Context: an optimization exercise on an open-source flow, tuned for small area, a short achievable clock period and few clock cycles. The choices shown serve that exercise and are no tape-out recipe. RTL that was checked went through simulation tests only; none was proved equivalent to the original. Some runs may be left out. An edit can pass the tests and still lose a function that they never use. Only the layout flow was run in runs 1 to 3 and 11; the RTL was not checked for function there.

==> run_1/clock_nets.png <==
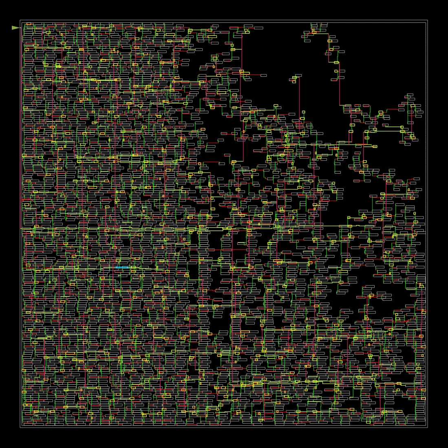
==> run_1/port_trees.png <==
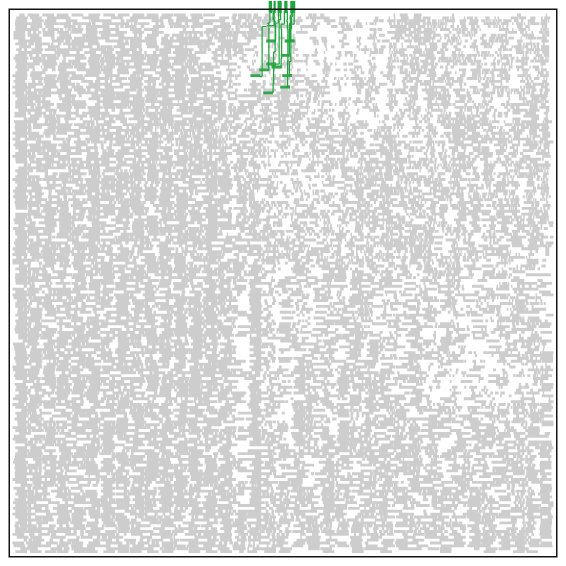
==> run_1/clock_wires.png <==
Bar = 200 µm.
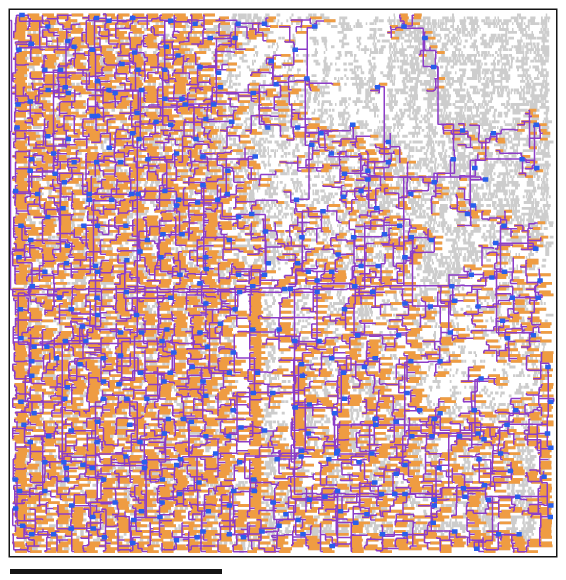
## flow/design.v in outline (module list and top-level ports)
// module Register_File: 38 lines
// module MUL_S1: 796 lines
// module MUL_S2: 122 lines
// module MUL: 12 lines
// module RAM_mem: 21 lines
// module Memory_System: 13 lines
// module UC_FSM: 45 lines
// module MIPS_Multi_Cycle: 207 lines
module MIPS_Multi_Cycle
(
    input clk,
    input reset,
    input   [7:0] GPIO_i,
    output  [31:0] GPIO_o_hex,
    output  [9:0] rom_addr,
    input   [31:0] rom_data
);
  // ...
==> flow/flow/run.sh <==
#!/bin/bash
set -euo pipefail
bash standard.sh SETUP_SLACK_MARGIN=10.5 finish > standard.log 2>&1
==> flow/standard.sh <==
#!/bin/bash
# synth_recipe.tcl (not shown) runs the flow's synth.tcl, then flattens the netlist and writes it again
# the make line also repeats each setting of config.mk as NAME=value (left out here)
make -C /OpenROAD-flow-scripts/flow DESIGN_CONFIG=/design/flow/config.mk WORK_HOME=/design/flow/orfs CLKGATE_MAP_FILE= SYNTH_SCRIPT=/design/flow/synth_recipe.tcl "${@:-finish}"
==> flow/config.mk <==
export PLATFORM = sky130hd
export DESIGN_NAME = MIPS_Multi_Cycle
export DESIGN_NICKNAME = MIPS_Multi_Cycle
export VERILOG_FILES = /design/flow/design.v
export SDC_FILE = /design/flow/constraint.sdc
export NUM_CORES = 8
export LEC_CHECK = 0
export ABC_CLOCK_PERIOD_IN_PS = 3000
export CAP_MARGIN = 30
export CORE_MARGIN = 2
export CORE_UTILIZATION = 60
export CTS_BUF_LIST = sky130_fd_sc_hd__clkbuf_8
export CTS_CLUSTER_DIAMETER = 50
export CTS_CLUSTER_SIZE = 12
export SLEW_MARGIN = 30
==> flow/constraint.sdc <==
create_clock -name core_clock -period 15.0 [get_ports {clk}]
set_input_delay 3.0000 -clock core_clock [delete_from_list [all_inputs] [get_ports {clk}]]
set_output_delay 3.0000 -clock core_clock [all_outputs]
set_load 0.01 [all_outputs]
==> impl_metrics.ini, run 1 <==
[run_status]
status = no timing/DRC/antenna violations

[place]
dpl_cell_area_um2 = 162000
hpwl_um = 410000

[critical_path]
cp.required_ns = 12.00
cp-start-kind = flop
path_class = flop to output pin
critical_path.top_delay_family = flip-flops
r2r_cells = 10
crit_path_end_kind = output pin
path_buf_inv = 1

[yosys]
yosysTopAreaCell = edfxtp_1
synth_common_cells = edfxtp_1 (3154), a221oi_1 (802), a22o_1 (766)
synth_edf_count = 3154
yosys.area_share.adder_pct = 3.78
synth_compound_area_share_pct = 16.7
synth_cells = 11200
synth_seq_cells = 3684

[die]
die_h_um = 515
initial_core_util_pct = 60.3
core_area_um2 = 259000
nWellTaps = 3402

[cells_and_area]
postLayoutCoreUtil_pct = 66.7
drive_gt1_share_pct = 15.1
instances_no_fill = 15000
multiInputGateArea_um2 = 48200
buffers = 664
inv_count = 188
diodes = 41
layout_common_cells = edfxtp_1 (3154), a221oi_1 (779), a22o_1 (766)
sh_seq_area_pct = 61.4
buf_share_pct = 3.64

[global_route]
top_usage_layer = met2

[min_path]
hold_path.class = flop to flop
hold_depth = 0

[detailed_routing]
routed_wl_um = 720000

[clock_network]
cts_buffer_depth = 4
cts.sinks = 3684
cts_resized = 526
cts_made_buffers = 389
clkTransAtPathRegs_ns = 0.09

[sta]
max_freq_mhz = 203
fin_crit_sh_pct = 32.9
hold_viol_final = 0
fin_ws_ns = 10.07
## Picture notes: clock_nets.png
Seq Cell Count: 3684

## Picture notes: port_trees.png
legend:
  `rom_addr`:
    color: green
    direction: output
    end_cells: 10
    wire: 589 µm
I/O pin count: 84
Port Buf Inserts: 83

## Picture notes: clock_wires.png
legend:
  flip-flops:
    color: orange
    count: 3684
  clock-net drivers:
    color: blue
    count: 389
  clock wires:
    color: purple
    length: 40.8 mm
flops lie: all over the die
clk latency of the worst-skew pair: 1.24 ns
Fin Clk Skew: 0.142 ns

==> run 1 -> run 2 <==
--- a/flow/design.v
+++ b/flow/design.v
@@ -4,10 +4,11 @@
     input             we,           
     input      [4:0]  wa,
     input      [31:0] wd,
-    input      [4:0]  ra1,
+    input             hold,         
+    input      [4:0]  rs_n,
+    input      [4:0]  rt_n,
+    input      [4:0]  ra1,          
     input      [4:0]  ra2,
-    input      [31:0] ra1_oh,
-    input      [31:0] ra2_oh,
     output     [31:0] rd1,
     output     [31:0] rd2
 );
@@ -18,19 +19,30 @@
     for (i = 1; i < 32; i = i + 1)
         if (we && wa == i) rf[i] <= wd;
 end
+wire [31:1] rv_n = rv | ({31{we}} & (31'b1 << (wa - 5'd1)));
 always @(posedge clk or negedge reset) begin
     if (!reset) rv <= 31'b0;
-    else if (we) rv[wa] <= 1'b1;
+    else rv <= rv_n;
+end
+reg  [31:1] s1, s2;
+reg         sp1, sp2;
+wire [4:0]  a1_n  = hold ? ra1 : rs_n;
+wire [4:0]  a2_n  = hold ? ra2 : rt_n;
+wire [31:1] h1_n  = 31'b1 << (a1_n - 5'd1);
+wire [31:1] h2_n  = 31'b1 << (a2_n - 5'd1);
+always @(posedge clk) begin
+    s1  <= (a1_n == 5'd0) ? 31'b0 : h1_n & rv_n;
+    s2  <= (a2_n == 5'd0) ? 31'b0 : h2_n & rv_n;
+    sp1 <= (a1_n == 5'd29) & ~rv_n[29];
+    sp2 <= (a2_n == 5'd29) & ~rv_n[29];
 end
-wire [31:1] vs1 = ra1_oh[31:1] & rv;
-wire [31:1] vs2 = ra2_oh[31:1] & rv;
 reg [31:0] q1, q2;
 always @(*) begin
-    q1 = (ra1_oh[29] & ~rv[29]) ? 32'h1001_00FC : 32'h0;
-    q2 = (ra2_oh[29] & ~rv[29]) ? 32'h1001_00FC : 32'h0;
+    q1 = sp1 ? 32'h1001_00FC : 32'h0;
+    q2 = sp2 ? 32'h1001_00FC : 32'h0;
     for (i = 1; i < 32; i = i + 1) begin
-        q1 = q1 | (rf[i] & {32{vs1[i]}});
-        q2 = q2 | (rf[i] & {32{vs2[i]}});
+        q1 = q1 | (rf[i] & {32{s1[i]}});
+        q2 = q2 | (rf[i] & {32{s2[i]}});
     end
 end
 assign rd1 = (we && wa == ra1) ? wd : q1;
@@ -1060,7 +1072,6 @@
 reg  [31:0] d_ir;
 reg  [9:0]  d_pc;
 reg  [9:0]  d_pt;         
-reg  [31:0] d_rs_oh, d_rt_oh;    
 reg         d_v;
 reg  [9:0]  ras0, ras1;
 reg  [31:0] e_a, e_b, e_sd;
@@ -1080,6 +1091,7 @@
 reg  [7:0]  gpio_q;
 assign rom_addr   = ra_q;
 assign GPIO_o_hex = port_q;
+wire       d_stall;       
 wire [4:0] d_rs = d_ir[25:21];
 wire [4:0] d_rt = d_ir[20:16];
 wire is_jr, is_halt, is_jmp, is_jal, is_beq, is_slti, is_mul, is_lw, is_sw;
@@ -1095,7 +1107,8 @@
 Register_File RF (
     .clk(clk), .reset(reset),
     .we(w_we), .wa(w_rd), .wd(w_res),
-    .ra1(d_rs), .ra2(d_rt), .ra1_oh(d_rs_oh), .ra2_oh(d_rt_oh),
+    .hold(d_stall), .rs_n(rom_data[25:21]), .rt_n(rom_data[20:16]),
+    .ra1(d_rs), .ra2(d_rt),
     .rd1(rs_v), .rd2(rt_v)
 );
 wire ex_wr_rs  = e_we & (e_rd == d_rs);
@@ -1103,7 +1116,7 @@
 wire mem_wr_rs = m_we & (m_rd == d_rs);
 wire mem_wr_rt = m_we & (m_rd == d_rt);
 wire e_late    = e_lw | e_mul;
-wire m_late    = m_rom | m_mul;    
+wire m_late    = m_lw | m_mul;     
 wire stall_lu = (e_late & ((use_rs & ex_wr_rs) | (use_rt & ex_wr_rt))) |
                 (m_late & (((use_rs | is_jr) & mem_wr_rs) | ((use_rt | is_sw) & mem_wr_rt))) |
                 (is_jr & ex_wr_rs);
@@ -1112,7 +1125,7 @@
 wire [9:0]  ex_ra;
 wire [31:0] x_res;
 wire [31:0] mem_res;
-wire d_stall = d_v & stall_lu;
+assign d_stall = d_v & stall_lu;
 wire d_go    = d_v & ~d_stall & ~ex_taken;
 wire [31:0] jr_v = mem_wr_rs ? mem_res : rs_v;
 wire d_jump  = d_go & is_jr & (jr_v[11:2] != d_pt);
@@ -1169,8 +1182,6 @@
         d_ir <= rom_data;
         d_pc <= pc_f;
         d_pt <= ras0;
-        d_rs_oh <= 32'b1 << rom_data[25:21];
-        d_rt_oh <= 32'b1 << rom_data[20:16];
     end
 end
 always @(posedge clk or negedge reset) begin
@@ -1215,12 +1226,12 @@
         m_sw  <= e_sw;
         m_mul <= e_mul;
         m_rom <= ex_rom;
-        m_sdr <= e_sdl & m_late;
+        m_sdr <= e_sdl;
     end
 end
 always @(posedge clk) begin
     m_res <= x_res;
-    m_sd  <= e_sdl ? mem_res : e_sd;    
+    m_sd  <= e_sd;
     m_rd  <= e_rd;
     m_isport <= x_port;
     m_isgpio <= x_gpio;
@@ -1237,7 +1248,7 @@
     .is_port(m_isport), .is_gpio(m_isgpio), .is_ram(m_isram),
     .ram_q(ram_q), .port_q(port_q), .gpio_q(gpio_q), .load_q(load_q)
 );
-assign mem_res = m_lw ? load_q : m_res;
+assign mem_res = m_res;
 always @(posedge clk or negedge reset) begin
     if (!reset) begin
         port_q <= 32'h0;
@@ -1248,7 +1259,7 @@
     end
 end
 always @(posedge clk) begin
-    w_res <= m_rom ? rom_data : m_mul ? mul_p : mem_res;
+    w_res <= m_rom ? rom_data : m_mul ? mul_p : m_lw ? load_q : m_res;
     w_rd  <= m_rd;
 end
 endmodule
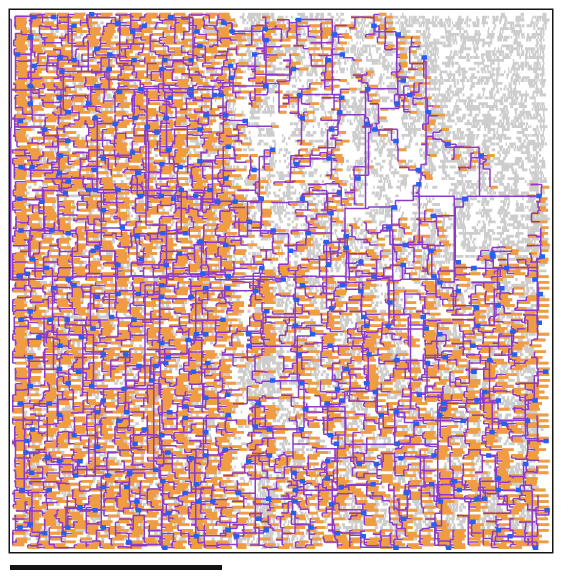
(run_2/clock_wires.png)
Bar = 200 µm.
clk latency of the worst-skew pair: 1.23 ns
Fin Clk Skew: 0.161 ns

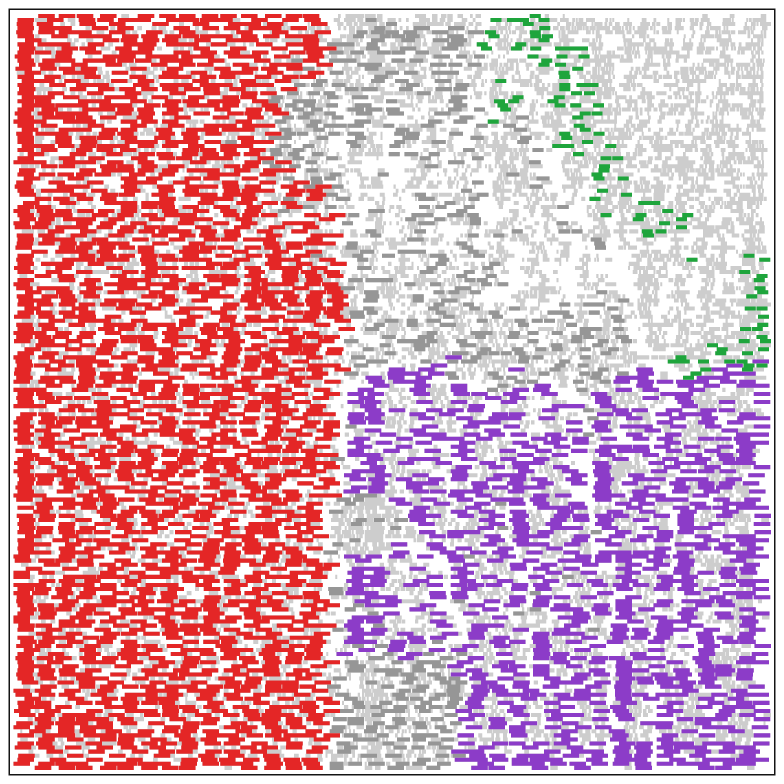
(run_2/ff_map.png)
Other sequential cells in the stronger gray, the rest of the logic in the fainter gray.
legend:
  `RAM.ram`:
    color: red
    sequential_cells: 2048
  `MULT.cs_q`:
    color: green
    sequential_cells: 119
    where: north-east
  `RF.rf`:
    color: purple
    sequential_cells: 992
not colored: 527
Final Util: 65.9%
fraction of area in registers: 62.5%

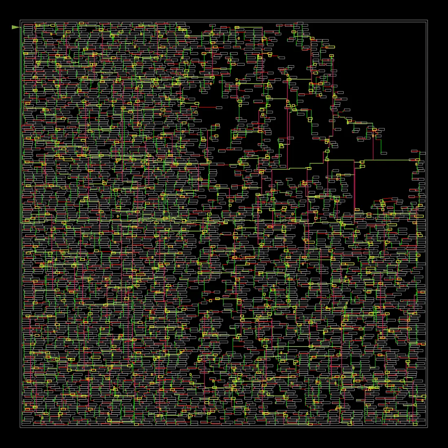
(run_2/clock_nets.png)
CTS sink count: 3686
TritonCTS buffer count: 386

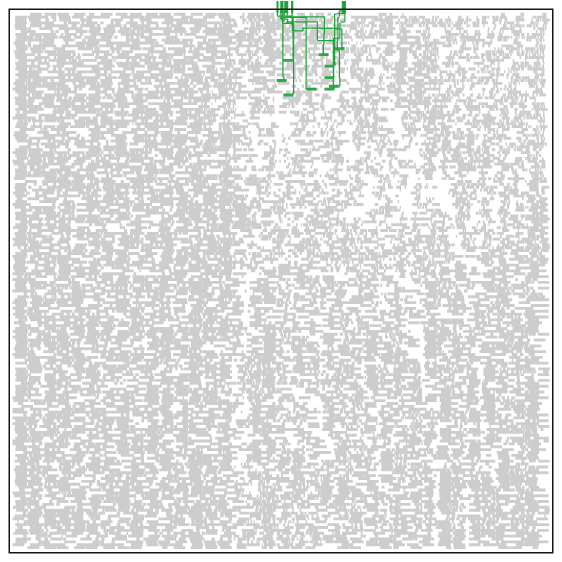
(run_2/port_trees.png)
legend:
  `rom_addr`:
    color: green
    direction: output
    end_cells: 10
    wire: 844 µm

==> run 2 against run 1 <==
Fmax fell by 0.60%. Critical path depth did not move. Setup slack got worse by 0.030 ns. Largest cell class unchanged. Highest routed layer unchanged.
==> impl_metrics.ini, run 2 <==
[critical_path]
path_buf_inv = 1
cp-start-kind = flop
path_class = flop to output pin
crit_path_end_kind = output pin
cp.required_ns = 12.00

[sta]
fin_ws_ns = 10.04
finalHoldWorstSlack_ns = 0.279
max_freq_mhz = 201
grt_setup_unrepaired = true
fin_crit_sh_pct = 33.1

[die]
ioPinCount = 84
initial_core_util_pct = 60.2
std_cell_rows = 186
core_area_um2 = 256000
nWellTaps = 3384
die_h_um = 511

[clock_network]
clkTransAtPathRegs_ns = 0.09
cts_buffer_depth = 4
cts_resized = 261
cts_root_buf = clkbuf_8

[yosys]
yosys.area_share.adder_pct = 3.70
synth_edf_count = 3092
synth_seq_cells = 3686
synth_common_cells = edfxtp_1 (3092), a221oi_1 (800), a22o_1 (761)
yosysTopAreaCell = edfxtp_1
synth_compound_area_share_pct = 17.0
synth_cells = 11000

[cells_and_area]
clock_area_share_pct = 4.29
design.seq.count = 3686
buf_share_pct = 2.91
instances_no_fill = 14800
inv_count = 212
diodes = 46
design_area_um2 = 169000
multiInputGateArea_um2 = 46000
drive_gt1_share_pct = 13.6
buffers = 578
area_growth_pct = 9.45
layout_common_cells = edfxtp_1 (3092), a221oi_1 (800), a22o_1 (761)

[global_route]
top_usage_layer = met2
grt_first_pass_wirelength_um = 934000
grt_pass1_vias = 110000

[detailed_routing]
routed_wl_um = 702000

[min_path]
hold_depth = 0

[place]
io_buffers = 83
dpl_cell_area_um2 = 160000
hpwl_um = 404000

[run_status]
status = no timing/DRC/antenna violations
==> run 2 -> run 3 <==
==> flow/flow/run.sh (replaced) <==
#!/bin/bash
set -euo pipefail
bash standard.sh SETUP_SLACK_MARGIN=11.0 finish > standard.log 2>&1
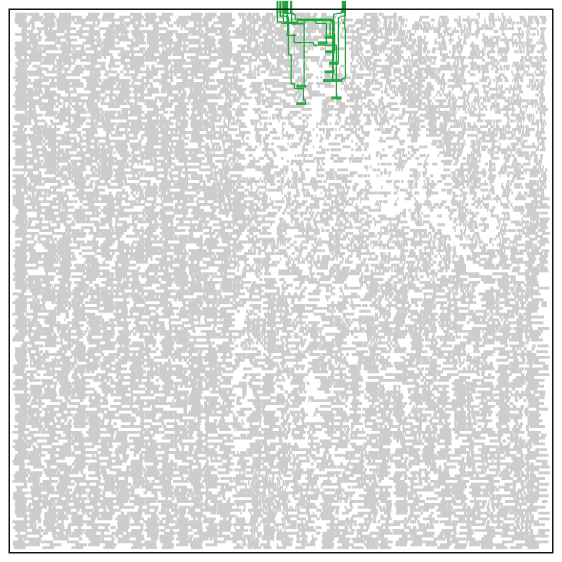
(run_3/port_trees.png)
legend:
  `rom_addr`:
    color: green
    direction: output
    end_cells: 10
    wire: 903 µm

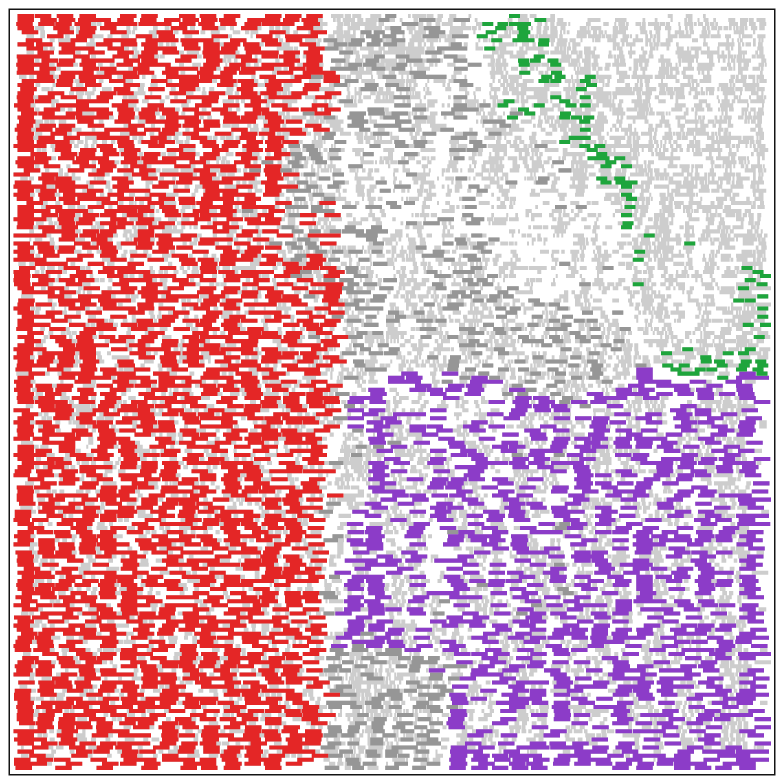
(run_3/ff_map.png)
Other sequential cells in the stronger gray, the rest of the logic in the fainter gray.
legend:
  `RAM.ram`:
    color: red
    sequential_cells: 2048
  `MULT.cs_q`:
    color: green
    sequential_cells: 119
  `RF.rf`:
    color: purple
    sequential_cells: 992
Final Util: 66.7%
Register Area: 106000 µm²
fraction of area in registers: 61.8%

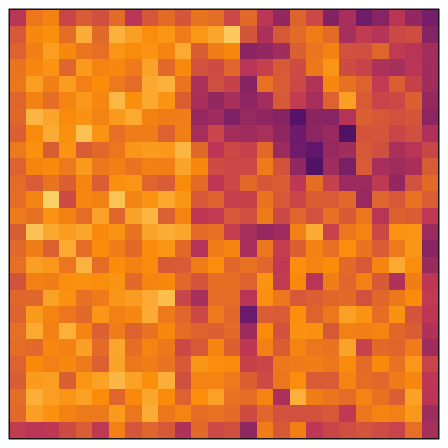
(run_3/util_map.png)
The die is cut into 26 by 26 equal tiles; black is low, pale yellow is high, 0 to 100% covered.
mean over tiles: 64%
fullest tile: 90%
tiles over 75% full: 20%
Initial Util: 60.2%
Core ar.: 256000 µm²

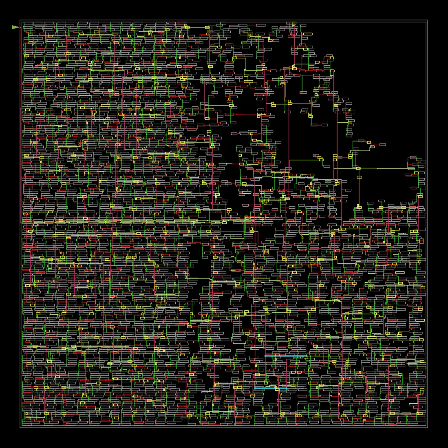
(run_3/clock_nets.png)
Clock Buffer Count: 402
TritonCTS buffer count: 387
Fin Clk Skew: 0.146 ns

==> run 3 against run 2 <==
Still clean. Final cell count rose by 0.52%. Flip-flop and latch count did not move.
==> impl_metrics.ini, run 3 <==
[global_route]
grt_first_pass_wirelength_um = 941000
top_usage_layer = met2
grt_pass1_vias = 111000
grt-ovfl-total = 0

[critical_path]
crit_path_end_kind = output pin
cp-start-kind = flop
path_class = flop to output pin
cp.required_ns = 12.00
path_buf_inv = 1
r2r_cells = 11
critical_path.top_delay_family = flip-flops

[cells_and_area]
diodes = 43
area_growth_pct = 10.8
layout_common_cells = edfxtp_1 (3092), a221oi_1 (794), a22o_1 (761)
inv_count = 212
clock_area_share_pct = 4.21
design.seq.count = 3686
instances_no_fill = 14800
drive_gt1_share_pct = 15.3
design_area_um2 = 171000
buffers = 662
buf_share_pct = 3.68

[place]
io_buffers = 83
hpwl_um = 410000
dpl_cell_area_um2 = 161000

[sta]
finalHoldWorstSlack_ns = 0.303
hold_viol_final = 0
fin_ws_ns = 10.04
grt_setup_unrepaired = true

[clock_network]
clkTransAtPathRegs_ns = 0.08
cts_root_buf = clkbuf_8
cts_resized = 472
cts_buffer_depth = 4
worstSkewPairLatency_ns = 1.23
cts.sinks = 3686

[min_path]
hold_depth = 0
hold_path.class = flop to flop

[die]
die_h_um = 511
nWellTaps = 3384
ioPinCount = 84
std_cell_rows = 186

[yosys]
yosysTopAreaCell = edfxtp_1
synth_edf_count = 3092
synth_compound_area_share_pct = 17.0
yosys.area_share.adder_pct = 3.70
synth_seq_cells = 3686
synth_cells = 11000

[detailed_routing]
routed_wl_um = 710000

[run_status]
status = no timing/DRC/antenna violations
==> run 3 -> run 4 <==
--- a/flow/design.v
+++ b/flow/design.v
@@ -9,6 +9,8 @@
     input      [4:0]  rt_n,
     input      [4:0]  ra1,          
     input      [4:0]  ra2,
+    input             byp1,         
+    input             byp2,
     output     [31:0] rd1,
     output     [31:0] rd2
 );
@@ -45,8 +47,8 @@
         q2 = q2 | (rf[i] & {32{s2[i]}});
     end
 end
-assign rd1 = (we && wa == ra1) ? wd : q1;
-assign rd2 = (we && wa == ra2) ? wd : q2;
+assign rd1 = byp1 ? wd : q1;
+assign rd2 = byp2 ? wd : q2;
 endmodule
 module MUL_S1 (
     input  [31:0] a,
@@ -1002,15 +1004,11 @@
 module Memory_System (
     input         is_port,
     input         is_gpio,
-    input         is_ram,
-    input  [31:0] ram_q,
     input  [31:0] port_q,
     input  [7:0]  gpio_q,
-    output [31:0] load_q
+    output [31:0] io_q
 );
-assign load_q = is_port ? port_q :
-                is_gpio ? {24'b0, gpio_q} :
-                is_ram  ? ram_q : 32'b0;
+assign io_q = (port_q & {32{is_port}}) | ({24'b0, gpio_q} & {32{is_gpio}});
 endmodule
 module UC_FSM (
     input  [31:0] ir,
@@ -1075,23 +1073,29 @@
 reg         d_v;
 reg  [9:0]  ras0, ras1;
 reg  [31:0] e_a, e_b, e_sd;
-reg  [9:0]  e_bt;
+reg  [9:0]  e_bt;         
+reg         e_jr, e_jlate;
 reg  [4:0]  e_rd;
 reg         e_we, e_beq, e_lw, e_sw, e_mul, e_slt;
 reg         e_sdl;
 reg  [31:0] m_res, m_sd;
 reg  [4:0]  m_rd;
 reg         m_we, m_lw, m_sw, m_mul, m_rom, m_sdr;
-reg         m_isport, m_isgpio, m_isram;
+reg         m_isport, m_isgpio, m_isram, m_ldram;
 reg  [63:0] m_wsel;       
 reg  [31:0] w_res;
 reg  [4:0]  w_rd;
 reg         w_we;
 reg  [31:0] port_q;
+reg  [31:0] port_rb;
+reg         port_wr;      
 reg  [7:0]  gpio_q;
 assign rom_addr   = ra_q;
 assign GPIO_o_hex = port_q;
 wire       d_stall;       
+reg        f_xs, f_xt;    
+reg        f_ms, f_mt;    
+reg        f_ws, f_wt;    
 wire [4:0] d_rs = d_ir[25:21];
 wire [4:0] d_rt = d_ir[20:16];
 wire is_jr, is_halt, is_jmp, is_jal, is_beq, is_slti, is_mul, is_lw, is_sw;
@@ -1108,31 +1112,42 @@
     .clk(clk), .reset(reset),
     .we(w_we), .wa(w_rd), .wd(w_res),
     .hold(d_stall), .rs_n(rom_data[25:21]), .rt_n(rom_data[20:16]),
-    .ra1(d_rs), .ra2(d_rt),
+    .ra1(d_rs), .ra2(d_rt), .byp1(f_ws), .byp2(f_wt),
     .rd1(rs_v), .rd2(rt_v)
 );
-wire ex_wr_rs  = e_we & (e_rd == d_rs);
-wire ex_wr_rt  = e_we & (e_rd == d_rt);
-wire mem_wr_rs = m_we & (m_rd == d_rs);
-wire mem_wr_rt = m_we & (m_rd == d_rt);
+wire ex_wr_rs  = f_xs;
+wire ex_wr_rt  = f_xt;
+wire mem_wr_rs = f_ms;
+wire mem_wr_rt = f_mt;
 wire e_late    = e_lw | e_mul;
 wire m_late    = m_lw | m_mul;     
-wire stall_lu = (e_late & ((use_rs & ex_wr_rs) | (use_rt & ex_wr_rt))) |
-                (m_late & (((use_rs | is_jr) & mem_wr_rs) | ((use_rt | is_sw) & mem_wr_rt))) |
-                (is_jr & ex_wr_rs);
-wire        ex_taken;
+wire stall_lu = (e_late & (((use_rs | is_jr) & ex_wr_rs) | (use_rt & ex_wr_rt))) |
+                (m_late & ((use_rs & mem_wr_rs) | ((use_rt | is_sw) & mem_wr_rt)));
+wire        ex_redir;      
+wire [9:0]  ex_tgt;
 wire        ex_rom;
 wire [9:0]  ex_ra;
 wire [31:0] x_res;
 wire [31:0] mem_res;
 assign d_stall = d_v & stall_lu;
-wire d_go    = d_v & ~d_stall & ~ex_taken;
-wire [31:0] jr_v = mem_wr_rs ? mem_res : rs_v;
-wire d_jump  = d_go & is_jr & (jr_v[11:2] != d_pt);
+wire d_go    = d_v & ~d_stall & ~ex_redir;
 wire d_halt  = d_go & is_halt;
+wire [4:0] rs_nx = d_stall ? d_rs : rom_data[25:21];
+wire [4:0] rt_nx = d_stall ? d_rt : rom_data[20:16];
+always @(posedge clk or negedge reset) begin
+    if (!reset) begin
+        f_xs <= 1'b0; f_xt <= 1'b0; f_ms <= 1'b0; f_mt <= 1'b0; f_ws <= 1'b0; f_wt <= 1'b0;
+    end else begin
+        f_xs <= d_go & wen & (wdest == rom_data[25:21]);
+        f_xt <= d_go & wen & (wdest == rom_data[20:16]);
+        f_ms <= e_we & (e_rd == rs_nx);
+        f_mt <= e_we & (e_rd == rt_nx);
+        f_ws <= m_we & (m_rd == rs_nx);
+        f_wt <= m_we & (m_rd == rt_nx);
+    end
+end
 wire [31:0] fwd_rs = ex_wr_rs ? x_res : mem_wr_rs ? mem_res : rs_v;
 wire [31:0] fwd_rt = ex_wr_rt ? x_res : mem_wr_rt ? mem_res : rt_v;
-wire [9:0]  d_jt = jr_v[11:2];
 wire [31:0] sext = {{16{d_ir[15]}}, d_ir[15:0]};
 wire [10:0] pc_inc = {1'b0, d_pc} + 11'd1;
 wire [31:0] link = {9'b0, 1'b1, 9'b0, pc_inc[10], pc_inc[9:0], 2'b00};
@@ -1148,9 +1163,8 @@
 wire [9:0] pc_inc1 = pc_f + 10'd1;
 wire [9:0] pc_seq  = if_jmp ? rom_data[9:0] : if_jr ? ras0 : pc_inc1;
 wire       pc_hold = d_stall | m_rom | halted | d_halt;
-wire       if_go   = ~(ex_taken | d_jump | pc_hold);
-wire [9:0] pc_next = ex_taken ? e_bt :
-                     d_jump   ? d_jt :
+wire       if_go   = ~(ex_redir | pc_hold);
+wire [9:0] pc_next = ex_redir ? ex_tgt :
                      pc_hold  ? pc_f : pc_seq;
 always @(posedge clk or negedge reset) begin
     if (!reset) begin
@@ -1173,8 +1187,8 @@
         pc_f   <= pc_next;
         ra_q   <= ex_rom ? ex_ra : pc_next;
         if (d_halt) halted <= 1'b1;
-        if (ex_taken | ~d_stall)
-            d_v <= ~(ex_taken | d_jump | d_halt | halted | m_rom);
+        if (ex_redir | ~d_stall)
+            d_v <= ~(ex_redir | d_halt | halted | m_rom);
     end
 end
 always @(posedge clk) begin
@@ -1187,10 +1201,12 @@
 always @(posedge clk or negedge reset) begin
     if (!reset) begin
         e_we <= 1'b0; e_beq <= 1'b0; e_lw <= 1'b0; e_sw <= 1'b0; e_mul <= 1'b0;
-        e_slt <= 1'b0; e_sdl <= 1'b0;
+        e_slt <= 1'b0; e_sdl <= 1'b0; e_jr <= 1'b0; e_jlate <= 1'b0;
     end else begin
         e_we   <= d_go & wen;
         e_beq  <= d_go & is_beq;
+        e_jr   <= d_go & is_jr;
+        e_jlate <= m_late & mem_wr_rs;
         e_lw   <= d_go & is_lw;
         e_sw   <= d_go & is_sw;
         e_mul  <= d_go & is_mul;
@@ -1202,15 +1218,18 @@
     e_a  <= d_a;
     e_b  <= d_b;
     e_sd <= fwd_rt;
-    e_bt <= d_pc + 10'd1 + d_ir[9:0];
+    e_bt <= is_jr ? d_pt : d_pc + 10'd1 + d_ir[9:0];
     e_rd <= wdest;
 end
 wire [32:0] sum = {1'b0, e_a} + {1'b0, e_b} + {32'b0, e_slt};
 assign x_res = e_slt ? {31'b0, ~sum[32]} : sum[31:0];
-assign ex_taken = e_beq & (e_a == e_b);
+wire [9:0] jr_t = e_jlate ? w_res[11:2] : e_a[11:2];
+assign ex_redir = (e_beq & (e_a == e_b)) | (e_jr & (jr_t != e_bt));
+assign ex_tgt   = e_jr ? jr_t : e_bt;
 wire x_port = (sum[31:0] == 32'h003F_FFC0);
 wire x_gpio = (sum[31:0] == 32'h003F_FFBC);
 wire x_ram  = (sum[31:16] >= 16'h1001);
+wire x_ldram = e_lw & x_ram;
 assign ex_rom = e_lw & ~x_port & ~x_gpio & ~x_ram;
 assign ex_ra  = sum[11:2];
 wire [63:0] x_wsel = 64'b1 << sum[7:2];
@@ -1236,30 +1255,37 @@
     m_isport <= x_port;
     m_isgpio <= x_gpio;
     m_isram  <= x_ram;
+    m_ldram  <= x_ldram;
     m_wsel   <= x_wsel;
     gpio_q   <= GPIO_i;
 end
 wire [31:0] st_d = m_sdr ? w_res : m_sd;
-wire [31:0] ram_q, load_q;
+wire [31:0] ram_q, io_q;
 RAM_mem RAM (
     .clk(clk), .we(m_sw & m_isram), .wsel(m_wsel), .din(st_d), .dout(ram_q)
 );
 Memory_System MS (
-    .is_port(m_isport), .is_gpio(m_isgpio), .is_ram(m_isram),
-    .ram_q(ram_q), .port_q(port_q), .gpio_q(gpio_q), .load_q(load_q)
+    .is_port(m_isport), .is_gpio(m_isgpio),
+    .port_q(port_rb & {32{port_wr}}), .gpio_q(gpio_q), .io_q(io_q)
 );
 assign mem_res = m_res;
 always @(posedge clk or negedge reset) begin
     if (!reset) begin
-        port_q <= 32'h0;
-        w_we   <= 1'b0;
+        port_q  <= 32'h0;
+        port_wr <= 1'b0;
+        w_we    <= 1'b0;
     end else begin
-        if (m_sw & m_isport) port_q <= st_d;
+        if (m_sw & m_isport) begin
+            port_q  <= st_d;
+            port_wr <= 1'b1;
+        end
         w_we <= m_we;
     end
 end
 always @(posedge clk) begin
-    w_res <= m_rom ? rom_data : m_mul ? mul_p : m_lw ? load_q : m_res;
+    if (m_sw & m_isport) port_rb <= st_d;
+    w_res <= (ram_q & {32{m_ldram}}) | (rom_data & {32{m_rom}}) |
+             (m_mul ? mul_p : m_lw ? io_q : m_res);
     w_rd  <= m_rd;
 end
 endmodule
==> flow/flow/run.sh (replaced) <==
#!/bin/bash
set -euo pipefail
bash standard.sh SETUP_SLACK_MARGIN=10.5 finish > standard.log 2>&1
--- a/flow/config.mk
+++ b/flow/config.mk
@@ -9,7 +9,4 @@
 export CAP_MARGIN = 30
 export CORE_MARGIN = 2
 export CORE_UTILIZATION = 60
-export CTS_BUF_LIST = sky130_fd_sc_hd__clkbuf_8
-export CTS_CLUSTER_DIAMETER = 50
-export CTS_CLUSTER_SIZE = 12
 export SLEW_MARGIN = 30
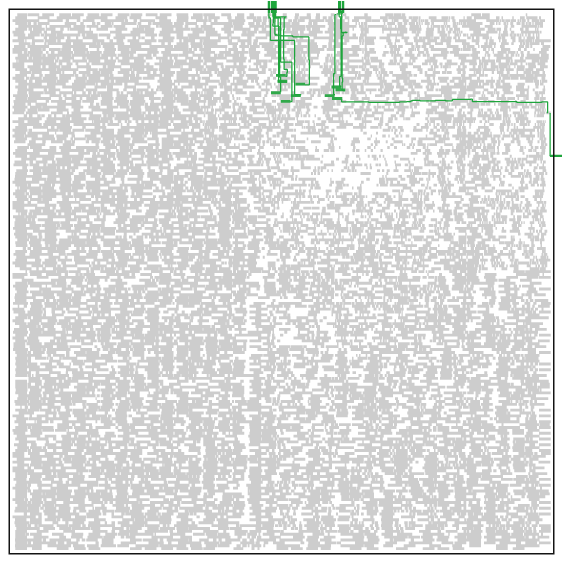
(run_4/port_trees.png)
legend:
  `rom_addr`:
    color: green
    direction: output
    end_cells: 10
    wire: 1080 µm

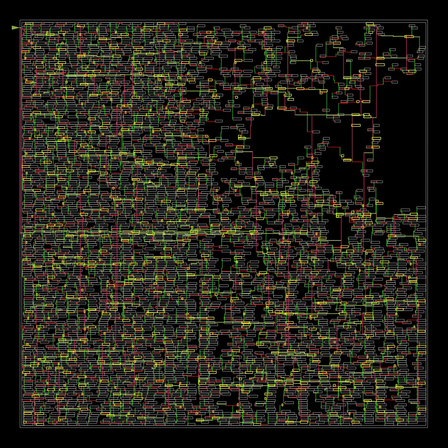
(run_4/clock_nets.png)
clk latency of the worst-skew pair: 1.01 ns
TritonCTS buffer count: 374

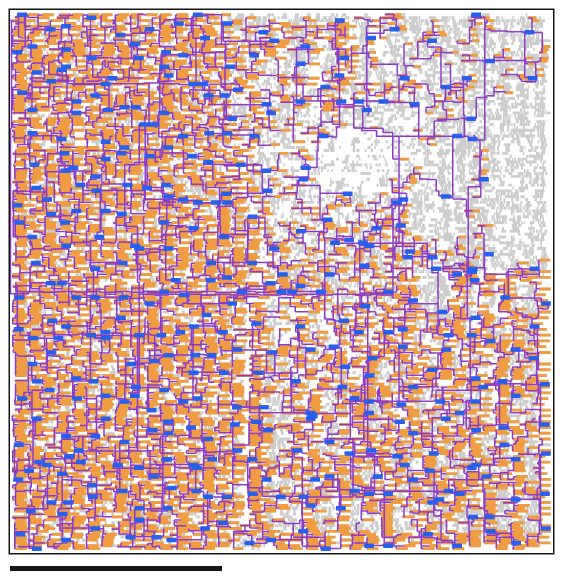
(run_4/clock_wires.png)
Bar = 200 µm.
Fin Clk Skew: 0.111 ns

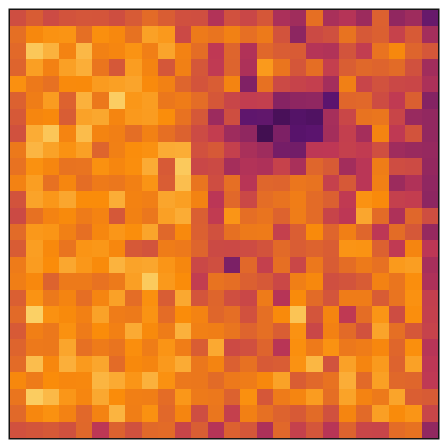
(run_4/util_map.png)
The die is cut into 26 by 26 equal tiles; black is low, pale yellow is high, 0 to 100% covered.
tiles over 75% full: 21%
mean over tiles: 65%
fullest tile: 90%
Initial Util: 60.3%
Final Util: 67.8%
Core ar.: 257000 µm²

==> run 4 against run 3 <==
Synthesized cell count down 1.1%. Synthesized area up 0.22%. Critical path type unchanged. Highest routed layer unchanged.
==> impl_metrics.ini, run 4 <==
[sta]
fin_crit_sh_pct = 31.0
hold_viol_final = 0
max_freq_mhz = 215
finalHoldWorstSlack_ns = 0.284
fin_ws_ns = 10.34
grt_setup_unrepaired = true

[min_path]
hold_path.class = flop to flop

[cells_and_area]
multiInputGateArea_um2 = 45400
diodes = 52
area_growth_pct = 12.4
clock_area_share_pct = 6.91
seqCellArea_um2 = 107000
instances_no_fill = 14700
sh_seq_area_pct = 61.4
layout_common_cells = edfxtp_1 (3124), a221oi_1 (860), a22o_1 (797)
clkbuf_count = 471
buffers = 549
drive_gt1_share_pct = 13.6
inv_count = 182

[die]
std_cell_rows = 186
ioPinCount = 84
nWellTaps = 3384
die_h_um = 512

[yosys]
synth_cells = 10800
synth_compound_area_share_pct = 16.7
synth_seq_cells = 3728
synth_common_cells = edfxtp_1 (3124), a221oi_1 (860), a22o_1 (797)
yosys.area_share.adder_pct = 3.60
yosysTopAreaCell = edfxtp_1

[clock_network]
cts.sinks = 3728
cts_buffer_depth = 4
cts_root_buf = clkbuf_16
clkTransAtPathRegs_ns = 0.07
cts_resized = 242

[global_route]
grt_pass1_vias = 109000
grtUsageMet1_pct = 63.7
top_usage_layer = met2
grt_first_pass_wirelength_um = 924000
grt-ovfl-total = 0

[place]
io_buffers = 83
hpwl_um = 390000
dpl_cell_area_um2 = 161000

[critical_path]
path_buf_inv = 1
crit_path_end_kind = output pin
critical_path.top_delay_family = flip-flops
cp.required_ns = 12.00
cp-start-kind = flop

[job]
maxCapViolCount = 0

[run_status]
status = no timing/DRC/antenna violations

[detailed_routing]
routed_wl_um = 693000
Testbench counts for the RTL of run 4, summed over its fixed seeds: cycles 508,117.
==> run 4 -> run 5 <==
--- a/flow/config.mk
+++ b/flow/config.mk
@@ -9,4 +9,7 @@
 export CAP_MARGIN = 30
 export CORE_MARGIN = 2
 export CORE_UTILIZATION = 60
+export CTS_BUF_LIST = sky130_fd_sc_hd__clkbuf_8
+export CTS_CLUSTER_DIAMETER = 50
+export CTS_CLUSTER_SIZE = 12
 export SLEW_MARGIN = 30
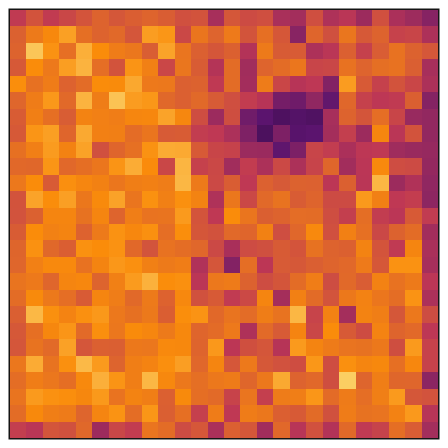
(run_5/util_map.png)
The die is cut into 26 by 26 equal tiles; black is low, pale yellow is high, 0 to 100% covered.
Final Util: 65.9%

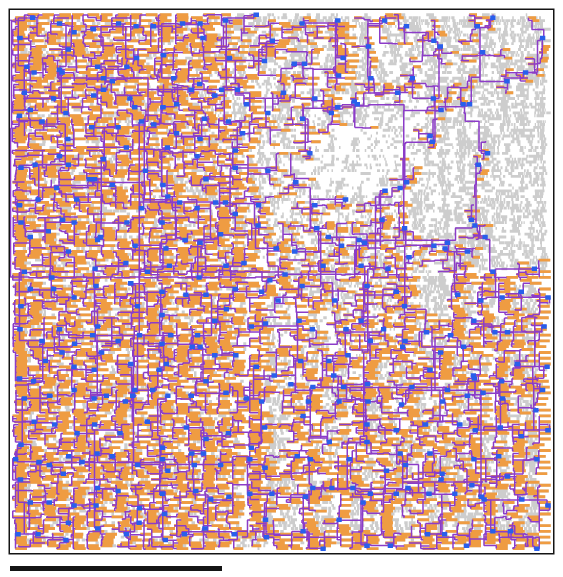
(run_5/clock_wires.png)
Bar = 200 µm.
legend:
  clock-net drivers:
    color: blue
    count: 397
  flip-flops:
    color: orange
    count: 3728
  clock wires:
    color: purple
    length: 41.3 mm
routed clock nets: 398
Fin Clk Skew: 0.197 ns

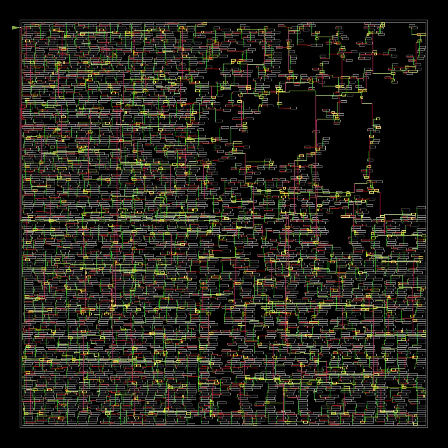
(run_5/clock_nets.png)
Seq Cell Count: 3728
TritonCTS buffer count: 397
CTS sink count: 3728
clk latency of the worst-skew pair: 1.25 ns
Clock Buffer Count: 407

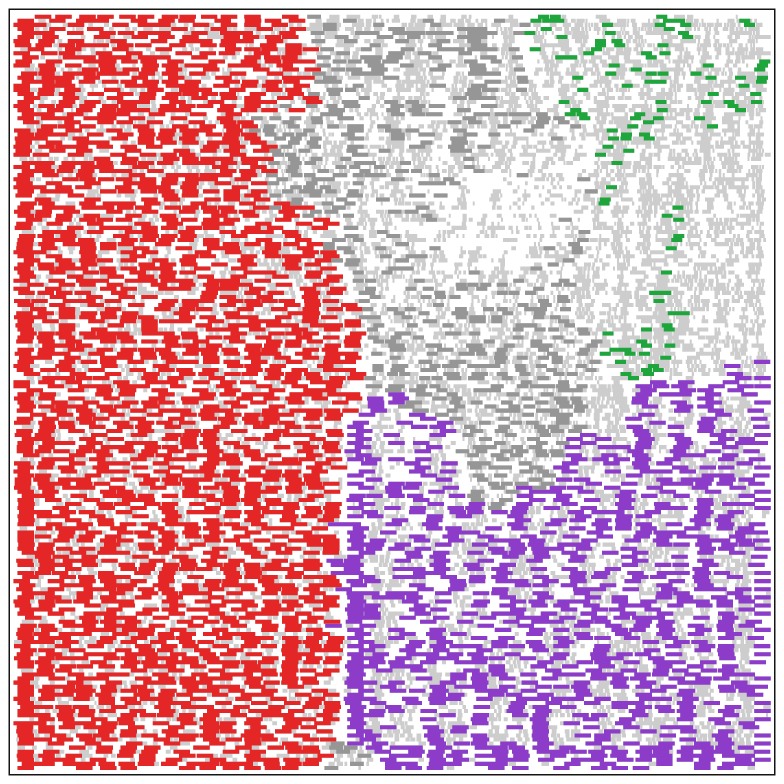
(run_5/ff_map.png)
Other sequential cells in the stronger gray, the rest of the logic in the fainter gray.
legend:
  `MULT.cs_q`:
    color: green
    sequential_cells: 119
  `RF.rf`:
    color: purple
    sequential_cells: 992
  `RAM.ram`:
    color: red
    sequential_cells: 2048
fraction of area in registers: 63.1%

==> run 5 against run 4 <==
Routed wire length decreased by 0.12%. Critical endpoint is now GPIO_o_hex[12]. Setup slack got worse by 0.19 ns.
==> impl_metrics.ini, run 5 <==
[min_path]
hold_depth = 0
hold_path.class = flop to flop

[global_route]
grt_first_pass_wirelength_um = 921000
grtUsageMet1_pct = 63.7
grt_pass1_vias = 109000
top_usage_layer = met2

[cells_and_area]
drive_gt1_share_pct = 13.5
multi_input_area_share_pct = 26.8
area_growth_pct = 9.41
layout_common_cells = edfxtp_1 (3124), a221oi_1 (860), a22o_1 (797)
seqCellArea_um2 = 107000
buf_share_pct = 2.71
clock_area_share_pct = 4.38
design_area_um2 = 169000
inv_count = 182
instances_no_fill = 14600

[die]
initial_core_util_pct = 60.3
std_cell_rows = 186
core_area_um2 = 257000
die_h_um = 512
ioPinCount = 84
nWellTaps = 3384

[sta]
fin_ws_ns = 10.15
fin_crit_sh_pct = 32.3
max_freq_mhz = 206
grt_setup_unrepaired = true
hold_viol_final = 0

[yosys]
synth_compound_area_share_pct = 16.7
synth_seq_cells = 3728
yosysTopAreaCell = edfxtp_1
synth_edf_count = 3124
synth_common_cells = edfxtp_1 (3124), a221oi_1 (860), a22o_1 (797)

[critical_path]
cp-start-kind = flop
r2r_cells = 15
path_buf_inv = 1
path_class = flop to output pin
crit_path_end_kind = output pin
critical_path.top_delay_family = flip-flops
cp.required_ns = 12.00

[place]
io_buffers = 83
hpwl_um = 390000
dpl_cell_area_um2 = 161000

[run_status]
status = no timing/DRC/antenna violations

[clock_network]
cts_resized = 240
cts_buffer_depth = 4
clkTransAtPathRegs_ns = 0.09

[detailed_routing]
routed_wl_um = 693000
==> run 5 -> run 6 <==
--- a/flow/config.mk
+++ b/flow/config.mk
@@ -9,7 +9,6 @@
 export CAP_MARGIN = 30
 export CORE_MARGIN = 2
 export CORE_UTILIZATION = 60
-export CTS_BUF_LIST = sky130_fd_sc_hd__clkbuf_8
-export CTS_CLUSTER_DIAMETER = 50
-export CTS_CLUSTER_SIZE = 12
+export CTS_CLUSTER_DIAMETER = 90
+export CTS_CLUSTER_SIZE = 27
 export SLEW_MARGIN = 30
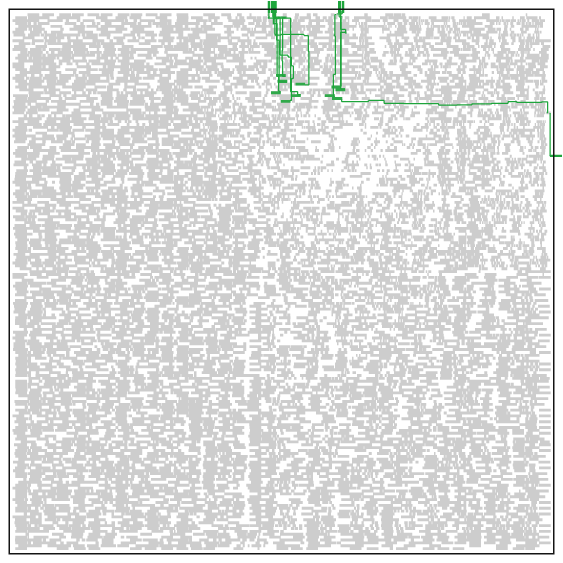
(run_6/port_trees.png)
legend:
  `rom_addr`:
    color: green
    direction: output
    end_cells: 10
    wire: 1090 µm

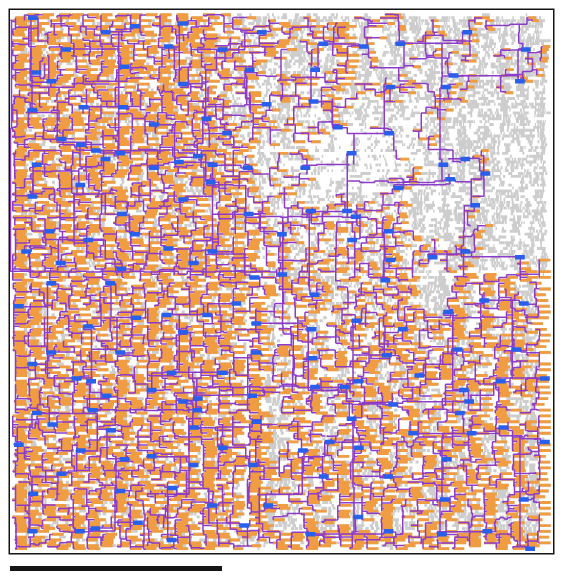
(run_6/clock_wires.png)
Bar = 200 µm.
legend:
  clock-net drivers:
    color: blue
    count: 169
  clock wires:
    color: purple
    length: 36.7 mm
  flip-flops:
    color: orange
    count: 3728
routed clock nets: 170
Fin Clk Skew: 0.0997 ns
clk latency of the worst-skew pair: 0.93 ns

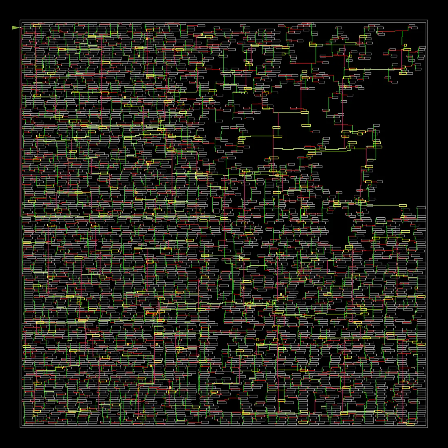
(run_6/clock_nets.png)
Clock Buffer Count: 209
TritonCTS buffer count: 169

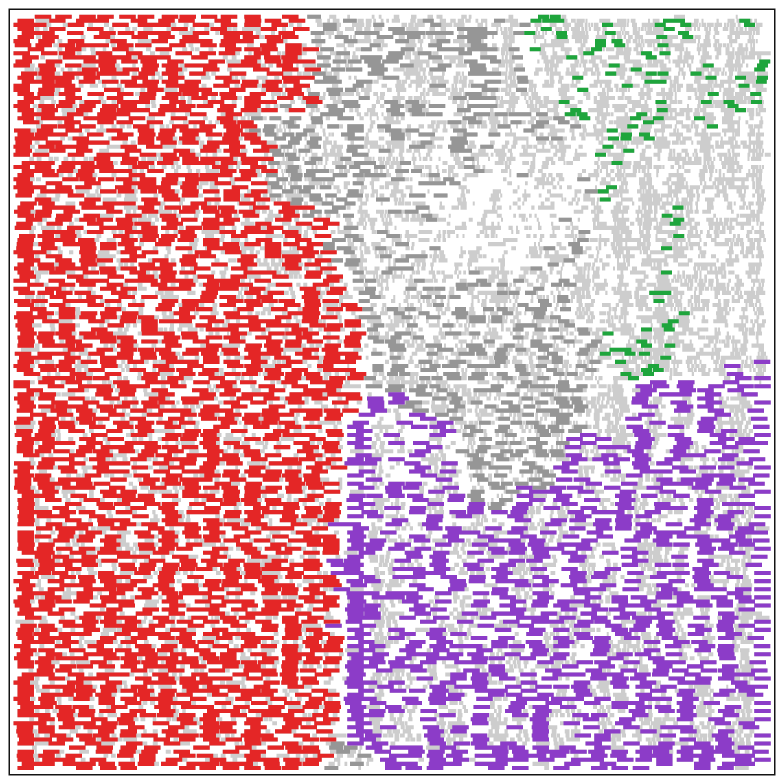
(run_6/ff_map.png)
Other sequential cells in the stronger gray, the rest of the logic in the fainter gray.
Register Area: 107000 µm²
fraction of area in registers: 64.0%
Final Util: 65.0%

==> run 6 against run 5 <==
Sequential share of layout area is 0.89 points higher. Critical path depth stayed put. Still clean on timing, DRC and antenna. Core utilization is 0.91 points lower. Synthesized cell count stayed put. Largest cell class unchanged. Clock-buffer cell count is 198 lower. Critical endpoint unchanged. Fmax is 6.0% higher. Highest routed layer unchanged. Worst hold slack better by 0.030 ns. Die area stayed put.
==> impl_metrics.ini, run 6 <==
[clock_network]
cts_resized = 222
cts.sinks = 3728
clkTransAtPathRegs_ns = 0.11

[place]
hpwl_um = 390000
dpl_cell_area_um2 = 161000

[cells_and_area]
instances_no_fill = 14300
diodes = 49
buffers = 544
area_growth_pct = 7.89

[die]
nWellTaps = 3384
core_area_um2 = 257000

[sta]
finalHoldWorstSlack_ns = 0.333
fin_crit_sh_pct = 30.5
grt_setup_unrepaired = true
max_freq_mhz = 219
fin_ws_ns = 10.43

[run_status]
status = no timing/DRC/antenna violations

[global_route]
grt-ovfl-total = 0
grtUsageMet1_pct = 63.4
top_usage_layer = met2
grt_first_pass_wirelength_um = 913000

[yosys]
synth_cells = 10800

[min_path]
hold_depth = 0

[critical_path]
critical_path.top_delay_family = flip-flops
cp-start-kind = flop
==> run 6 -> run 7 <==
--- a/flow/config.mk
+++ b/flow/config.mk
@@ -8,7 +8,7 @@
 export ABC_CLOCK_PERIOD_IN_PS = 3000
 export CAP_MARGIN = 30
 export CORE_MARGIN = 2
-export CORE_UTILIZATION = 60
+export CORE_UTILIZATION = 66
 export CTS_CLUSTER_DIAMETER = 90
 export CTS_CLUSTER_SIZE = 27
 export SLEW_MARGIN = 30
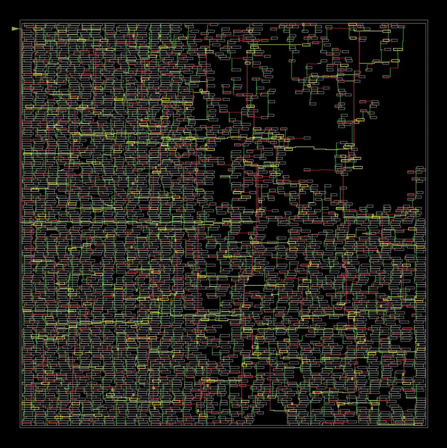
(run_7/clock_nets.png)
TritonCTS buffer count: 163
clk latency of the worst-skew pair: 0.94 ns

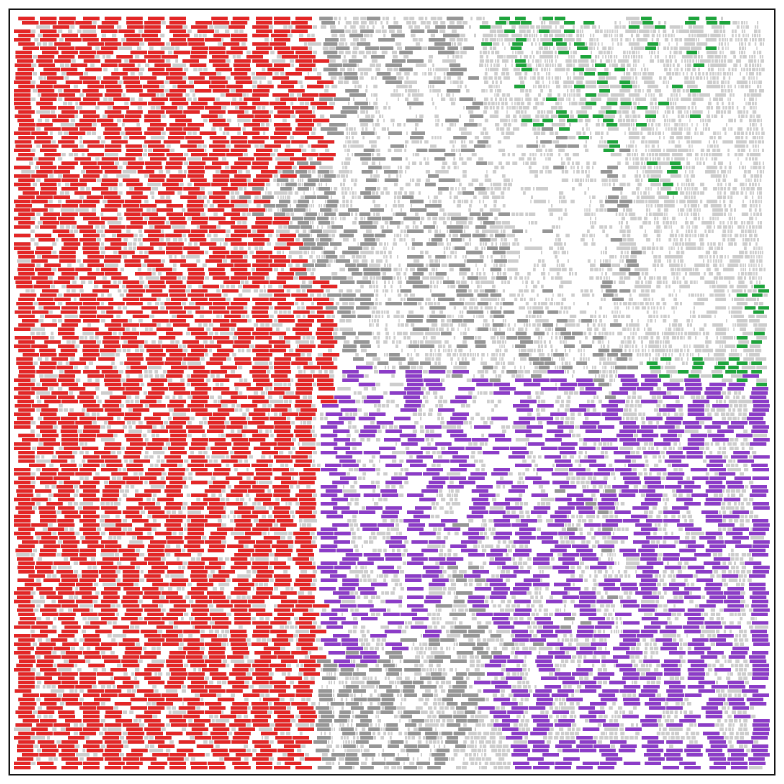
(run_7/ff_map.png)
Other sequential cells in the stronger gray, the rest of the logic in the fainter gray.
legend:
  `MULT.cs_q`:
    color: green
    sequential_cells: 119
  `RAM.ram`:
    color: red
    sequential_cells: 2048
  `RF.rf`:
    color: purple
    sequential_cells: 992
fraction of area in registers: 64.3%
Register Area: 107000 µm²
Final Util: 71.4%

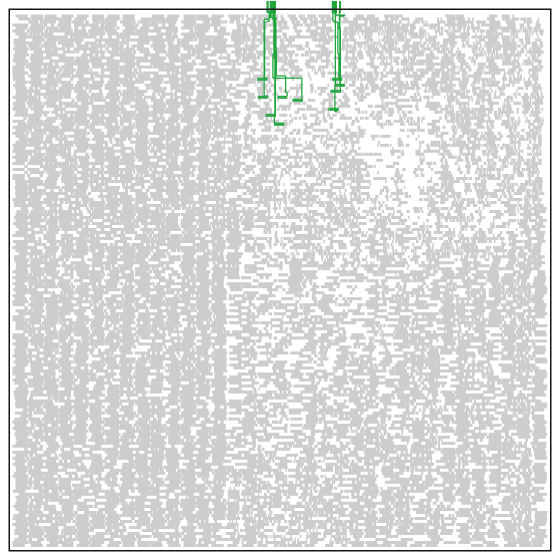
(run_7/port_trees.png)
legend:
  `rom_addr`:
    color: green
    direction: output
    end_cells: 10
    wire: 892 µm

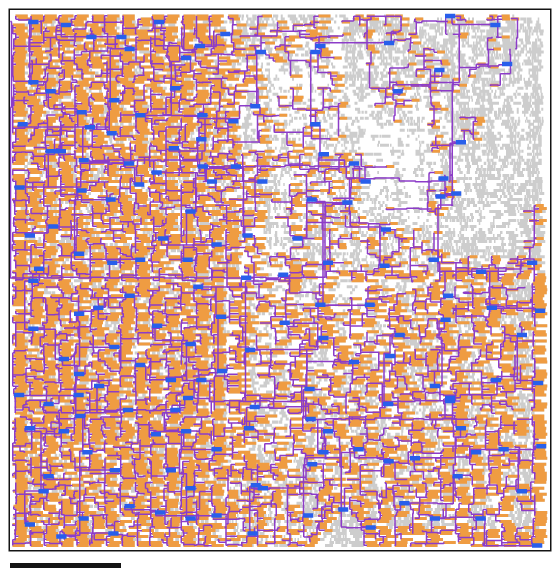
(run_7/clock_wires.png)
Bar = 100 µm.
legend:
  flip-flops:
    color: orange
    count: 3728
  clock-net drivers:
    color: blue
    count: 163
  clock wires:
    color: purple
    length: 34.4 mm
flops lie: all over the die
Fin Clk Skew: 0.0838 ns

==> run 7 against run 6 <==
Still clean. First-iteration DRC count increased by 11%. Core utilization increased by 6.4 points. Critical path depth did not move. Worst hold slack gained 0.0033 ns. Clock-buffer cell count grew 21. Critical endpoint is now GPIO_o_hex[16].
==> impl_metrics.ini, run 7 <==
[cells_and_area]
instances_no_fill = 14000
design.seq.count = 3728
inv_count = 182
clock_area_share_pct = 3.03
drive_gt1_share_pct = 10.6
clkbuf_count = 230
diodes = 73
design_area_um2 = 166000
multiInputGateArea_um2 = 45300
area_growth_pct = 7.42
multi_input_area_share_pct = 27.3
buf_share_pct = 2.51

[global_route]
top_usage_layer = met2
grt-ovfl-total = 0
grt_pass1_vias = 108000
grt_first_pass_wirelength_um = 893000

[yosys]
synth_cells = 10800
synth_compound_area_share_pct = 16.7
yosysTopAreaCell = edfxtp_1
synth_seq_cells = 3728
synth_common_cells = edfxtp_1 (3124), a221oi_1 (860), a22o_1 (797)

[place]
io_buffers = 83
hpwl_um = 375000
dpl_cell_area_um2 = 160000

[sta]
fin_crit_sh_pct = 30.6
hold_viol_final = 0
fin_ws_ns = 10.41

[die]
std_cell_rows = 177
nWellTaps = 3132
ioPinCount = 84
initial_core_util_pct = 66.5
die_h_um = 488

[critical_path]
cp-start-kind = flop
path_buf_inv = 1
critical_path.top_delay_family = flip-flops
path_class = flop to output pin
crit_path_end_kind = output pin
r2r_cells = 15
cp.required_ns = 12.00

[clock_network]
cts.sinks = 3728
cts_buffer_depth = 3
cts_root_buf = clkbuf_16
cts_resized = 242

[min_path]
hold_path.class = flop to flop
hold_depth = 0

[run_status]
status = no timing/DRC/antenna violations
==> run 7 -> run 8 <==
==> flow/flow/run.sh (replaced) <==
#!/bin/bash
set -euo pipefail
bash standard.sh SETUP_SLACK_MARGIN=10.7 finish > standard.log 2>&1
--- a/flow/config.mk
+++ b/flow/config.mk
@@ -8,7 +8,7 @@
 export ABC_CLOCK_PERIOD_IN_PS = 3000
 export CAP_MARGIN = 30
 export CORE_MARGIN = 2
-export CORE_UTILIZATION = 66
+export CORE_UTILIZATION = 60
 export CTS_CLUSTER_DIAMETER = 90
 export CTS_CLUSTER_SIZE = 27
 export SLEW_MARGIN = 30
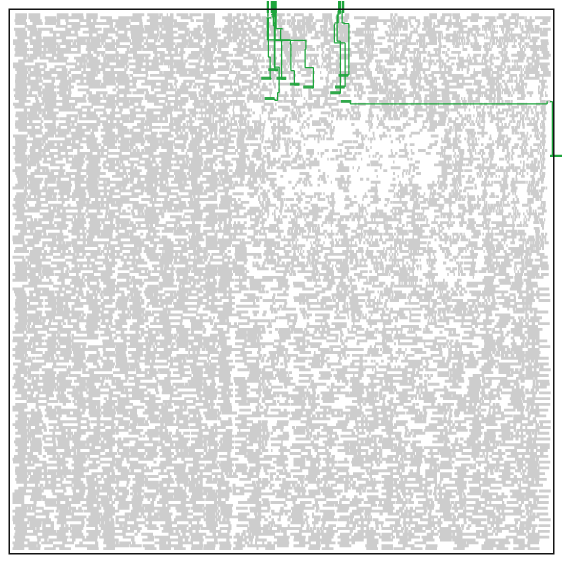
(run_8/port_trees.png)
legend:
  `rom_addr`:
    color: green
    direction: output
    end_cells: 10
    wire: 1000 µm

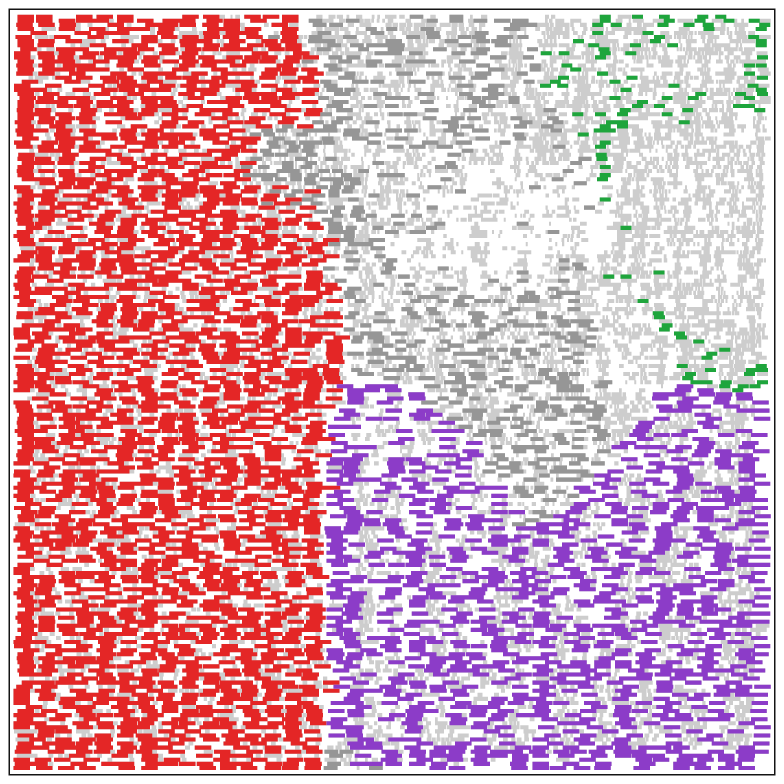
(run_8/ff_map.png)
Other sequential cells in the stronger gray, the rest of the logic in the fainter gray.
legend:
  `RF.rf`:
    color: purple
    sequential_cells: 992
  `MULT.cs_q`:
    color: green
    sequential_cells: 119
  `RAM.ram`:
    color: red
    sequential_cells: 2048
not colored: 569
fraction of area in registers: 63.8%
Register Area: 107000 µm²

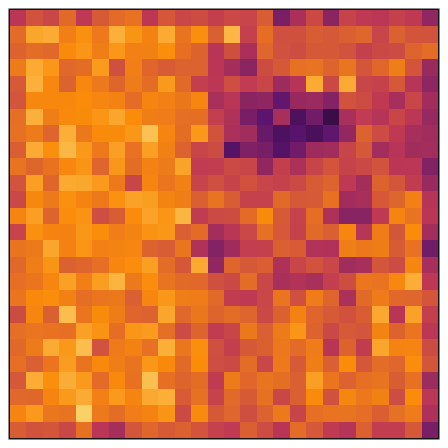
(run_8/util_map.png)
The die is cut into 26 by 26 equal tiles; black is low, pale yellow is high, 0 to 100% covered.
mean over tiles: 62%
tiles over 75% full: 15%
fullest tile: 90%
Final Util: 65.3%

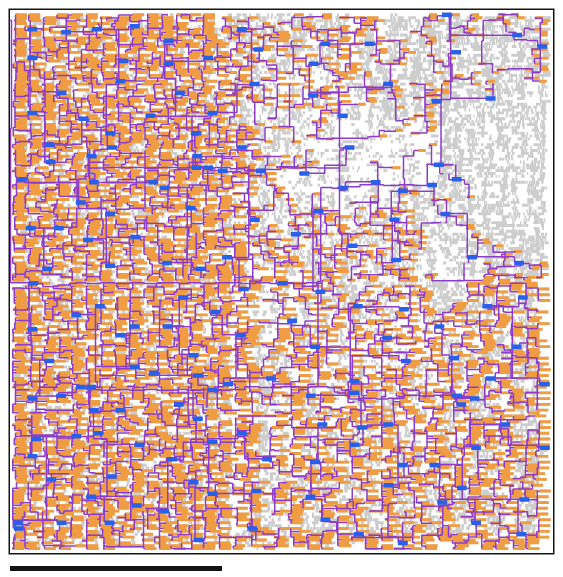
(run_8/clock_wires.png)
Bar = 200 µm.
legend:
  clock wires:
    color: purple
    length: 36.2 mm
  flip-flops:
    color: orange
    count: 3728
  clock-net drivers:
    color: blue
    count: 167
flops lie: all over the die
routed clock nets: 168
Fin Clk Skew: 0.0993 ns
clk latency of the worst-skew pair: 0.93 ns

==> run 8 against run 7 <==
Largest cell class unchanged. Fmax shrank 3.0%. Synthesized area unchanged. Clock-buffer cell count is 25 lower. Via count decreased by 0.98%. Die area up 9.9%. Core utilization is 6.2 points lower. Final cell count increased by 2.0%. Global-route usage down 3.4 points. Critical path depth rose by 8. Worst hold slack lost 0.066 ns.
==> impl_metrics.ini, run 8 <==
[yosys]
synth_compound_area_share_pct = 16.7
yosysTopAreaCell = edfxtp_1
synth_edf_count = 3124
synth_cells = 10800
yosys.area_share.adder_pct = 3.60
synth_seq_cells = 3728

[cells_and_area]
design_area_um2 = 168000
inv_count = 183
instances_no_fill = 14300
buf_share_pct = 2.91
clock_area_share_pct = 3.02
multi_input_area_share_pct = 27.3
drive_gt1_share_pct = 11.5
multiInputGateArea_um2 = 45700
buffers = 572
design.seq.count = 3728
area_growth_pct = 8.26
layout_common_cells = edfxtp_1 (3124), a221oi_1 (859), a22o_1 (797)
clkbuf_count = 205

[job]
maxCapViolCount = 0

[die]
std_cell_rows = 186
initial_core_util_pct = 60.3
ioPinCount = 84

[critical_path]
r2r_cells = 9
cp-start-kind = flop
cp.required_ns = 15.67
crit_path_end_kind = flop
critical_path.top_delay_family = compound AO/OA/AOI/OAI gates
path_class = flop to flop
path_buf_inv = 3

[detailed_routing]
avgRoutedWirePerCell_um = 48.9
drc = 0
routed_wl_um = 698000
drt_iter0_drc = 27600

[global_route]
grt_first_pass_wirelength_um = 924000
grtUsageMet1_pct = 64.9
grt_pass1_vias = 108000
top_usage_layer = met2

[clock_network]
clkTransAtPathRegs_ns = 0.11
htreeDepth = 4
cts_made_buffers = 167
cts_buffer_depth = 3
cts.sinks = 3728

[sta]
slew_headroom_pct = 14.3
finalHoldWorstSlack_ns = 0.270
fin_ws_ns = 10.27
fin_crit_sh_pct = 31.5
grt_setup_unrepaired = true
hold_viol_final = 0
max_freq_mhz = 211

[place]
io_buffers = 83
hpwl_um = 399000
dpl_cell_area_um2 = 161000

[run_status]
status = no timing/DRC/antenna violations

[min_path]
hold_path.class = flop to flop
==> run 8 -> run 9 <==
--- a/flow/design.v
+++ b/flow/design.v
@@ -1132,6 +1132,17 @@
 assign d_stall = d_v & stall_lu;
 wire d_go    = d_v & ~d_stall & ~ex_redir;
 wire d_halt  = d_go & is_halt;
+wire [32:0] sum;
+wire        rs0  = (d_rs == 5'd0);
+wire        rt0  = (d_rt == 5'd0);
+wire        z_x  = rt0 ? ex_wr_rs  : ex_wr_rt;      
+wire        z_m  = rt0 ? mem_wr_rs : mem_wr_rt;     
+wire        bz   = is_beq & (rs0 | rt0) & (z_x | z_m);
+wire        z_ex = e_slt ? sum[32] :               
+              &(~(e_a ^ e_b ^ {(e_a[30:0] | e_b[30:0]), 1'b0}));    
+wire        z_is = z_x ? z_ex : (m_res == 32'b0);
+wire        d_btaken = d_go & bz & z_is;
+wire [9:0]  d_bt = d_pc + 10'd1 + d_ir[9:0];
 wire [4:0] rs_nx = d_stall ? d_rs : rom_data[25:21];
 wire [4:0] rt_nx = d_stall ? d_rt : rom_data[20:16];
 always @(posedge clk or negedge reset) begin
@@ -1163,8 +1174,9 @@
 wire [9:0] pc_inc1 = pc_f + 10'd1;
 wire [9:0] pc_seq  = if_jmp ? rom_data[9:0] : if_jr ? ras0 : pc_inc1;
 wire       pc_hold = d_stall | m_rom | halted | d_halt;
-wire       if_go   = ~(ex_redir | pc_hold);
+wire       if_go   = ~(ex_redir | d_btaken | pc_hold);
 wire [9:0] pc_next = ex_redir ? ex_tgt :
+                     d_btaken ? d_bt :
                      pc_hold  ? pc_f : pc_seq;
 always @(posedge clk or negedge reset) begin
     if (!reset) begin
@@ -1188,7 +1200,7 @@
         ra_q   <= ex_rom ? ex_ra : pc_next;
         if (d_halt) halted <= 1'b1;
         if (ex_redir | ~d_stall)
-            d_v <= ~(ex_redir | d_halt | halted | m_rom);
+            d_v <= ~(ex_redir | d_btaken | d_halt | halted | m_rom);
     end
 end
 always @(posedge clk) begin
@@ -1204,7 +1216,7 @@
         e_slt <= 1'b0; e_sdl <= 1'b0; e_jr <= 1'b0; e_jlate <= 1'b0;
     end else begin
         e_we   <= d_go & wen;
-        e_beq  <= d_go & is_beq;
+        e_beq  <= d_go & is_beq & ~bz;
         e_jr   <= d_go & is_jr;
         e_jlate <= m_late & mem_wr_rs;
         e_lw   <= d_go & is_lw;
@@ -1218,10 +1230,10 @@
     e_a  <= d_a;
     e_b  <= d_b;
     e_sd <= fwd_rt;
-    e_bt <= is_jr ? d_pt : d_pc + 10'd1 + d_ir[9:0];
+    e_bt <= is_jr ? d_pt : d_bt;
     e_rd <= wdest;
 end
-wire [32:0] sum = {1'b0, e_a} + {1'b0, e_b} + {32'b0, e_slt};
+assign sum = {1'b0, e_a} + {1'b0, e_b} + {32'b0, e_slt};
 assign x_res = e_slt ? {31'b0, ~sum[32]} : sum[31:0];
 wire [9:0] jr_t = e_jlate ? w_res[11:2] : e_a[11:2];
 assign ex_redir = (e_beq & (e_a == e_b)) | (e_jr & (jr_t != e_bt));
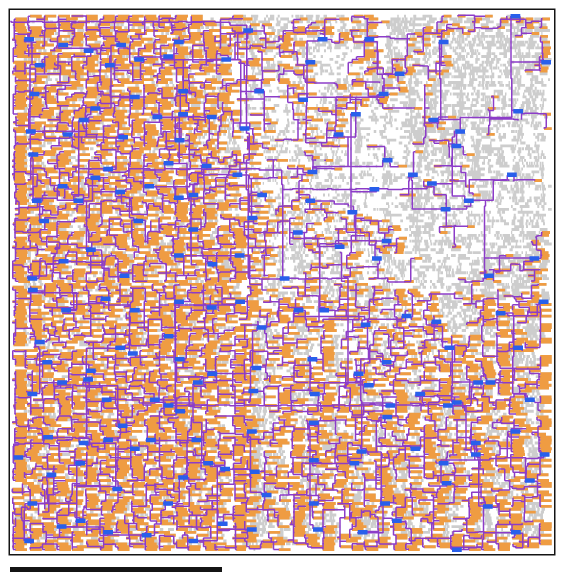
(run_9/clock_wires.png)
Bar = 200 µm.
legend:
  clock wires:
    color: purple
    length: 36.6 mm
  clock-net drivers:
    color: blue
    count: 177
  flip-flops:
    color: orange
    count: 3728
routed clock nets: 178
flops lie: all over the die
Fin Clk Skew: 0.0922 ns
clk latency of the worst-skew pair: 0.96 ns

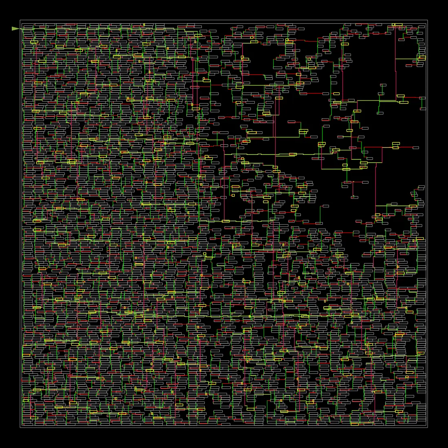
(run_9/clock_nets.png)
Clock Buffer Count: 238
TritonCTS buffer count: 177

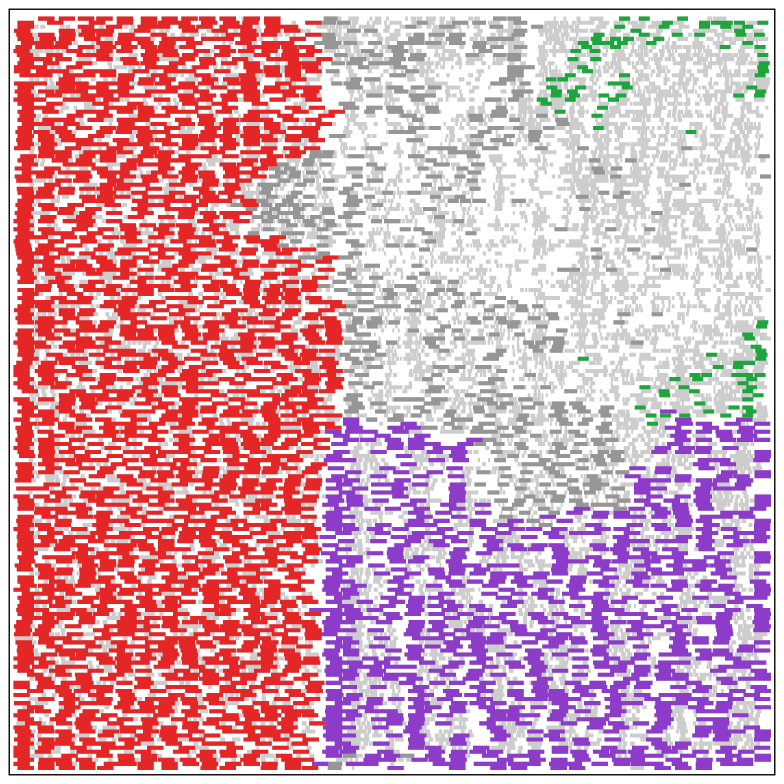
(run_9/ff_map.png)
Other sequential cells in the stronger gray, the rest of the logic in the fainter gray.
legend:
  `RF.rf`:
    color: purple
    sequential_cells: 992
  `RAM.ram`:
    color: red
    sequential_cells: 2048
  `MULT.cs_q`:
    color: green
    sequential_cells: 119
not colored: 569
Register Area: 107000 µm²
Final Util: 65.7%

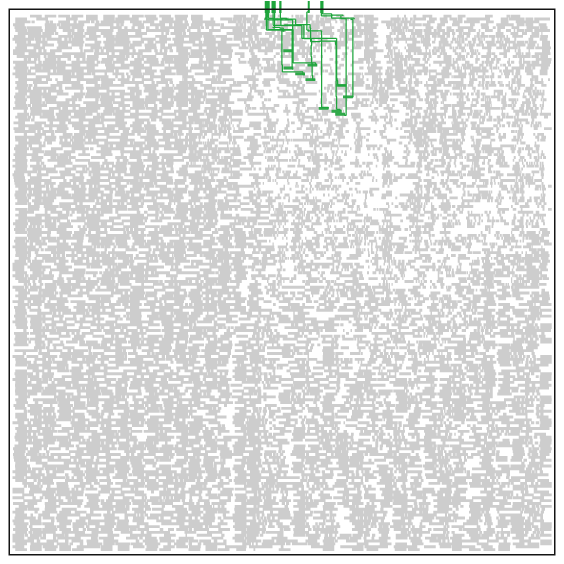
(run_9/port_trees.png)

==> run 9 against run 8 <==
Still clean. Critical path depth down 8. Flip-flop and latch count unchanged.
==> impl_metrics.ini, run 9 <==
[cells_and_area]
multiInputGateArea_um2 = 46300
buf_share_pct = 3.18
buffers = 612
diodes = 46
inv_count = 233
clock_area_share_pct = 3.10
drive_gt1_share_pct = 12.2
design.seq.count = 3728
area_growth_pct = 8.74
design_area_um2 = 169000
sh_seq_area_pct = 63.2

[place]
dpl_cell_area_um2 = 162000
io_buffers = 83

[run_status]
status = no timing/DRC/antenna violations

[detailed_routing]
drt_iter0_drc = 27900
routed_wl_um = 719000

[yosys]
synth_seq_cells = 3728
yosys.area_share.adder_pct = 3.56
synth_edf_count = 3124
yosysTopAreaCell = edfxtp_1
synth_compound_area_share_pct = 17.0
synth_common_cells = edfxtp_1 (3124), a221oi_1 (885), a22o_1 (815)

[critical_path]
cp-start-kind = flop
path_buf_inv = 1
crit_path_end_kind = output pin
r2r_cells = 9

[sta]
hold_viol_final = 0
fin_ws_ns = 10.35
slew_headroom_pct = 11.5

[die]
nWellTaps = 3384
die_h_um = 513
std_cell_rows = 186
initial_core_util_pct = 60.4
core_area_um2 = 257000

[global_route]
grt_first_pass_wirelength_um = 948000
grtUsageMet1_pct = 66.0
grt_pass1_vias = 109000

[clock_network]
clkTransAtPathRegs_ns = 0.10
cts_root_buf = clkbuf_16
cts_resized = 354
cts.sinks = 3728

[min_path]
hold_depth = 0

[job]
maxCapViolCount = 0
Testbench counts for the RTL of run 9, summed over its fixed seeds: cycles 499,189.
==> run 9 -> run 10 <==
==> flow/flow/run.sh (replaced) <==
#!/bin/bash
set -euo pipefail
bash standard.sh SETUP_SLACK_MARGIN=10.5 finish > standard.log 2>&1
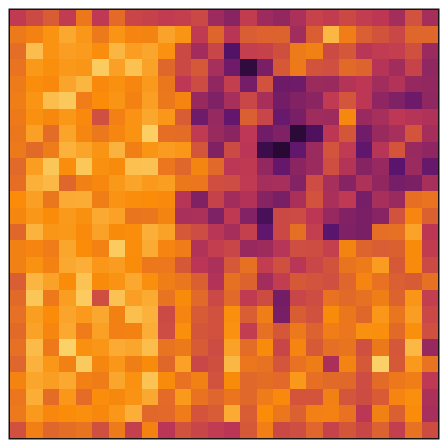
(run_10/util_map.png)
The die is cut into 26 by 26 equal tiles; black is low, pale yellow is high, 0 to 100% covered.
Initial Util: 60.4%
Final Util: 65.4%
Core ar.: 257000 µm²

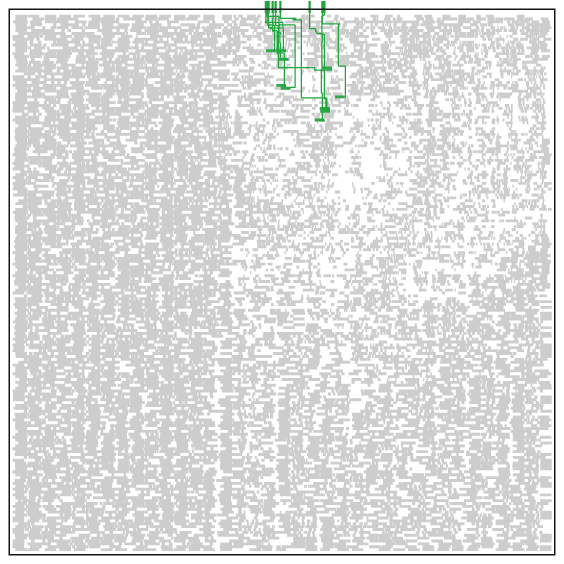
(run_10/port_trees.png)
legend:
  `rom_addr`:
    color: green
    direction: output
    end_cells: 10
    wire: 955 µm

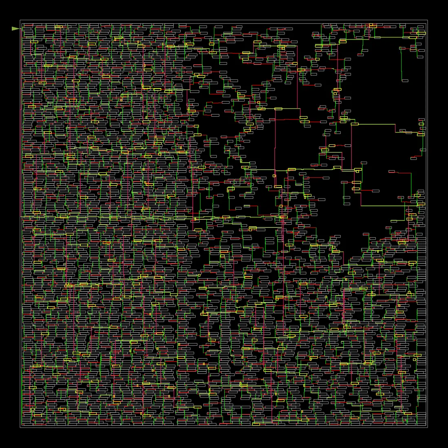
(run_10/clock_nets.png)
Fin Clk Skew: 0.113 ns
TritonCTS buffer count: 178

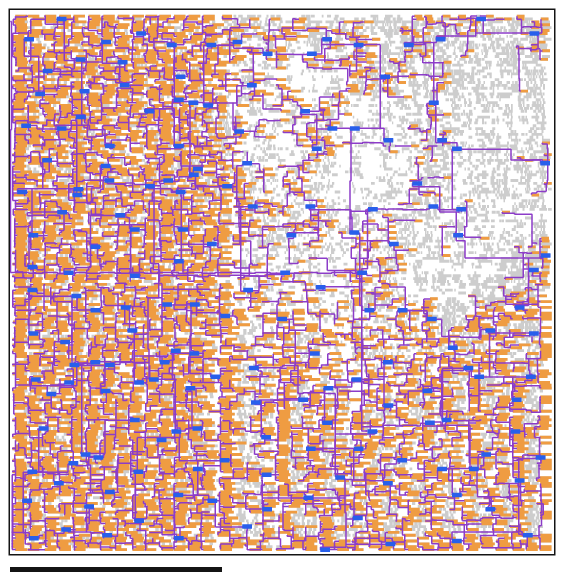
(run_10/clock_wires.png)
Bar = 200 µm.
legend:
  clock wires:
    color: purple
    length: 36.6 mm
  clock-net drivers:
    color: blue
    count: 178
  flip-flops:
    color: orange
    count: 3728
flops lie: all over the die

==> run 10 against run 9 <==
Still clean on timing, DRC and antenna. Core utilization shrank 0.31 points. Fmax shrank 0.12%. Sequential share of layout area grew 0.31 points. Die area is the same. Setup slack lost 0.0058 ns. Clock skew grew 0.021 ns. Synthesized area is the same. Critical endpoint is now GPIO_o_hex[13]. Highest routed layer unchanged.
==> impl_metrics.ini, run 10 <==
[run_status]
status = no timing/DRC/antenna violations

[global_route]
grt_pass1_vias = 110000
top_usage_layer = met2
grt_first_pass_wirelength_um = 950000
grtUsageMet1_pct = 65.9
grt-ovfl-total = 0

[job]
maxCapViolCount = 0

[die]
std_cell_rows = 186
ioPinCount = 84
die_h_um = 513

[critical_path]
r2r_cells = 14
crit_path_end_kind = output pin
critical_path.top_delay_family = flip-flops
path_buf_inv = 1
cp.required_ns = 12.00

[cells_and_area]
layout_common_cells = edfxtp_1 (3124), a221oi_1 (884), a22o_1 (815)
inv_count = 233
buf_share_pct = 2.92
clkbuf_count = 228
multi_input_area_share_pct = 27.4
multiInputGateArea_um2 = 46000
sh_seq_area_pct = 63.5
seqCellArea_um2 = 107000
buffers = 581
design_area_um2 = 168000

[clock_network]
cts_buffer_depth = 4
cts_resized = 294
cts_root_buf = clkbuf_16
worstSkewPairLatency_ns = 0.96

[detailed_routing]
drc = 0
drt_iter0_drc = 27900
routed_wl_um = 718000

[place]
io_buffers = 83
dpl_cell_area_um2 = 162000
hpwl_um = 420000

[sta]
hold_viol_final = 0
fin_crit_sh_pct = 31.1

[yosys]
synth_common_cells = edfxtp_1 (3124), a221oi_1 (885), a22o_1 (815)
synth_compound_area_share_pct = 17.0
yosys.area_share.adder_pct = 3.56

[min_path]
hold_path.class = flop to flop
==> run 10 -> run 11 <==
--- a/flow/design.v
+++ b/flow/design.v
@@ -1135,12 +1135,15 @@
 wire [32:0] sum;
 wire        rs0  = (d_rs == 5'd0);
 wire        rt0  = (d_rt == 5'd0);
+wire        bz   = is_beq & (rs0 | rt0);
 wire        z_x  = rt0 ? ex_wr_rs  : ex_wr_rt;      
 wire        z_m  = rt0 ? mem_wr_rs : mem_wr_rt;     
-wire        bz   = is_beq & (rs0 | rt0) & (z_x | z_m);
+wire [31:0] z_rf = rt0 ? rs_v : rt_v;
 wire        z_ex = e_slt ? sum[32] :               
               &(~(e_a ^ e_b ^ {(e_a[30:0] | e_b[30:0]), 1'b0}));    
-wire        z_is = z_x ? z_ex : (m_res == 32'b0);
+wire        z_is = (rs0 & rt0) ? 1'b1 :
+                   z_x ? z_ex :
+                   z_m ? (m_res == 32'b0) : (z_rf == 32'b0);
 wire        d_btaken = d_go & bz & z_is;
 wire [9:0]  d_bt = d_pc + 10'd1 + d_ir[9:0];
 wire [4:0] rs_nx = d_stall ? d_rs : rom_data[25:21];
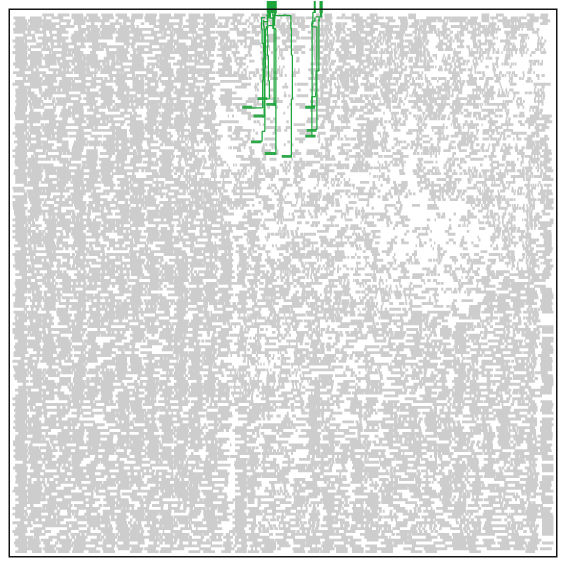
(run_11/port_trees.png)
legend:
  `rom_addr`:
    color: green
    direction: output
    end_cells: 10
    wire: 1200 µm

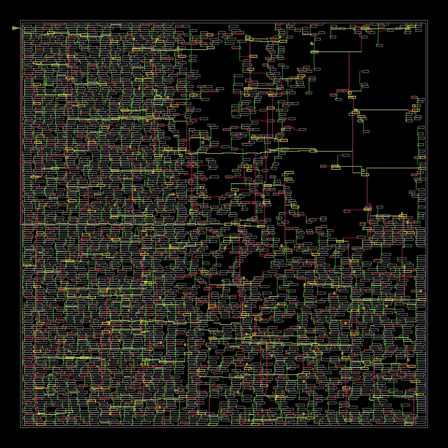
(run_11/clock_nets.png)
TritonCTS buffer count: 173
Fin Clk Skew: 0.106 ns
clk latency of the worst-skew pair: 0.98 ns
Clock Buffer Count: 237

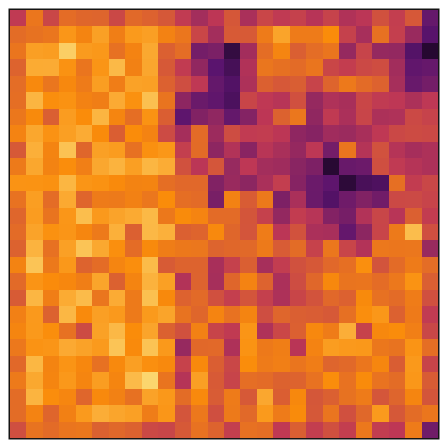
(run_11/util_map.png)
The die is cut into 26 by 26 equal tiles; black is low, pale yellow is high, 0 to 100% covered.
Final Util: 65.6%
Core ar.: 259000 µm²
Initial Util: 60.3%

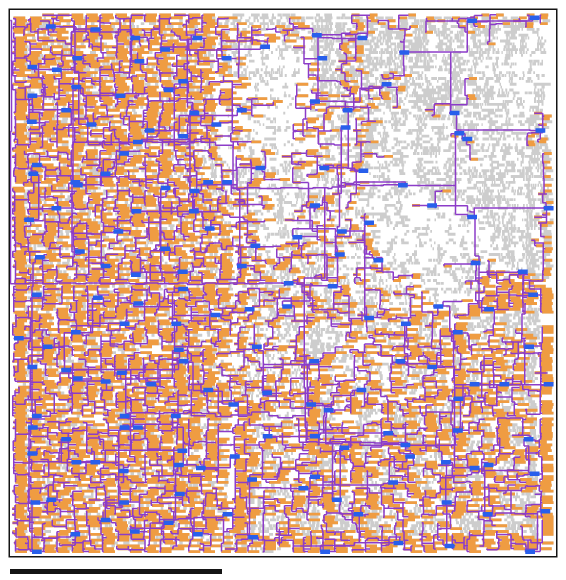
(run_11/clock_wires.png)
Bar = 200 µm.

==> run 11 against run 10 <==
Still clean on timing, DRC and antenna. Critical path depth increased by 7. Clock-buffer cell count increased by 9. Clock skew decreased by 0.0067 ns. Via count increased by 2.0%. Cell area increased by 1.1%. Die area increased by 0.63%. Sequential share of layout area decreased by 0.64 points. Non-clock buffer count increased by 7. Core utilization increased by 0.18 points. Synthesized cell count increased by 0.71%.
==> impl_metrics.ini, run 11 <==
[cells_and_area]
multi_input_area_share_pct = 27.7
area_growth_pct = 8.71
diodes = 88
buf_share_pct = 3.18
layout_common_cells = edfxtp_1 (3124), a221oi_1 (876), a22o_1 (811)
sh_seq_area_pct = 62.8
drive_gt1_share_pct = 12.3
instances_no_fill = 14500
clock_area_share_pct = 2.99
buffers = 588
inv_count = 255
design_area_um2 = 170000
design.seq.count = 3728

[die]
std_cell_rows = 187
die_h_um = 515
nWellTaps = 3402
ioPinCount = 84

[yosys]
synth_seq_cells = 3728
synth_cells = 11000
yosysTopAreaCell = edfxtp_1
synth_common_cells = edfxtp_1 (3124), a221oi_1 (877), a22o_1 (811)
synth_edf_count = 3124
synth_compound_area_share_pct = 17.3

[clock_network]
cts_buffer_depth = 4
cts.sinks = 3728
clkTransAtPathRegs_ns = 0.12
cts_resized = 430
htreeDepth = 4
cts_root_buf = clkbuf_16

[run_status]
status = no timing/DRC/antenna violations

[sta]
max_freq_mhz = 202
fin_ws_ns = 10.05
slew_headroom_pct = 19.1
grt_setup_unrepaired = true
fin_crit_sh_pct = 33.0
hold_viol_final = 0

[critical_path]
cp.required_ns = 15.68
r2r_cells = 8
crit_path_end_kind = flop
path_buf_inv = 3

[global_route]
grtUsageMet1_pct = 65.4
grt-ovfl-total = 0
grt_pass1_vias = 111000
grt_first_pass_wirelength_um = 959000
top_usage_layer = met2

[job]
maxCapViolCount = 0

[min_path]
hold_path.class = flop to flop

[detailed_routing]
avgRoutedWirePerCell_um = 50.2
drc = 0

[place]
dpl_cell_area_um2 = 162000
==> run 11 -> run 12 <==
--- a/flow/design.v
+++ b/flow/design.v
@@ -1135,15 +1135,12 @@
 wire [32:0] sum;
 wire        rs0  = (d_rs == 5'd0);
 wire        rt0  = (d_rt == 5'd0);
-wire        bz   = is_beq & (rs0 | rt0);
 wire        z_x  = rt0 ? ex_wr_rs  : ex_wr_rt;      
 wire        z_m  = rt0 ? mem_wr_rs : mem_wr_rt;     
-wire [31:0] z_rf = rt0 ? rs_v : rt_v;
+wire        bz   = is_beq & (rs0 | rt0) & (z_x | z_m);
 wire        z_ex = e_slt ? sum[32] :               
               &(~(e_a ^ e_b ^ {(e_a[30:0] | e_b[30:0]), 1'b0}));    
-wire        z_is = (rs0 & rt0) ? 1'b1 :
-                   z_x ? z_ex :
-                   z_m ? (m_res == 32'b0) : (z_rf == 32'b0);
+wire        z_is = z_x ? z_ex : (m_res == 32'b0);
 wire        d_btaken = d_go & bz & z_is;
 wire [9:0]  d_bt = d_pc + 10'd1 + d_ir[9:0];
 wire [4:0] rs_nx = d_stall ? d_rs : rom_data[25:21];
@@ -1276,12 +1273,13 @@
 end
 wire [31:0] st_d = m_sdr ? w_res : m_sd;
 wire [31:0] ram_q, io_q;
+wire [31:0] port_rd = port_rb & {32{port_wr}};    
 RAM_mem RAM (
     .clk(clk), .we(m_sw & m_isram), .wsel(m_wsel), .din(st_d), .dout(ram_q)
 );
 Memory_System MS (
     .is_port(m_isport), .is_gpio(m_isgpio),
-    .port_q(port_rb & {32{port_wr}}), .gpio_q(gpio_q), .io_q(io_q)
+    .port_q(port_rd), .gpio_q(gpio_q), .io_q(io_q)
 );
 assign mem_res = m_res;
 always @(posedge clk or negedge reset) begin
@@ -1290,10 +1288,8 @@
         port_wr <= 1'b0;
         w_we    <= 1'b0;
     end else begin
-        if (m_sw & m_isport) begin
-            port_q  <= st_d;
-            port_wr <= 1'b1;
-        end
+        port_q <= (m_sw & m_isport) ? st_d : port_rd;
+        if (m_sw & m_isport) port_wr <= 1'b1;
         w_we <= m_we;
     end
 end
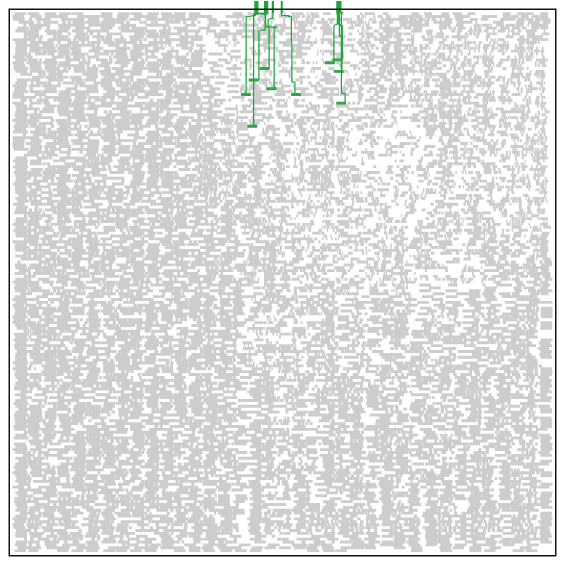
(run_12/port_trees.png)
legend:
  `rom_addr`:
    color: green
    direction: output
    end_cells: 10
    wire: 798 µm

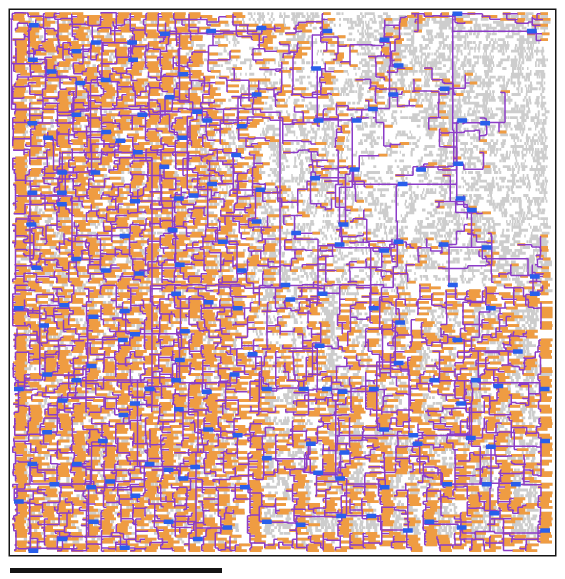
(run_12/clock_wires.png)
Bar = 200 µm.
legend:
  clock wires:
    color: purple
    length: 36.9 mm
  flip-flops:
    color: orange
    count: 3728
  clock-net drivers:
    color: blue
    count: 171
routed clock nets: 172
flops lie: all over the die
clk latency of the worst-skew pair: 0.97 ns

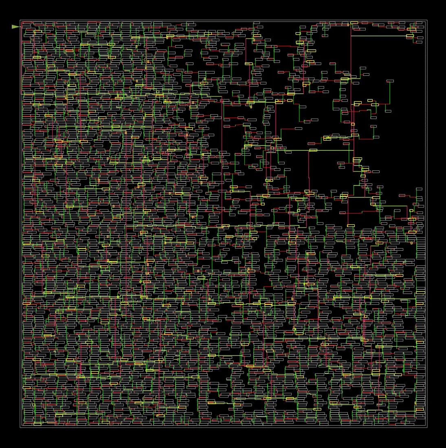
(run_12/clock_nets.png)
Fin Clk Skew: 0.112 ns
TritonCTS buffer count: 171

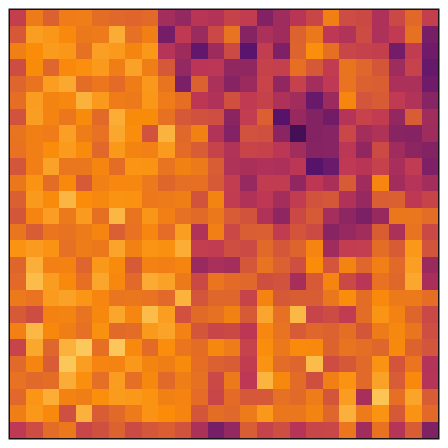
(run_12/util_map.png)
The die is cut into 26 by 26 equal tiles; black is low, pale yellow is high, 0 to 100% covered.
Final Util: 65.0%
Initial Util: 60.2%
Core ar.: 259000 µm²

==> run 12 against run 11 <==
Still clean on timing, DRC and antenna. Critical endpoint unchanged. Non-clock buffer count decreased by 24. Register-to-register slack improved by 0.21 ns. Highest routed layer unchanged. Via count decreased by 2.3%.
==> impl_metrics.ini, run 12 <==
[run_status]
status = no timing/DRC/antenna violations

[clock_network]
cts.sinks = 3728
htreeDepth = 4
cts_resized = 276
clkTransAtPathRegs_ns = 0.12

[yosys]
yosys.area_share.adder_pct = 3.55
synth_edf_count = 3124
synth_common_cells = edfxtp_1 (3124), a221oi_1 (853), a22o_1 (789)
yosysTopAreaCell = edfxtp_1
synth_compound_area_share_pct = 17.2

[global_route]
grt_first_pass_wirelength_um = 940000
grt_pass1_vias = 109000
grtUsageMet1_pct = 65.1

[detailed_routing]
drt_iter0_drc = 27300
drc = 0
avgRoutedWirePerCell_um = 49.3

[sta]
fin_ws_ns = 10.25
fin_crit_sh_pct = 31.6
grt_setup_unrepaired = true

[cells_and_area]
multi_input_area_share_pct = 27.5
design_area_um2 = 168000
seqCellArea_um2 = 107000
instances_no_fill = 14400
sh_seq_area_pct = 63.6
design.seq.count = 3728
buf_share_pct = 2.79
layout_common_cells = edfxtp_1 (3124), a221oi_1 (852), a22o_1 (789)

[min_path]
hold_path.class = flop to flop

[critical_path]
path_buf_inv = 4
r2r_cells = 10
cp-start-kind = flop
crit_path_end_kind = flop

[die]
nWellTaps = 3402
std_cell_rows = 187

[place]
hpwl_um = 410000
dpl_cell_area_um2 = 162000
Testbench counts for the RTL of run 12, summed over its fixed seeds: cycles 499,189.
==> run 12 -> run 13 <==
--- a/flow/design.v
+++ b/flow/design.v
@@ -9,8 +9,8 @@
     input      [4:0]  rt_n,
     input      [4:0]  ra1,          
     input      [4:0]  ra2,
-    input             byp1,         
-    input             byp2,
+    input             oth1_n,       
+    input             oth2_n,
     output     [31:0] rd1,
     output     [31:0] rd2
 );
@@ -33,10 +33,10 @@
 wire [31:1] h1_n  = 31'b1 << (a1_n - 5'd1);
 wire [31:1] h2_n  = 31'b1 << (a2_n - 5'd1);
 always @(posedge clk) begin
-    s1  <= (a1_n == 5'd0) ? 31'b0 : h1_n & rv_n;
-    s2  <= (a2_n == 5'd0) ? 31'b0 : h2_n & rv_n;
-    sp1 <= (a1_n == 5'd29) & ~rv_n[29];
-    sp2 <= (a2_n == 5'd29) & ~rv_n[29];
+    s1  <= (a1_n == 5'd0 || oth1_n) ? 31'b0 : h1_n & rv_n;
+    s2  <= (a2_n == 5'd0 || oth2_n) ? 31'b0 : h2_n & rv_n;
+    sp1 <= (a1_n == 5'd29) & ~rv_n[29] & ~oth1_n;
+    sp2 <= (a2_n == 5'd29) & ~rv_n[29] & ~oth2_n;
 end
 reg [31:0] q1, q2;
 always @(*) begin
@@ -47,8 +47,8 @@
         q2 = q2 | (rf[i] & {32{s2[i]}});
     end
 end
-assign rd1 = byp1 ? wd : q1;
-assign rd2 = byp2 ? wd : q2;
+assign rd1 = q1;
+assign rd2 = q2;
 endmodule
 module MUL_S1 (
     input  [31:0] a,
@@ -1108,11 +1108,12 @@
     .wen(wen), .wdest(wdest)
 );
 wire [31:0] rs_v, rt_v;
+wire       ms_n, mt_n, ws_n, wt_n;    
 Register_File RF (
     .clk(clk), .reset(reset),
     .we(w_we), .wa(w_rd), .wd(w_res),
     .hold(d_stall), .rs_n(rom_data[25:21]), .rt_n(rom_data[20:16]),
-    .ra1(d_rs), .ra2(d_rt), .byp1(f_ws), .byp2(f_wt),
+    .ra1(d_rs), .ra2(d_rt), .oth1_n(ms_n | ws_n), .oth2_n(mt_n | wt_n),
     .rd1(rs_v), .rd2(rt_v)
 );
 wire ex_wr_rs  = f_xs;
@@ -1145,20 +1146,26 @@
 wire [9:0]  d_bt = d_pc + 10'd1 + d_ir[9:0];
 wire [4:0] rs_nx = d_stall ? d_rs : rom_data[25:21];
 wire [4:0] rt_nx = d_stall ? d_rt : rom_data[20:16];
+assign ms_n = e_we & (e_rd == rs_nx);
+assign mt_n = e_we & (e_rd == rt_nx);
+assign ws_n = m_we & (m_rd == rs_nx);
+assign wt_n = m_we & (m_rd == rt_nx);
 always @(posedge clk or negedge reset) begin
     if (!reset) begin
         f_xs <= 1'b0; f_xt <= 1'b0; f_ms <= 1'b0; f_mt <= 1'b0; f_ws <= 1'b0; f_wt <= 1'b0;
     end else begin
         f_xs <= d_go & wen & (wdest == rom_data[25:21]);
         f_xt <= d_go & wen & (wdest == rom_data[20:16]);
-        f_ms <= e_we & (e_rd == rs_nx);
-        f_mt <= e_we & (e_rd == rt_nx);
-        f_ws <= m_we & (m_rd == rs_nx);
-        f_wt <= m_we & (m_rd == rt_nx);
+        f_ms <= ms_n;
+        f_mt <= mt_n;
+        f_ws <= ws_n & ~ms_n;
+        f_wt <= wt_n & ~mt_n;
     end
 end
-wire [31:0] fwd_rs = ex_wr_rs ? x_res : mem_wr_rs ? mem_res : rs_v;
-wire [31:0] fwd_rt = ex_wr_rt ? x_res : mem_wr_rt ? mem_res : rt_v;
+wire [31:0] rs_q = rs_v | (mem_res & {32{f_ms}}) | (w_res & {32{f_ws}});
+wire [31:0] rt_q = rt_v | (mem_res & {32{f_mt}}) | (w_res & {32{f_wt}});
+wire [31:0] fwd_rs = ex_wr_rs ? x_res : rs_q;
+wire [31:0] fwd_rt = ex_wr_rt ? x_res : rt_q;
 wire [31:0] sext = {{16{d_ir[15]}}, d_ir[15:0]};
 wire [10:0] pc_inc = {1'b0, d_pc} + 11'd1;
 wire [31:0] link = {9'b0, 1'b1, 9'b0, pc_inc[10], pc_inc[9:0], 2'b00};
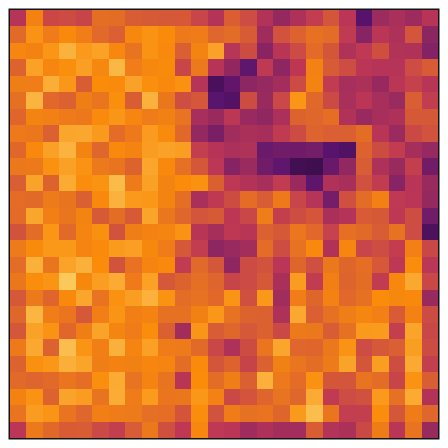
(run_13/util_map.png)
The die is cut into 26 by 26 equal tiles; black is low, pale yellow is high, 0 to 100% covered.
fullest tile: 88%
tiles over 75% full: 18%
mean over tiles: 62%
Final Util: 65.2%
Core ar.: 259000 µm²
Initial Util: 60.3%

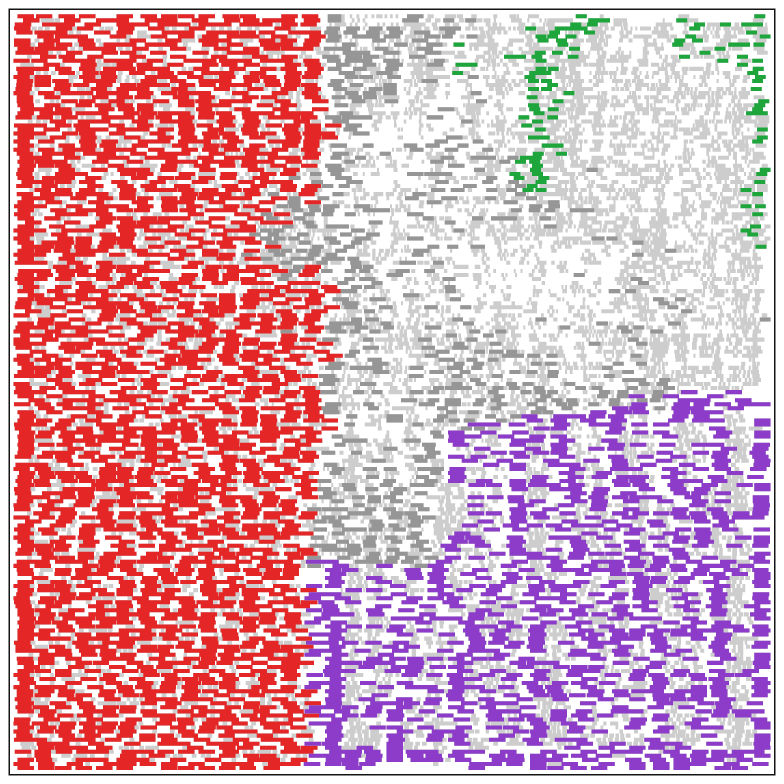
(run_13/ff_map.png)
Other sequential cells in the stronger gray, the rest of the logic in the fainter gray.
legend:
  `RAM.ram`:
    color: red
    sequential_cells: 2048
  `RF.rf`:
    color: purple
    sequential_cells: 992
  `MULT.cs_q`:
    color: green
    sequential_cells: 119
Register Area: 107000 µm²
fraction of area in registers: 63.3%

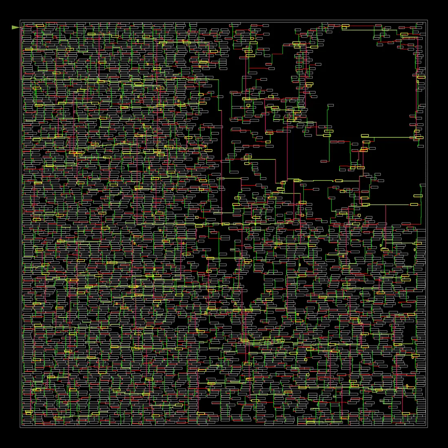
(run_13/clock_nets.png)
TritonCTS buffer count: 177
Fin Clk Skew: 0.0792 ns

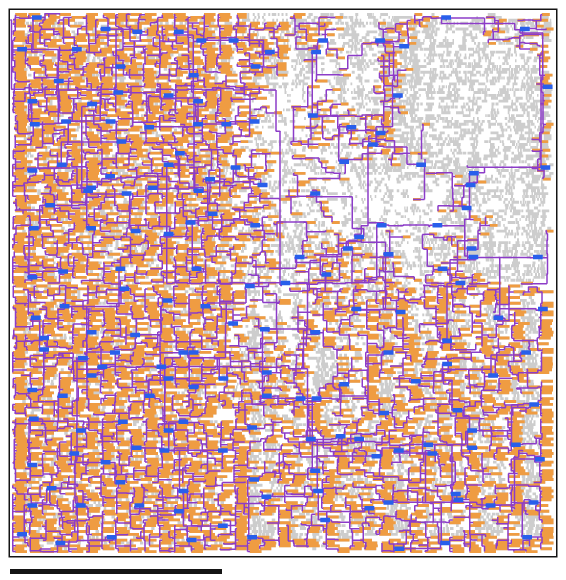
(run_13/clock_wires.png)
Bar = 200 µm.
legend:
  flip-flops:
    color: orange
    count: 3728
  clock wires:
    color: purple
    length: 36.9 mm
  clock-net drivers:
    color: blue
    count: 177
flops lie: all over the die
routed clock nets: 178
clk latency of the worst-skew pair: 0.96 ns

==> run 13 against run 12 <==
Highest routed layer unchanged. Largest cell class unchanged. Die area increased by 0.33%. Clock-buffer cell count increased by 6. Still clean on timing, DRC and antenna.
==> impl_metrics.ini, run 13 <==
[cells_and_area]
design.seq.count = 3728
inv_count = 262
buffers = 551
clkbuf_count = 223
instances_no_fill = 14400
multi_input_area_share_pct = 27.7
layout_common_cells = edfxtp_1 (3124), a221oi_1 (929), a22o_1 (832)
area_growth_pct = 8.19
multiInputGateArea_um2 = 46800
drive_gt1_share_pct = 11.7
clock_area_share_pct = 3.07

[die]
ioPinCount = 84
std_cell_rows = 187
nWellTaps = 3402

[clock_network]
htreeDepth = 4
cts_buffer_depth = 4
clkTransAtPathRegs_ns = 0.10
cts_resized = 296
cts_root_buf = clkbuf_16

[sta]
fin_ws_ns = 10.39
slew_headroom_pct = 13.9
fin_crit_sh_pct = 30.7
grt_setup_unrepaired = true
max_freq_mhz = 217

[yosys]
synth_cells = 11000
synth_seq_cells = 3728
synth_edf_count = 3124
synth_compound_area_share_pct = 17.4
yosys.area_share.adder_pct = 3.54

[global_route]
top_usage_layer = met2
grt_pass1_vias = 110000

[critical_path]
r2r_cells = 12
crit_path_end_kind = flop
path_buf_inv = 1
cp.required_ns = 15.82

[place]
dpl_cell_area_um2 = 162000
io_buffers = 83
hpwl_um = 430000

[detailed_routing]
drc = 0
routed_wl_um = 727000
avgRoutedWirePerCell_um = 50.4

[job]
maxCapViolCount = 0

[run_status]
status = no timing/DRC/antenna violations

[min_path]
hold_depth = 0
hold_path.class = flop to flop
Testbench counts for the RTL of run 13, summed over its fixed seeds: cycles 499,189.
==> run 13 -> run 14 <==
--- a/flow/design.v
+++ b/flow/design.v
@@ -1280,13 +1280,12 @@
 end
 wire [31:0] st_d = m_sdr ? w_res : m_sd;
 wire [31:0] ram_q, io_q;
-wire [31:0] port_rd = port_rb & {32{port_wr}};    
 RAM_mem RAM (
     .clk(clk), .we(m_sw & m_isram), .wsel(m_wsel), .din(st_d), .dout(ram_q)
 );
 Memory_System MS (
     .is_port(m_isport), .is_gpio(m_isgpio),
-    .port_q(port_rd), .gpio_q(gpio_q), .io_q(io_q)
+    .port_q(port_rb & {32{port_wr}}), .gpio_q(gpio_q), .io_q(io_q)
 );
 assign mem_res = m_res;
 always @(posedge clk or negedge reset) begin
@@ -1295,8 +1294,10 @@
         port_wr <= 1'b0;
         w_we    <= 1'b0;
     end else begin
-        port_q <= (m_sw & m_isport) ? st_d : port_rd;
-        if (m_sw & m_isport) port_wr <= 1'b1;
+        if (m_sw & m_isport) begin
+            port_q  <= st_d;
+            port_wr <= 1'b1;
+        end
         w_we <= m_we;
     end
 end
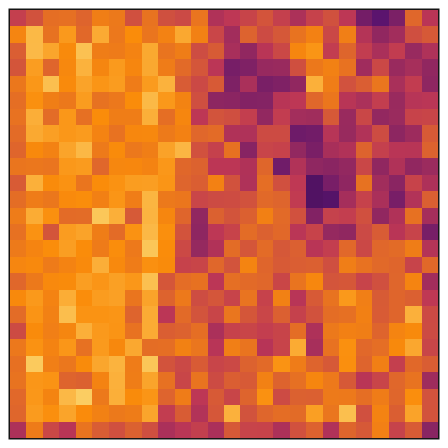
(run_14/util_map.png)
The die is cut into 26 by 26 equal tiles; black is low, pale yellow is high, 0 to 100% covered.
mean over tiles: 63%
tiles over 75% full: 18%
fullest tile: 89%
Initial Util: 60.2%
Final Util: 65.5%

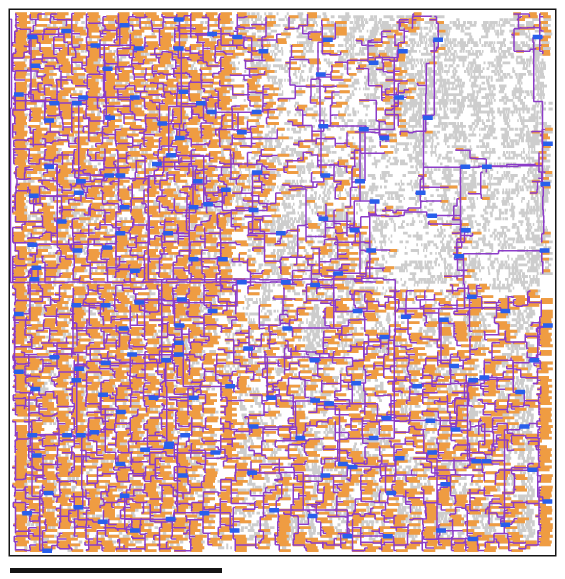
(run_14/clock_wires.png)
Bar = 200 µm.
Fin Clk Skew: 0.0835 ns

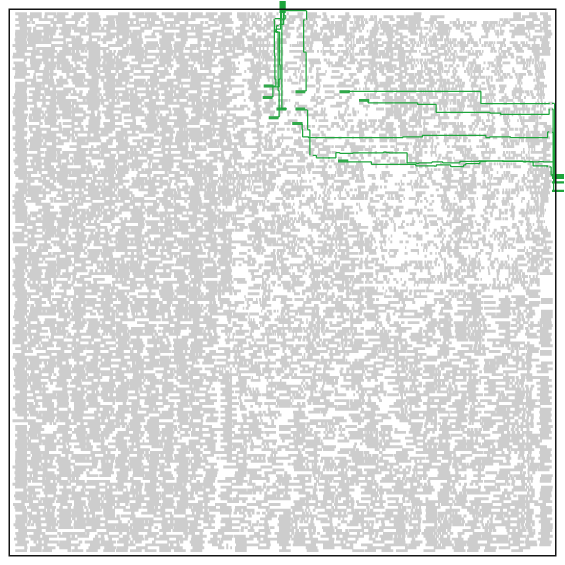
(run_14/port_trees.png)
legend:
  `rom_addr`:
    color: green
    direction: output
    end_cells: 10
    wire: 1880 µm

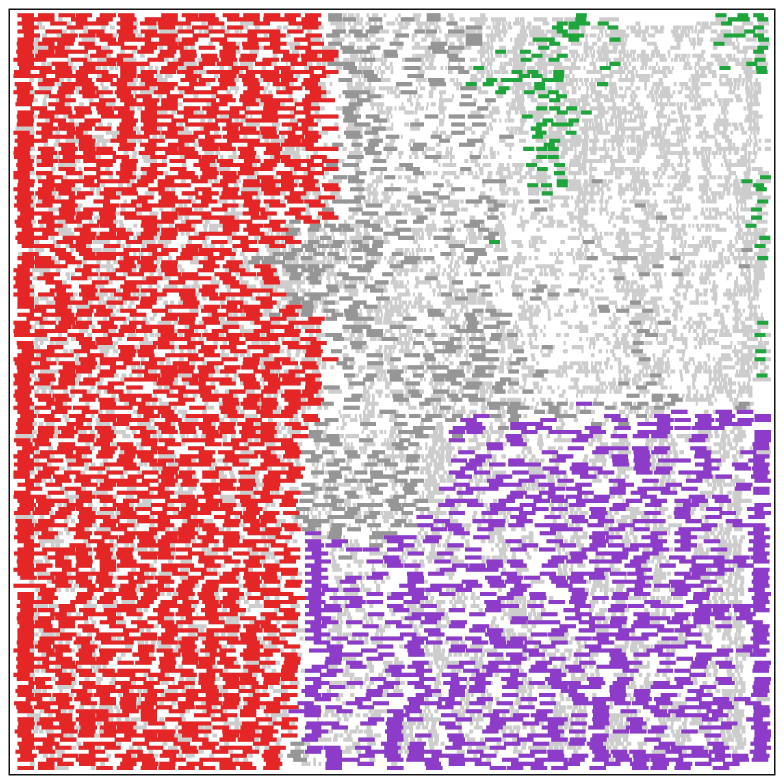
(run_14/ff_map.png)
Other sequential cells in the stronger gray, the rest of the logic in the fainter gray.
Register Area: 107000 µm²
fraction of area in registers: 63.0%

==> run 14 against run 13 <==
Worst hold slack better by 0.0052 ns. Setup slack worse by 0.027 ns. Final cell count up 0.17%. Non-clock buffer count up 117. Clock skew up 0.0043 ns. Synthesized cell count down 0.85%. Critical path type is now flop to output pin. Critical endpoint is now GPIO_o_hex[16].
==> impl_metrics.ini, run 14 <==
[run_status]
status = no timing/DRC/antenna violations

[clock_network]
cts_resized = 346
htreeDepth = 4
cts.sinks = 3728
cts_buffer_depth = 4
worstSkewPairLatency_ns = 0.95
clkTransAtPathRegs_ns = 0.11

[critical_path]
cp-start-kind = flop
r2r_cells = 15
critical_path.top_delay_family = flip-flops
path_class = flop to output pin
cp.required_ns = 12.00
crit_path_end_kind = output pin

[sta]
max_freq_mhz = 216
finalHoldWorstSlack_ns = 0.337
slew_headroom_pct = 18.6
fin_ws_ns = 10.36
fin_crit_sh_pct = 30.9

[global_route]
grtUsageMet1_pct = 65.7
grt_pass1_vias = 109000
grt-ovfl-total = 0
top_usage_layer = met2
grt_first_pass_wirelength_um = 957000

[cells_and_area]
diodes = 73
drive_gt1_share_pct = 12.8
layout_common_cells = edfxtp_1 (3124), a221oi_1 (905), a22o_1 (821)
buf_share_pct = 3.37
instances_no_fill = 14400
design.seq.count = 3728
inv_count = 256
clock_area_share_pct = 2.96
multi_input_area_share_pct = 27.4
clkbuf_count = 229

[die]
core_area_um2 = 259000
ioPinCount = 84
die_h_um = 514
nWellTaps = 3402
std_cell_rows = 187

[yosys]
synth_compound_area_share_pct = 17.2
synth_seq_cells = 3728
synth_edf_count = 3124
yosys.area_share.adder_pct = 3.55
synth_cells = 10900

[detailed_routing]
drt_iter0_drc = 28400
drc = 0
dr.pass1.iters = 12

[min_path]
hold_depth = 0

[place]
io_buffers = 83
dpl_cell_area_um2 = 163000
hpwl_um = 433000

[job]
maxCapViolCount = 0
Testbench counts for the RTL of run 14, summed over its fixed seeds: cycles 499,189.

==> notes/layouts.md <==
Pictures saved along the way, in no particular order.

Sequential cells colored by netlist name.
Other sequential cells in the stronger gray, the rest of the logic in the fainter gray.
image #1
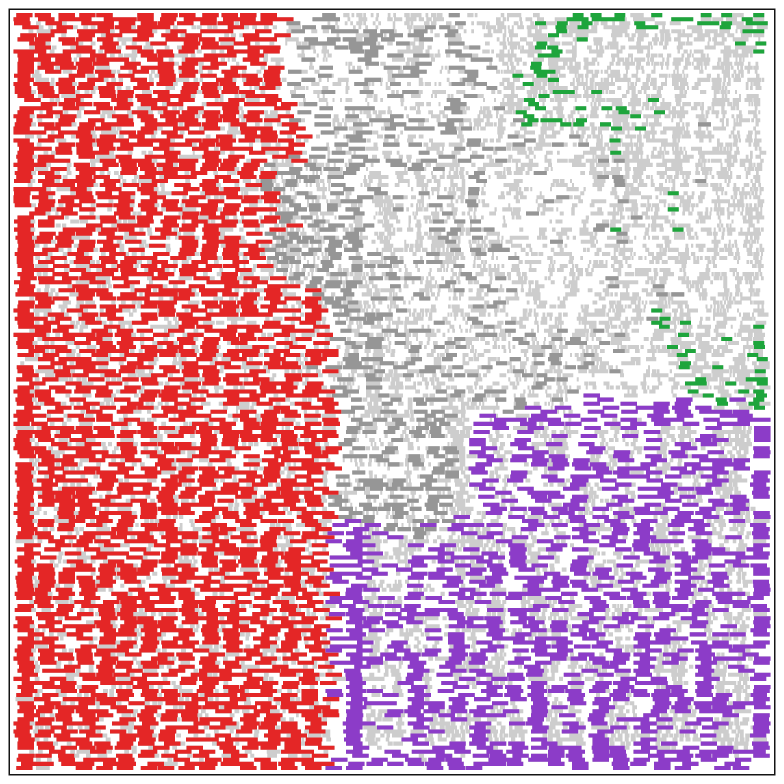
image #2
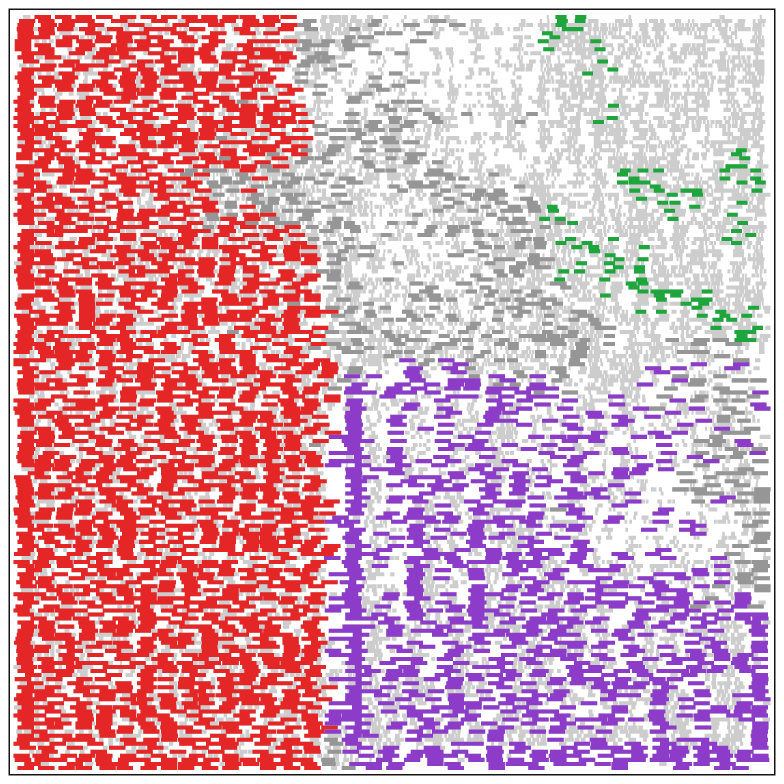
image #3
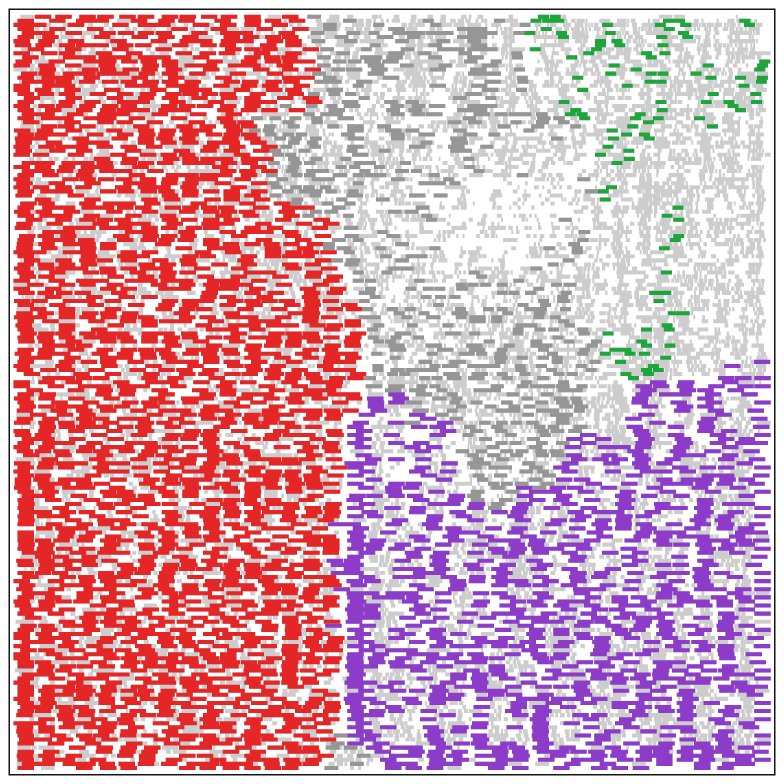
| from | picture |
|---|---|
| run 1 | image #2 |
| run 4 | image #3 |
| run 12 | image #1 |

Key to image #2:
legend:
  `RF.rf`:
    color: purple
    sequential_cells: 992
  `RAM.ram`:
    color: red
    sequential_cells: 2048
  `MULT.cs_q`:
    color: green
    sequential_cells: 119
not colored: 525


==> notes/layouts.md <==
Pictures saved along the way, in no particular order.

Cell area per tile.
panel A
The die is cut into 26 by 26 equal tiles; black is low, pale yellow is high, 0 to 100% covered.
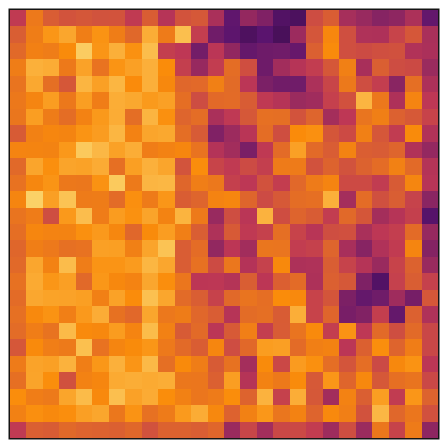
panel B
The die is cut into 24 by 24 equal tiles; black is low, pale yellow is high, 0 to 100% covered.
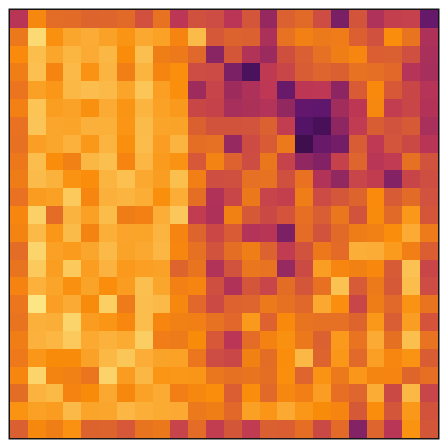
panel C
The die is cut into 26 by 26 equal tiles; black is low, pale yellow is high, 0 to 100% covered.
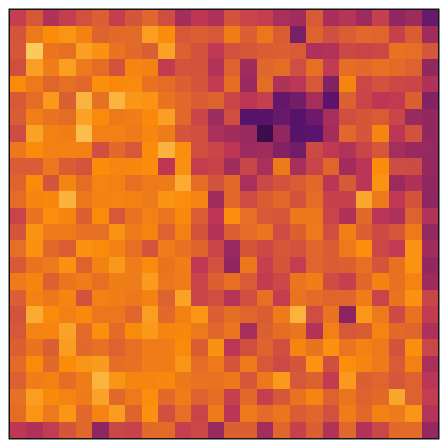
panel D
The die is cut into 26 by 26 equal tiles; black is low, pale yellow is high, 0 to 100% covered.
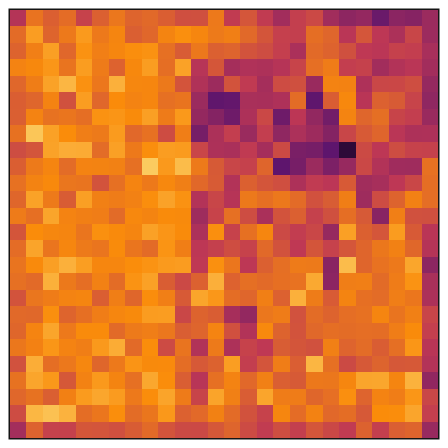
panel D -> run 2
panel B -> run 7
panel A -> run 1
panel C -> run 6

Key to panel C:
tiles over 75% full: 11%
fullest tile: 88%
mean over tiles: 62%

-- what the ideal ports hide --
How much do the figures lean on ideal ports? The routed layouts below were timed once more, with nothing changed but the port constraints. Step 1 assumes that a clkbuf_16 drives the clock port and a buf_2 every other input. Step 2 moves the port delays by t, midway between the first and last clock arrival at a register: inputs arrive t later, outputs are due t later. That takes back most of the time a late clock gives input paths. a / b / c = ideal ports / drivers / drivers and shift; a / b = the first two.
run	shift t [ns]	setup slack, ns	hold slack, ns	worst register clock-pin slew, ns	cell pins on the clock port's net
run 1	1.276	10.065 / 9.963 / 9.317	0.380 / 0.380 / 0.380	0.10 / 0.10	1
run 2	1.234	10.035 / 9.948 / 9.432	0.279 / 0.279 / 0.279	0.09 / 0.09	1
run 3	1.264	10.038 / 9.930 / 9.668	0.303 / 0.303 / 0.303	0.10 / 0.10	1
run 4	1.063	10.343 / 10.238 / 9.506	0.284 / 0.284 / 0.284	0.07 / 0.07	1
run 5	1.249	10.153 / 10.048 / 9.441	0.303 / 0.303 / 0.303	0.09 / 0.09	1
run 6	0.992	10.428 / 10.319 / 9.663	0.333 / 0.333 / 0.333	0.11 / 0.11	1
run 7	1.008	10.410 / 10.300 / 9.677	0.336 / 0.336 / 0.336	0.12 / 0.12	1
run 8	1.006	10.270 / 10.270 / 9.662	0.270 / 0.270 / 0.270	0.12 / 0.12	1
run 9	1.028	10.346 / 10.245 / 9.622	0.337 / 0.337 / 0.337	0.12 / 0.12	1
run 10	1.007	10.340 / 10.237 / 9.465	0.280 / 0.280 / 0.280	0.12 / 0.12	1
run 11	1.039	10.045 / 10.045 / 9.555	0.328 / 0.328 / 0.328	0.12 / 0.12	1
run 12	1.042	10.254 / 10.254 / 9.512	0.339 / 0.339 / 0.339	0.12 / 0.12	1
run 13	1.052	10.391 / 10.277 / 9.434	0.332 / 0.332 / 0.332	0.12 / 0.12	1
run 14	1.012	10.364 / 10.254 / 9.356	0.337 / 0.337 / 0.337	0.12 / 0.12	1
After both steps setup and hold are still met in every run listed. The setup slack of run 14, which loses most, moves by -0.110 ns with the drivers and by -1.008 ns with both steps.
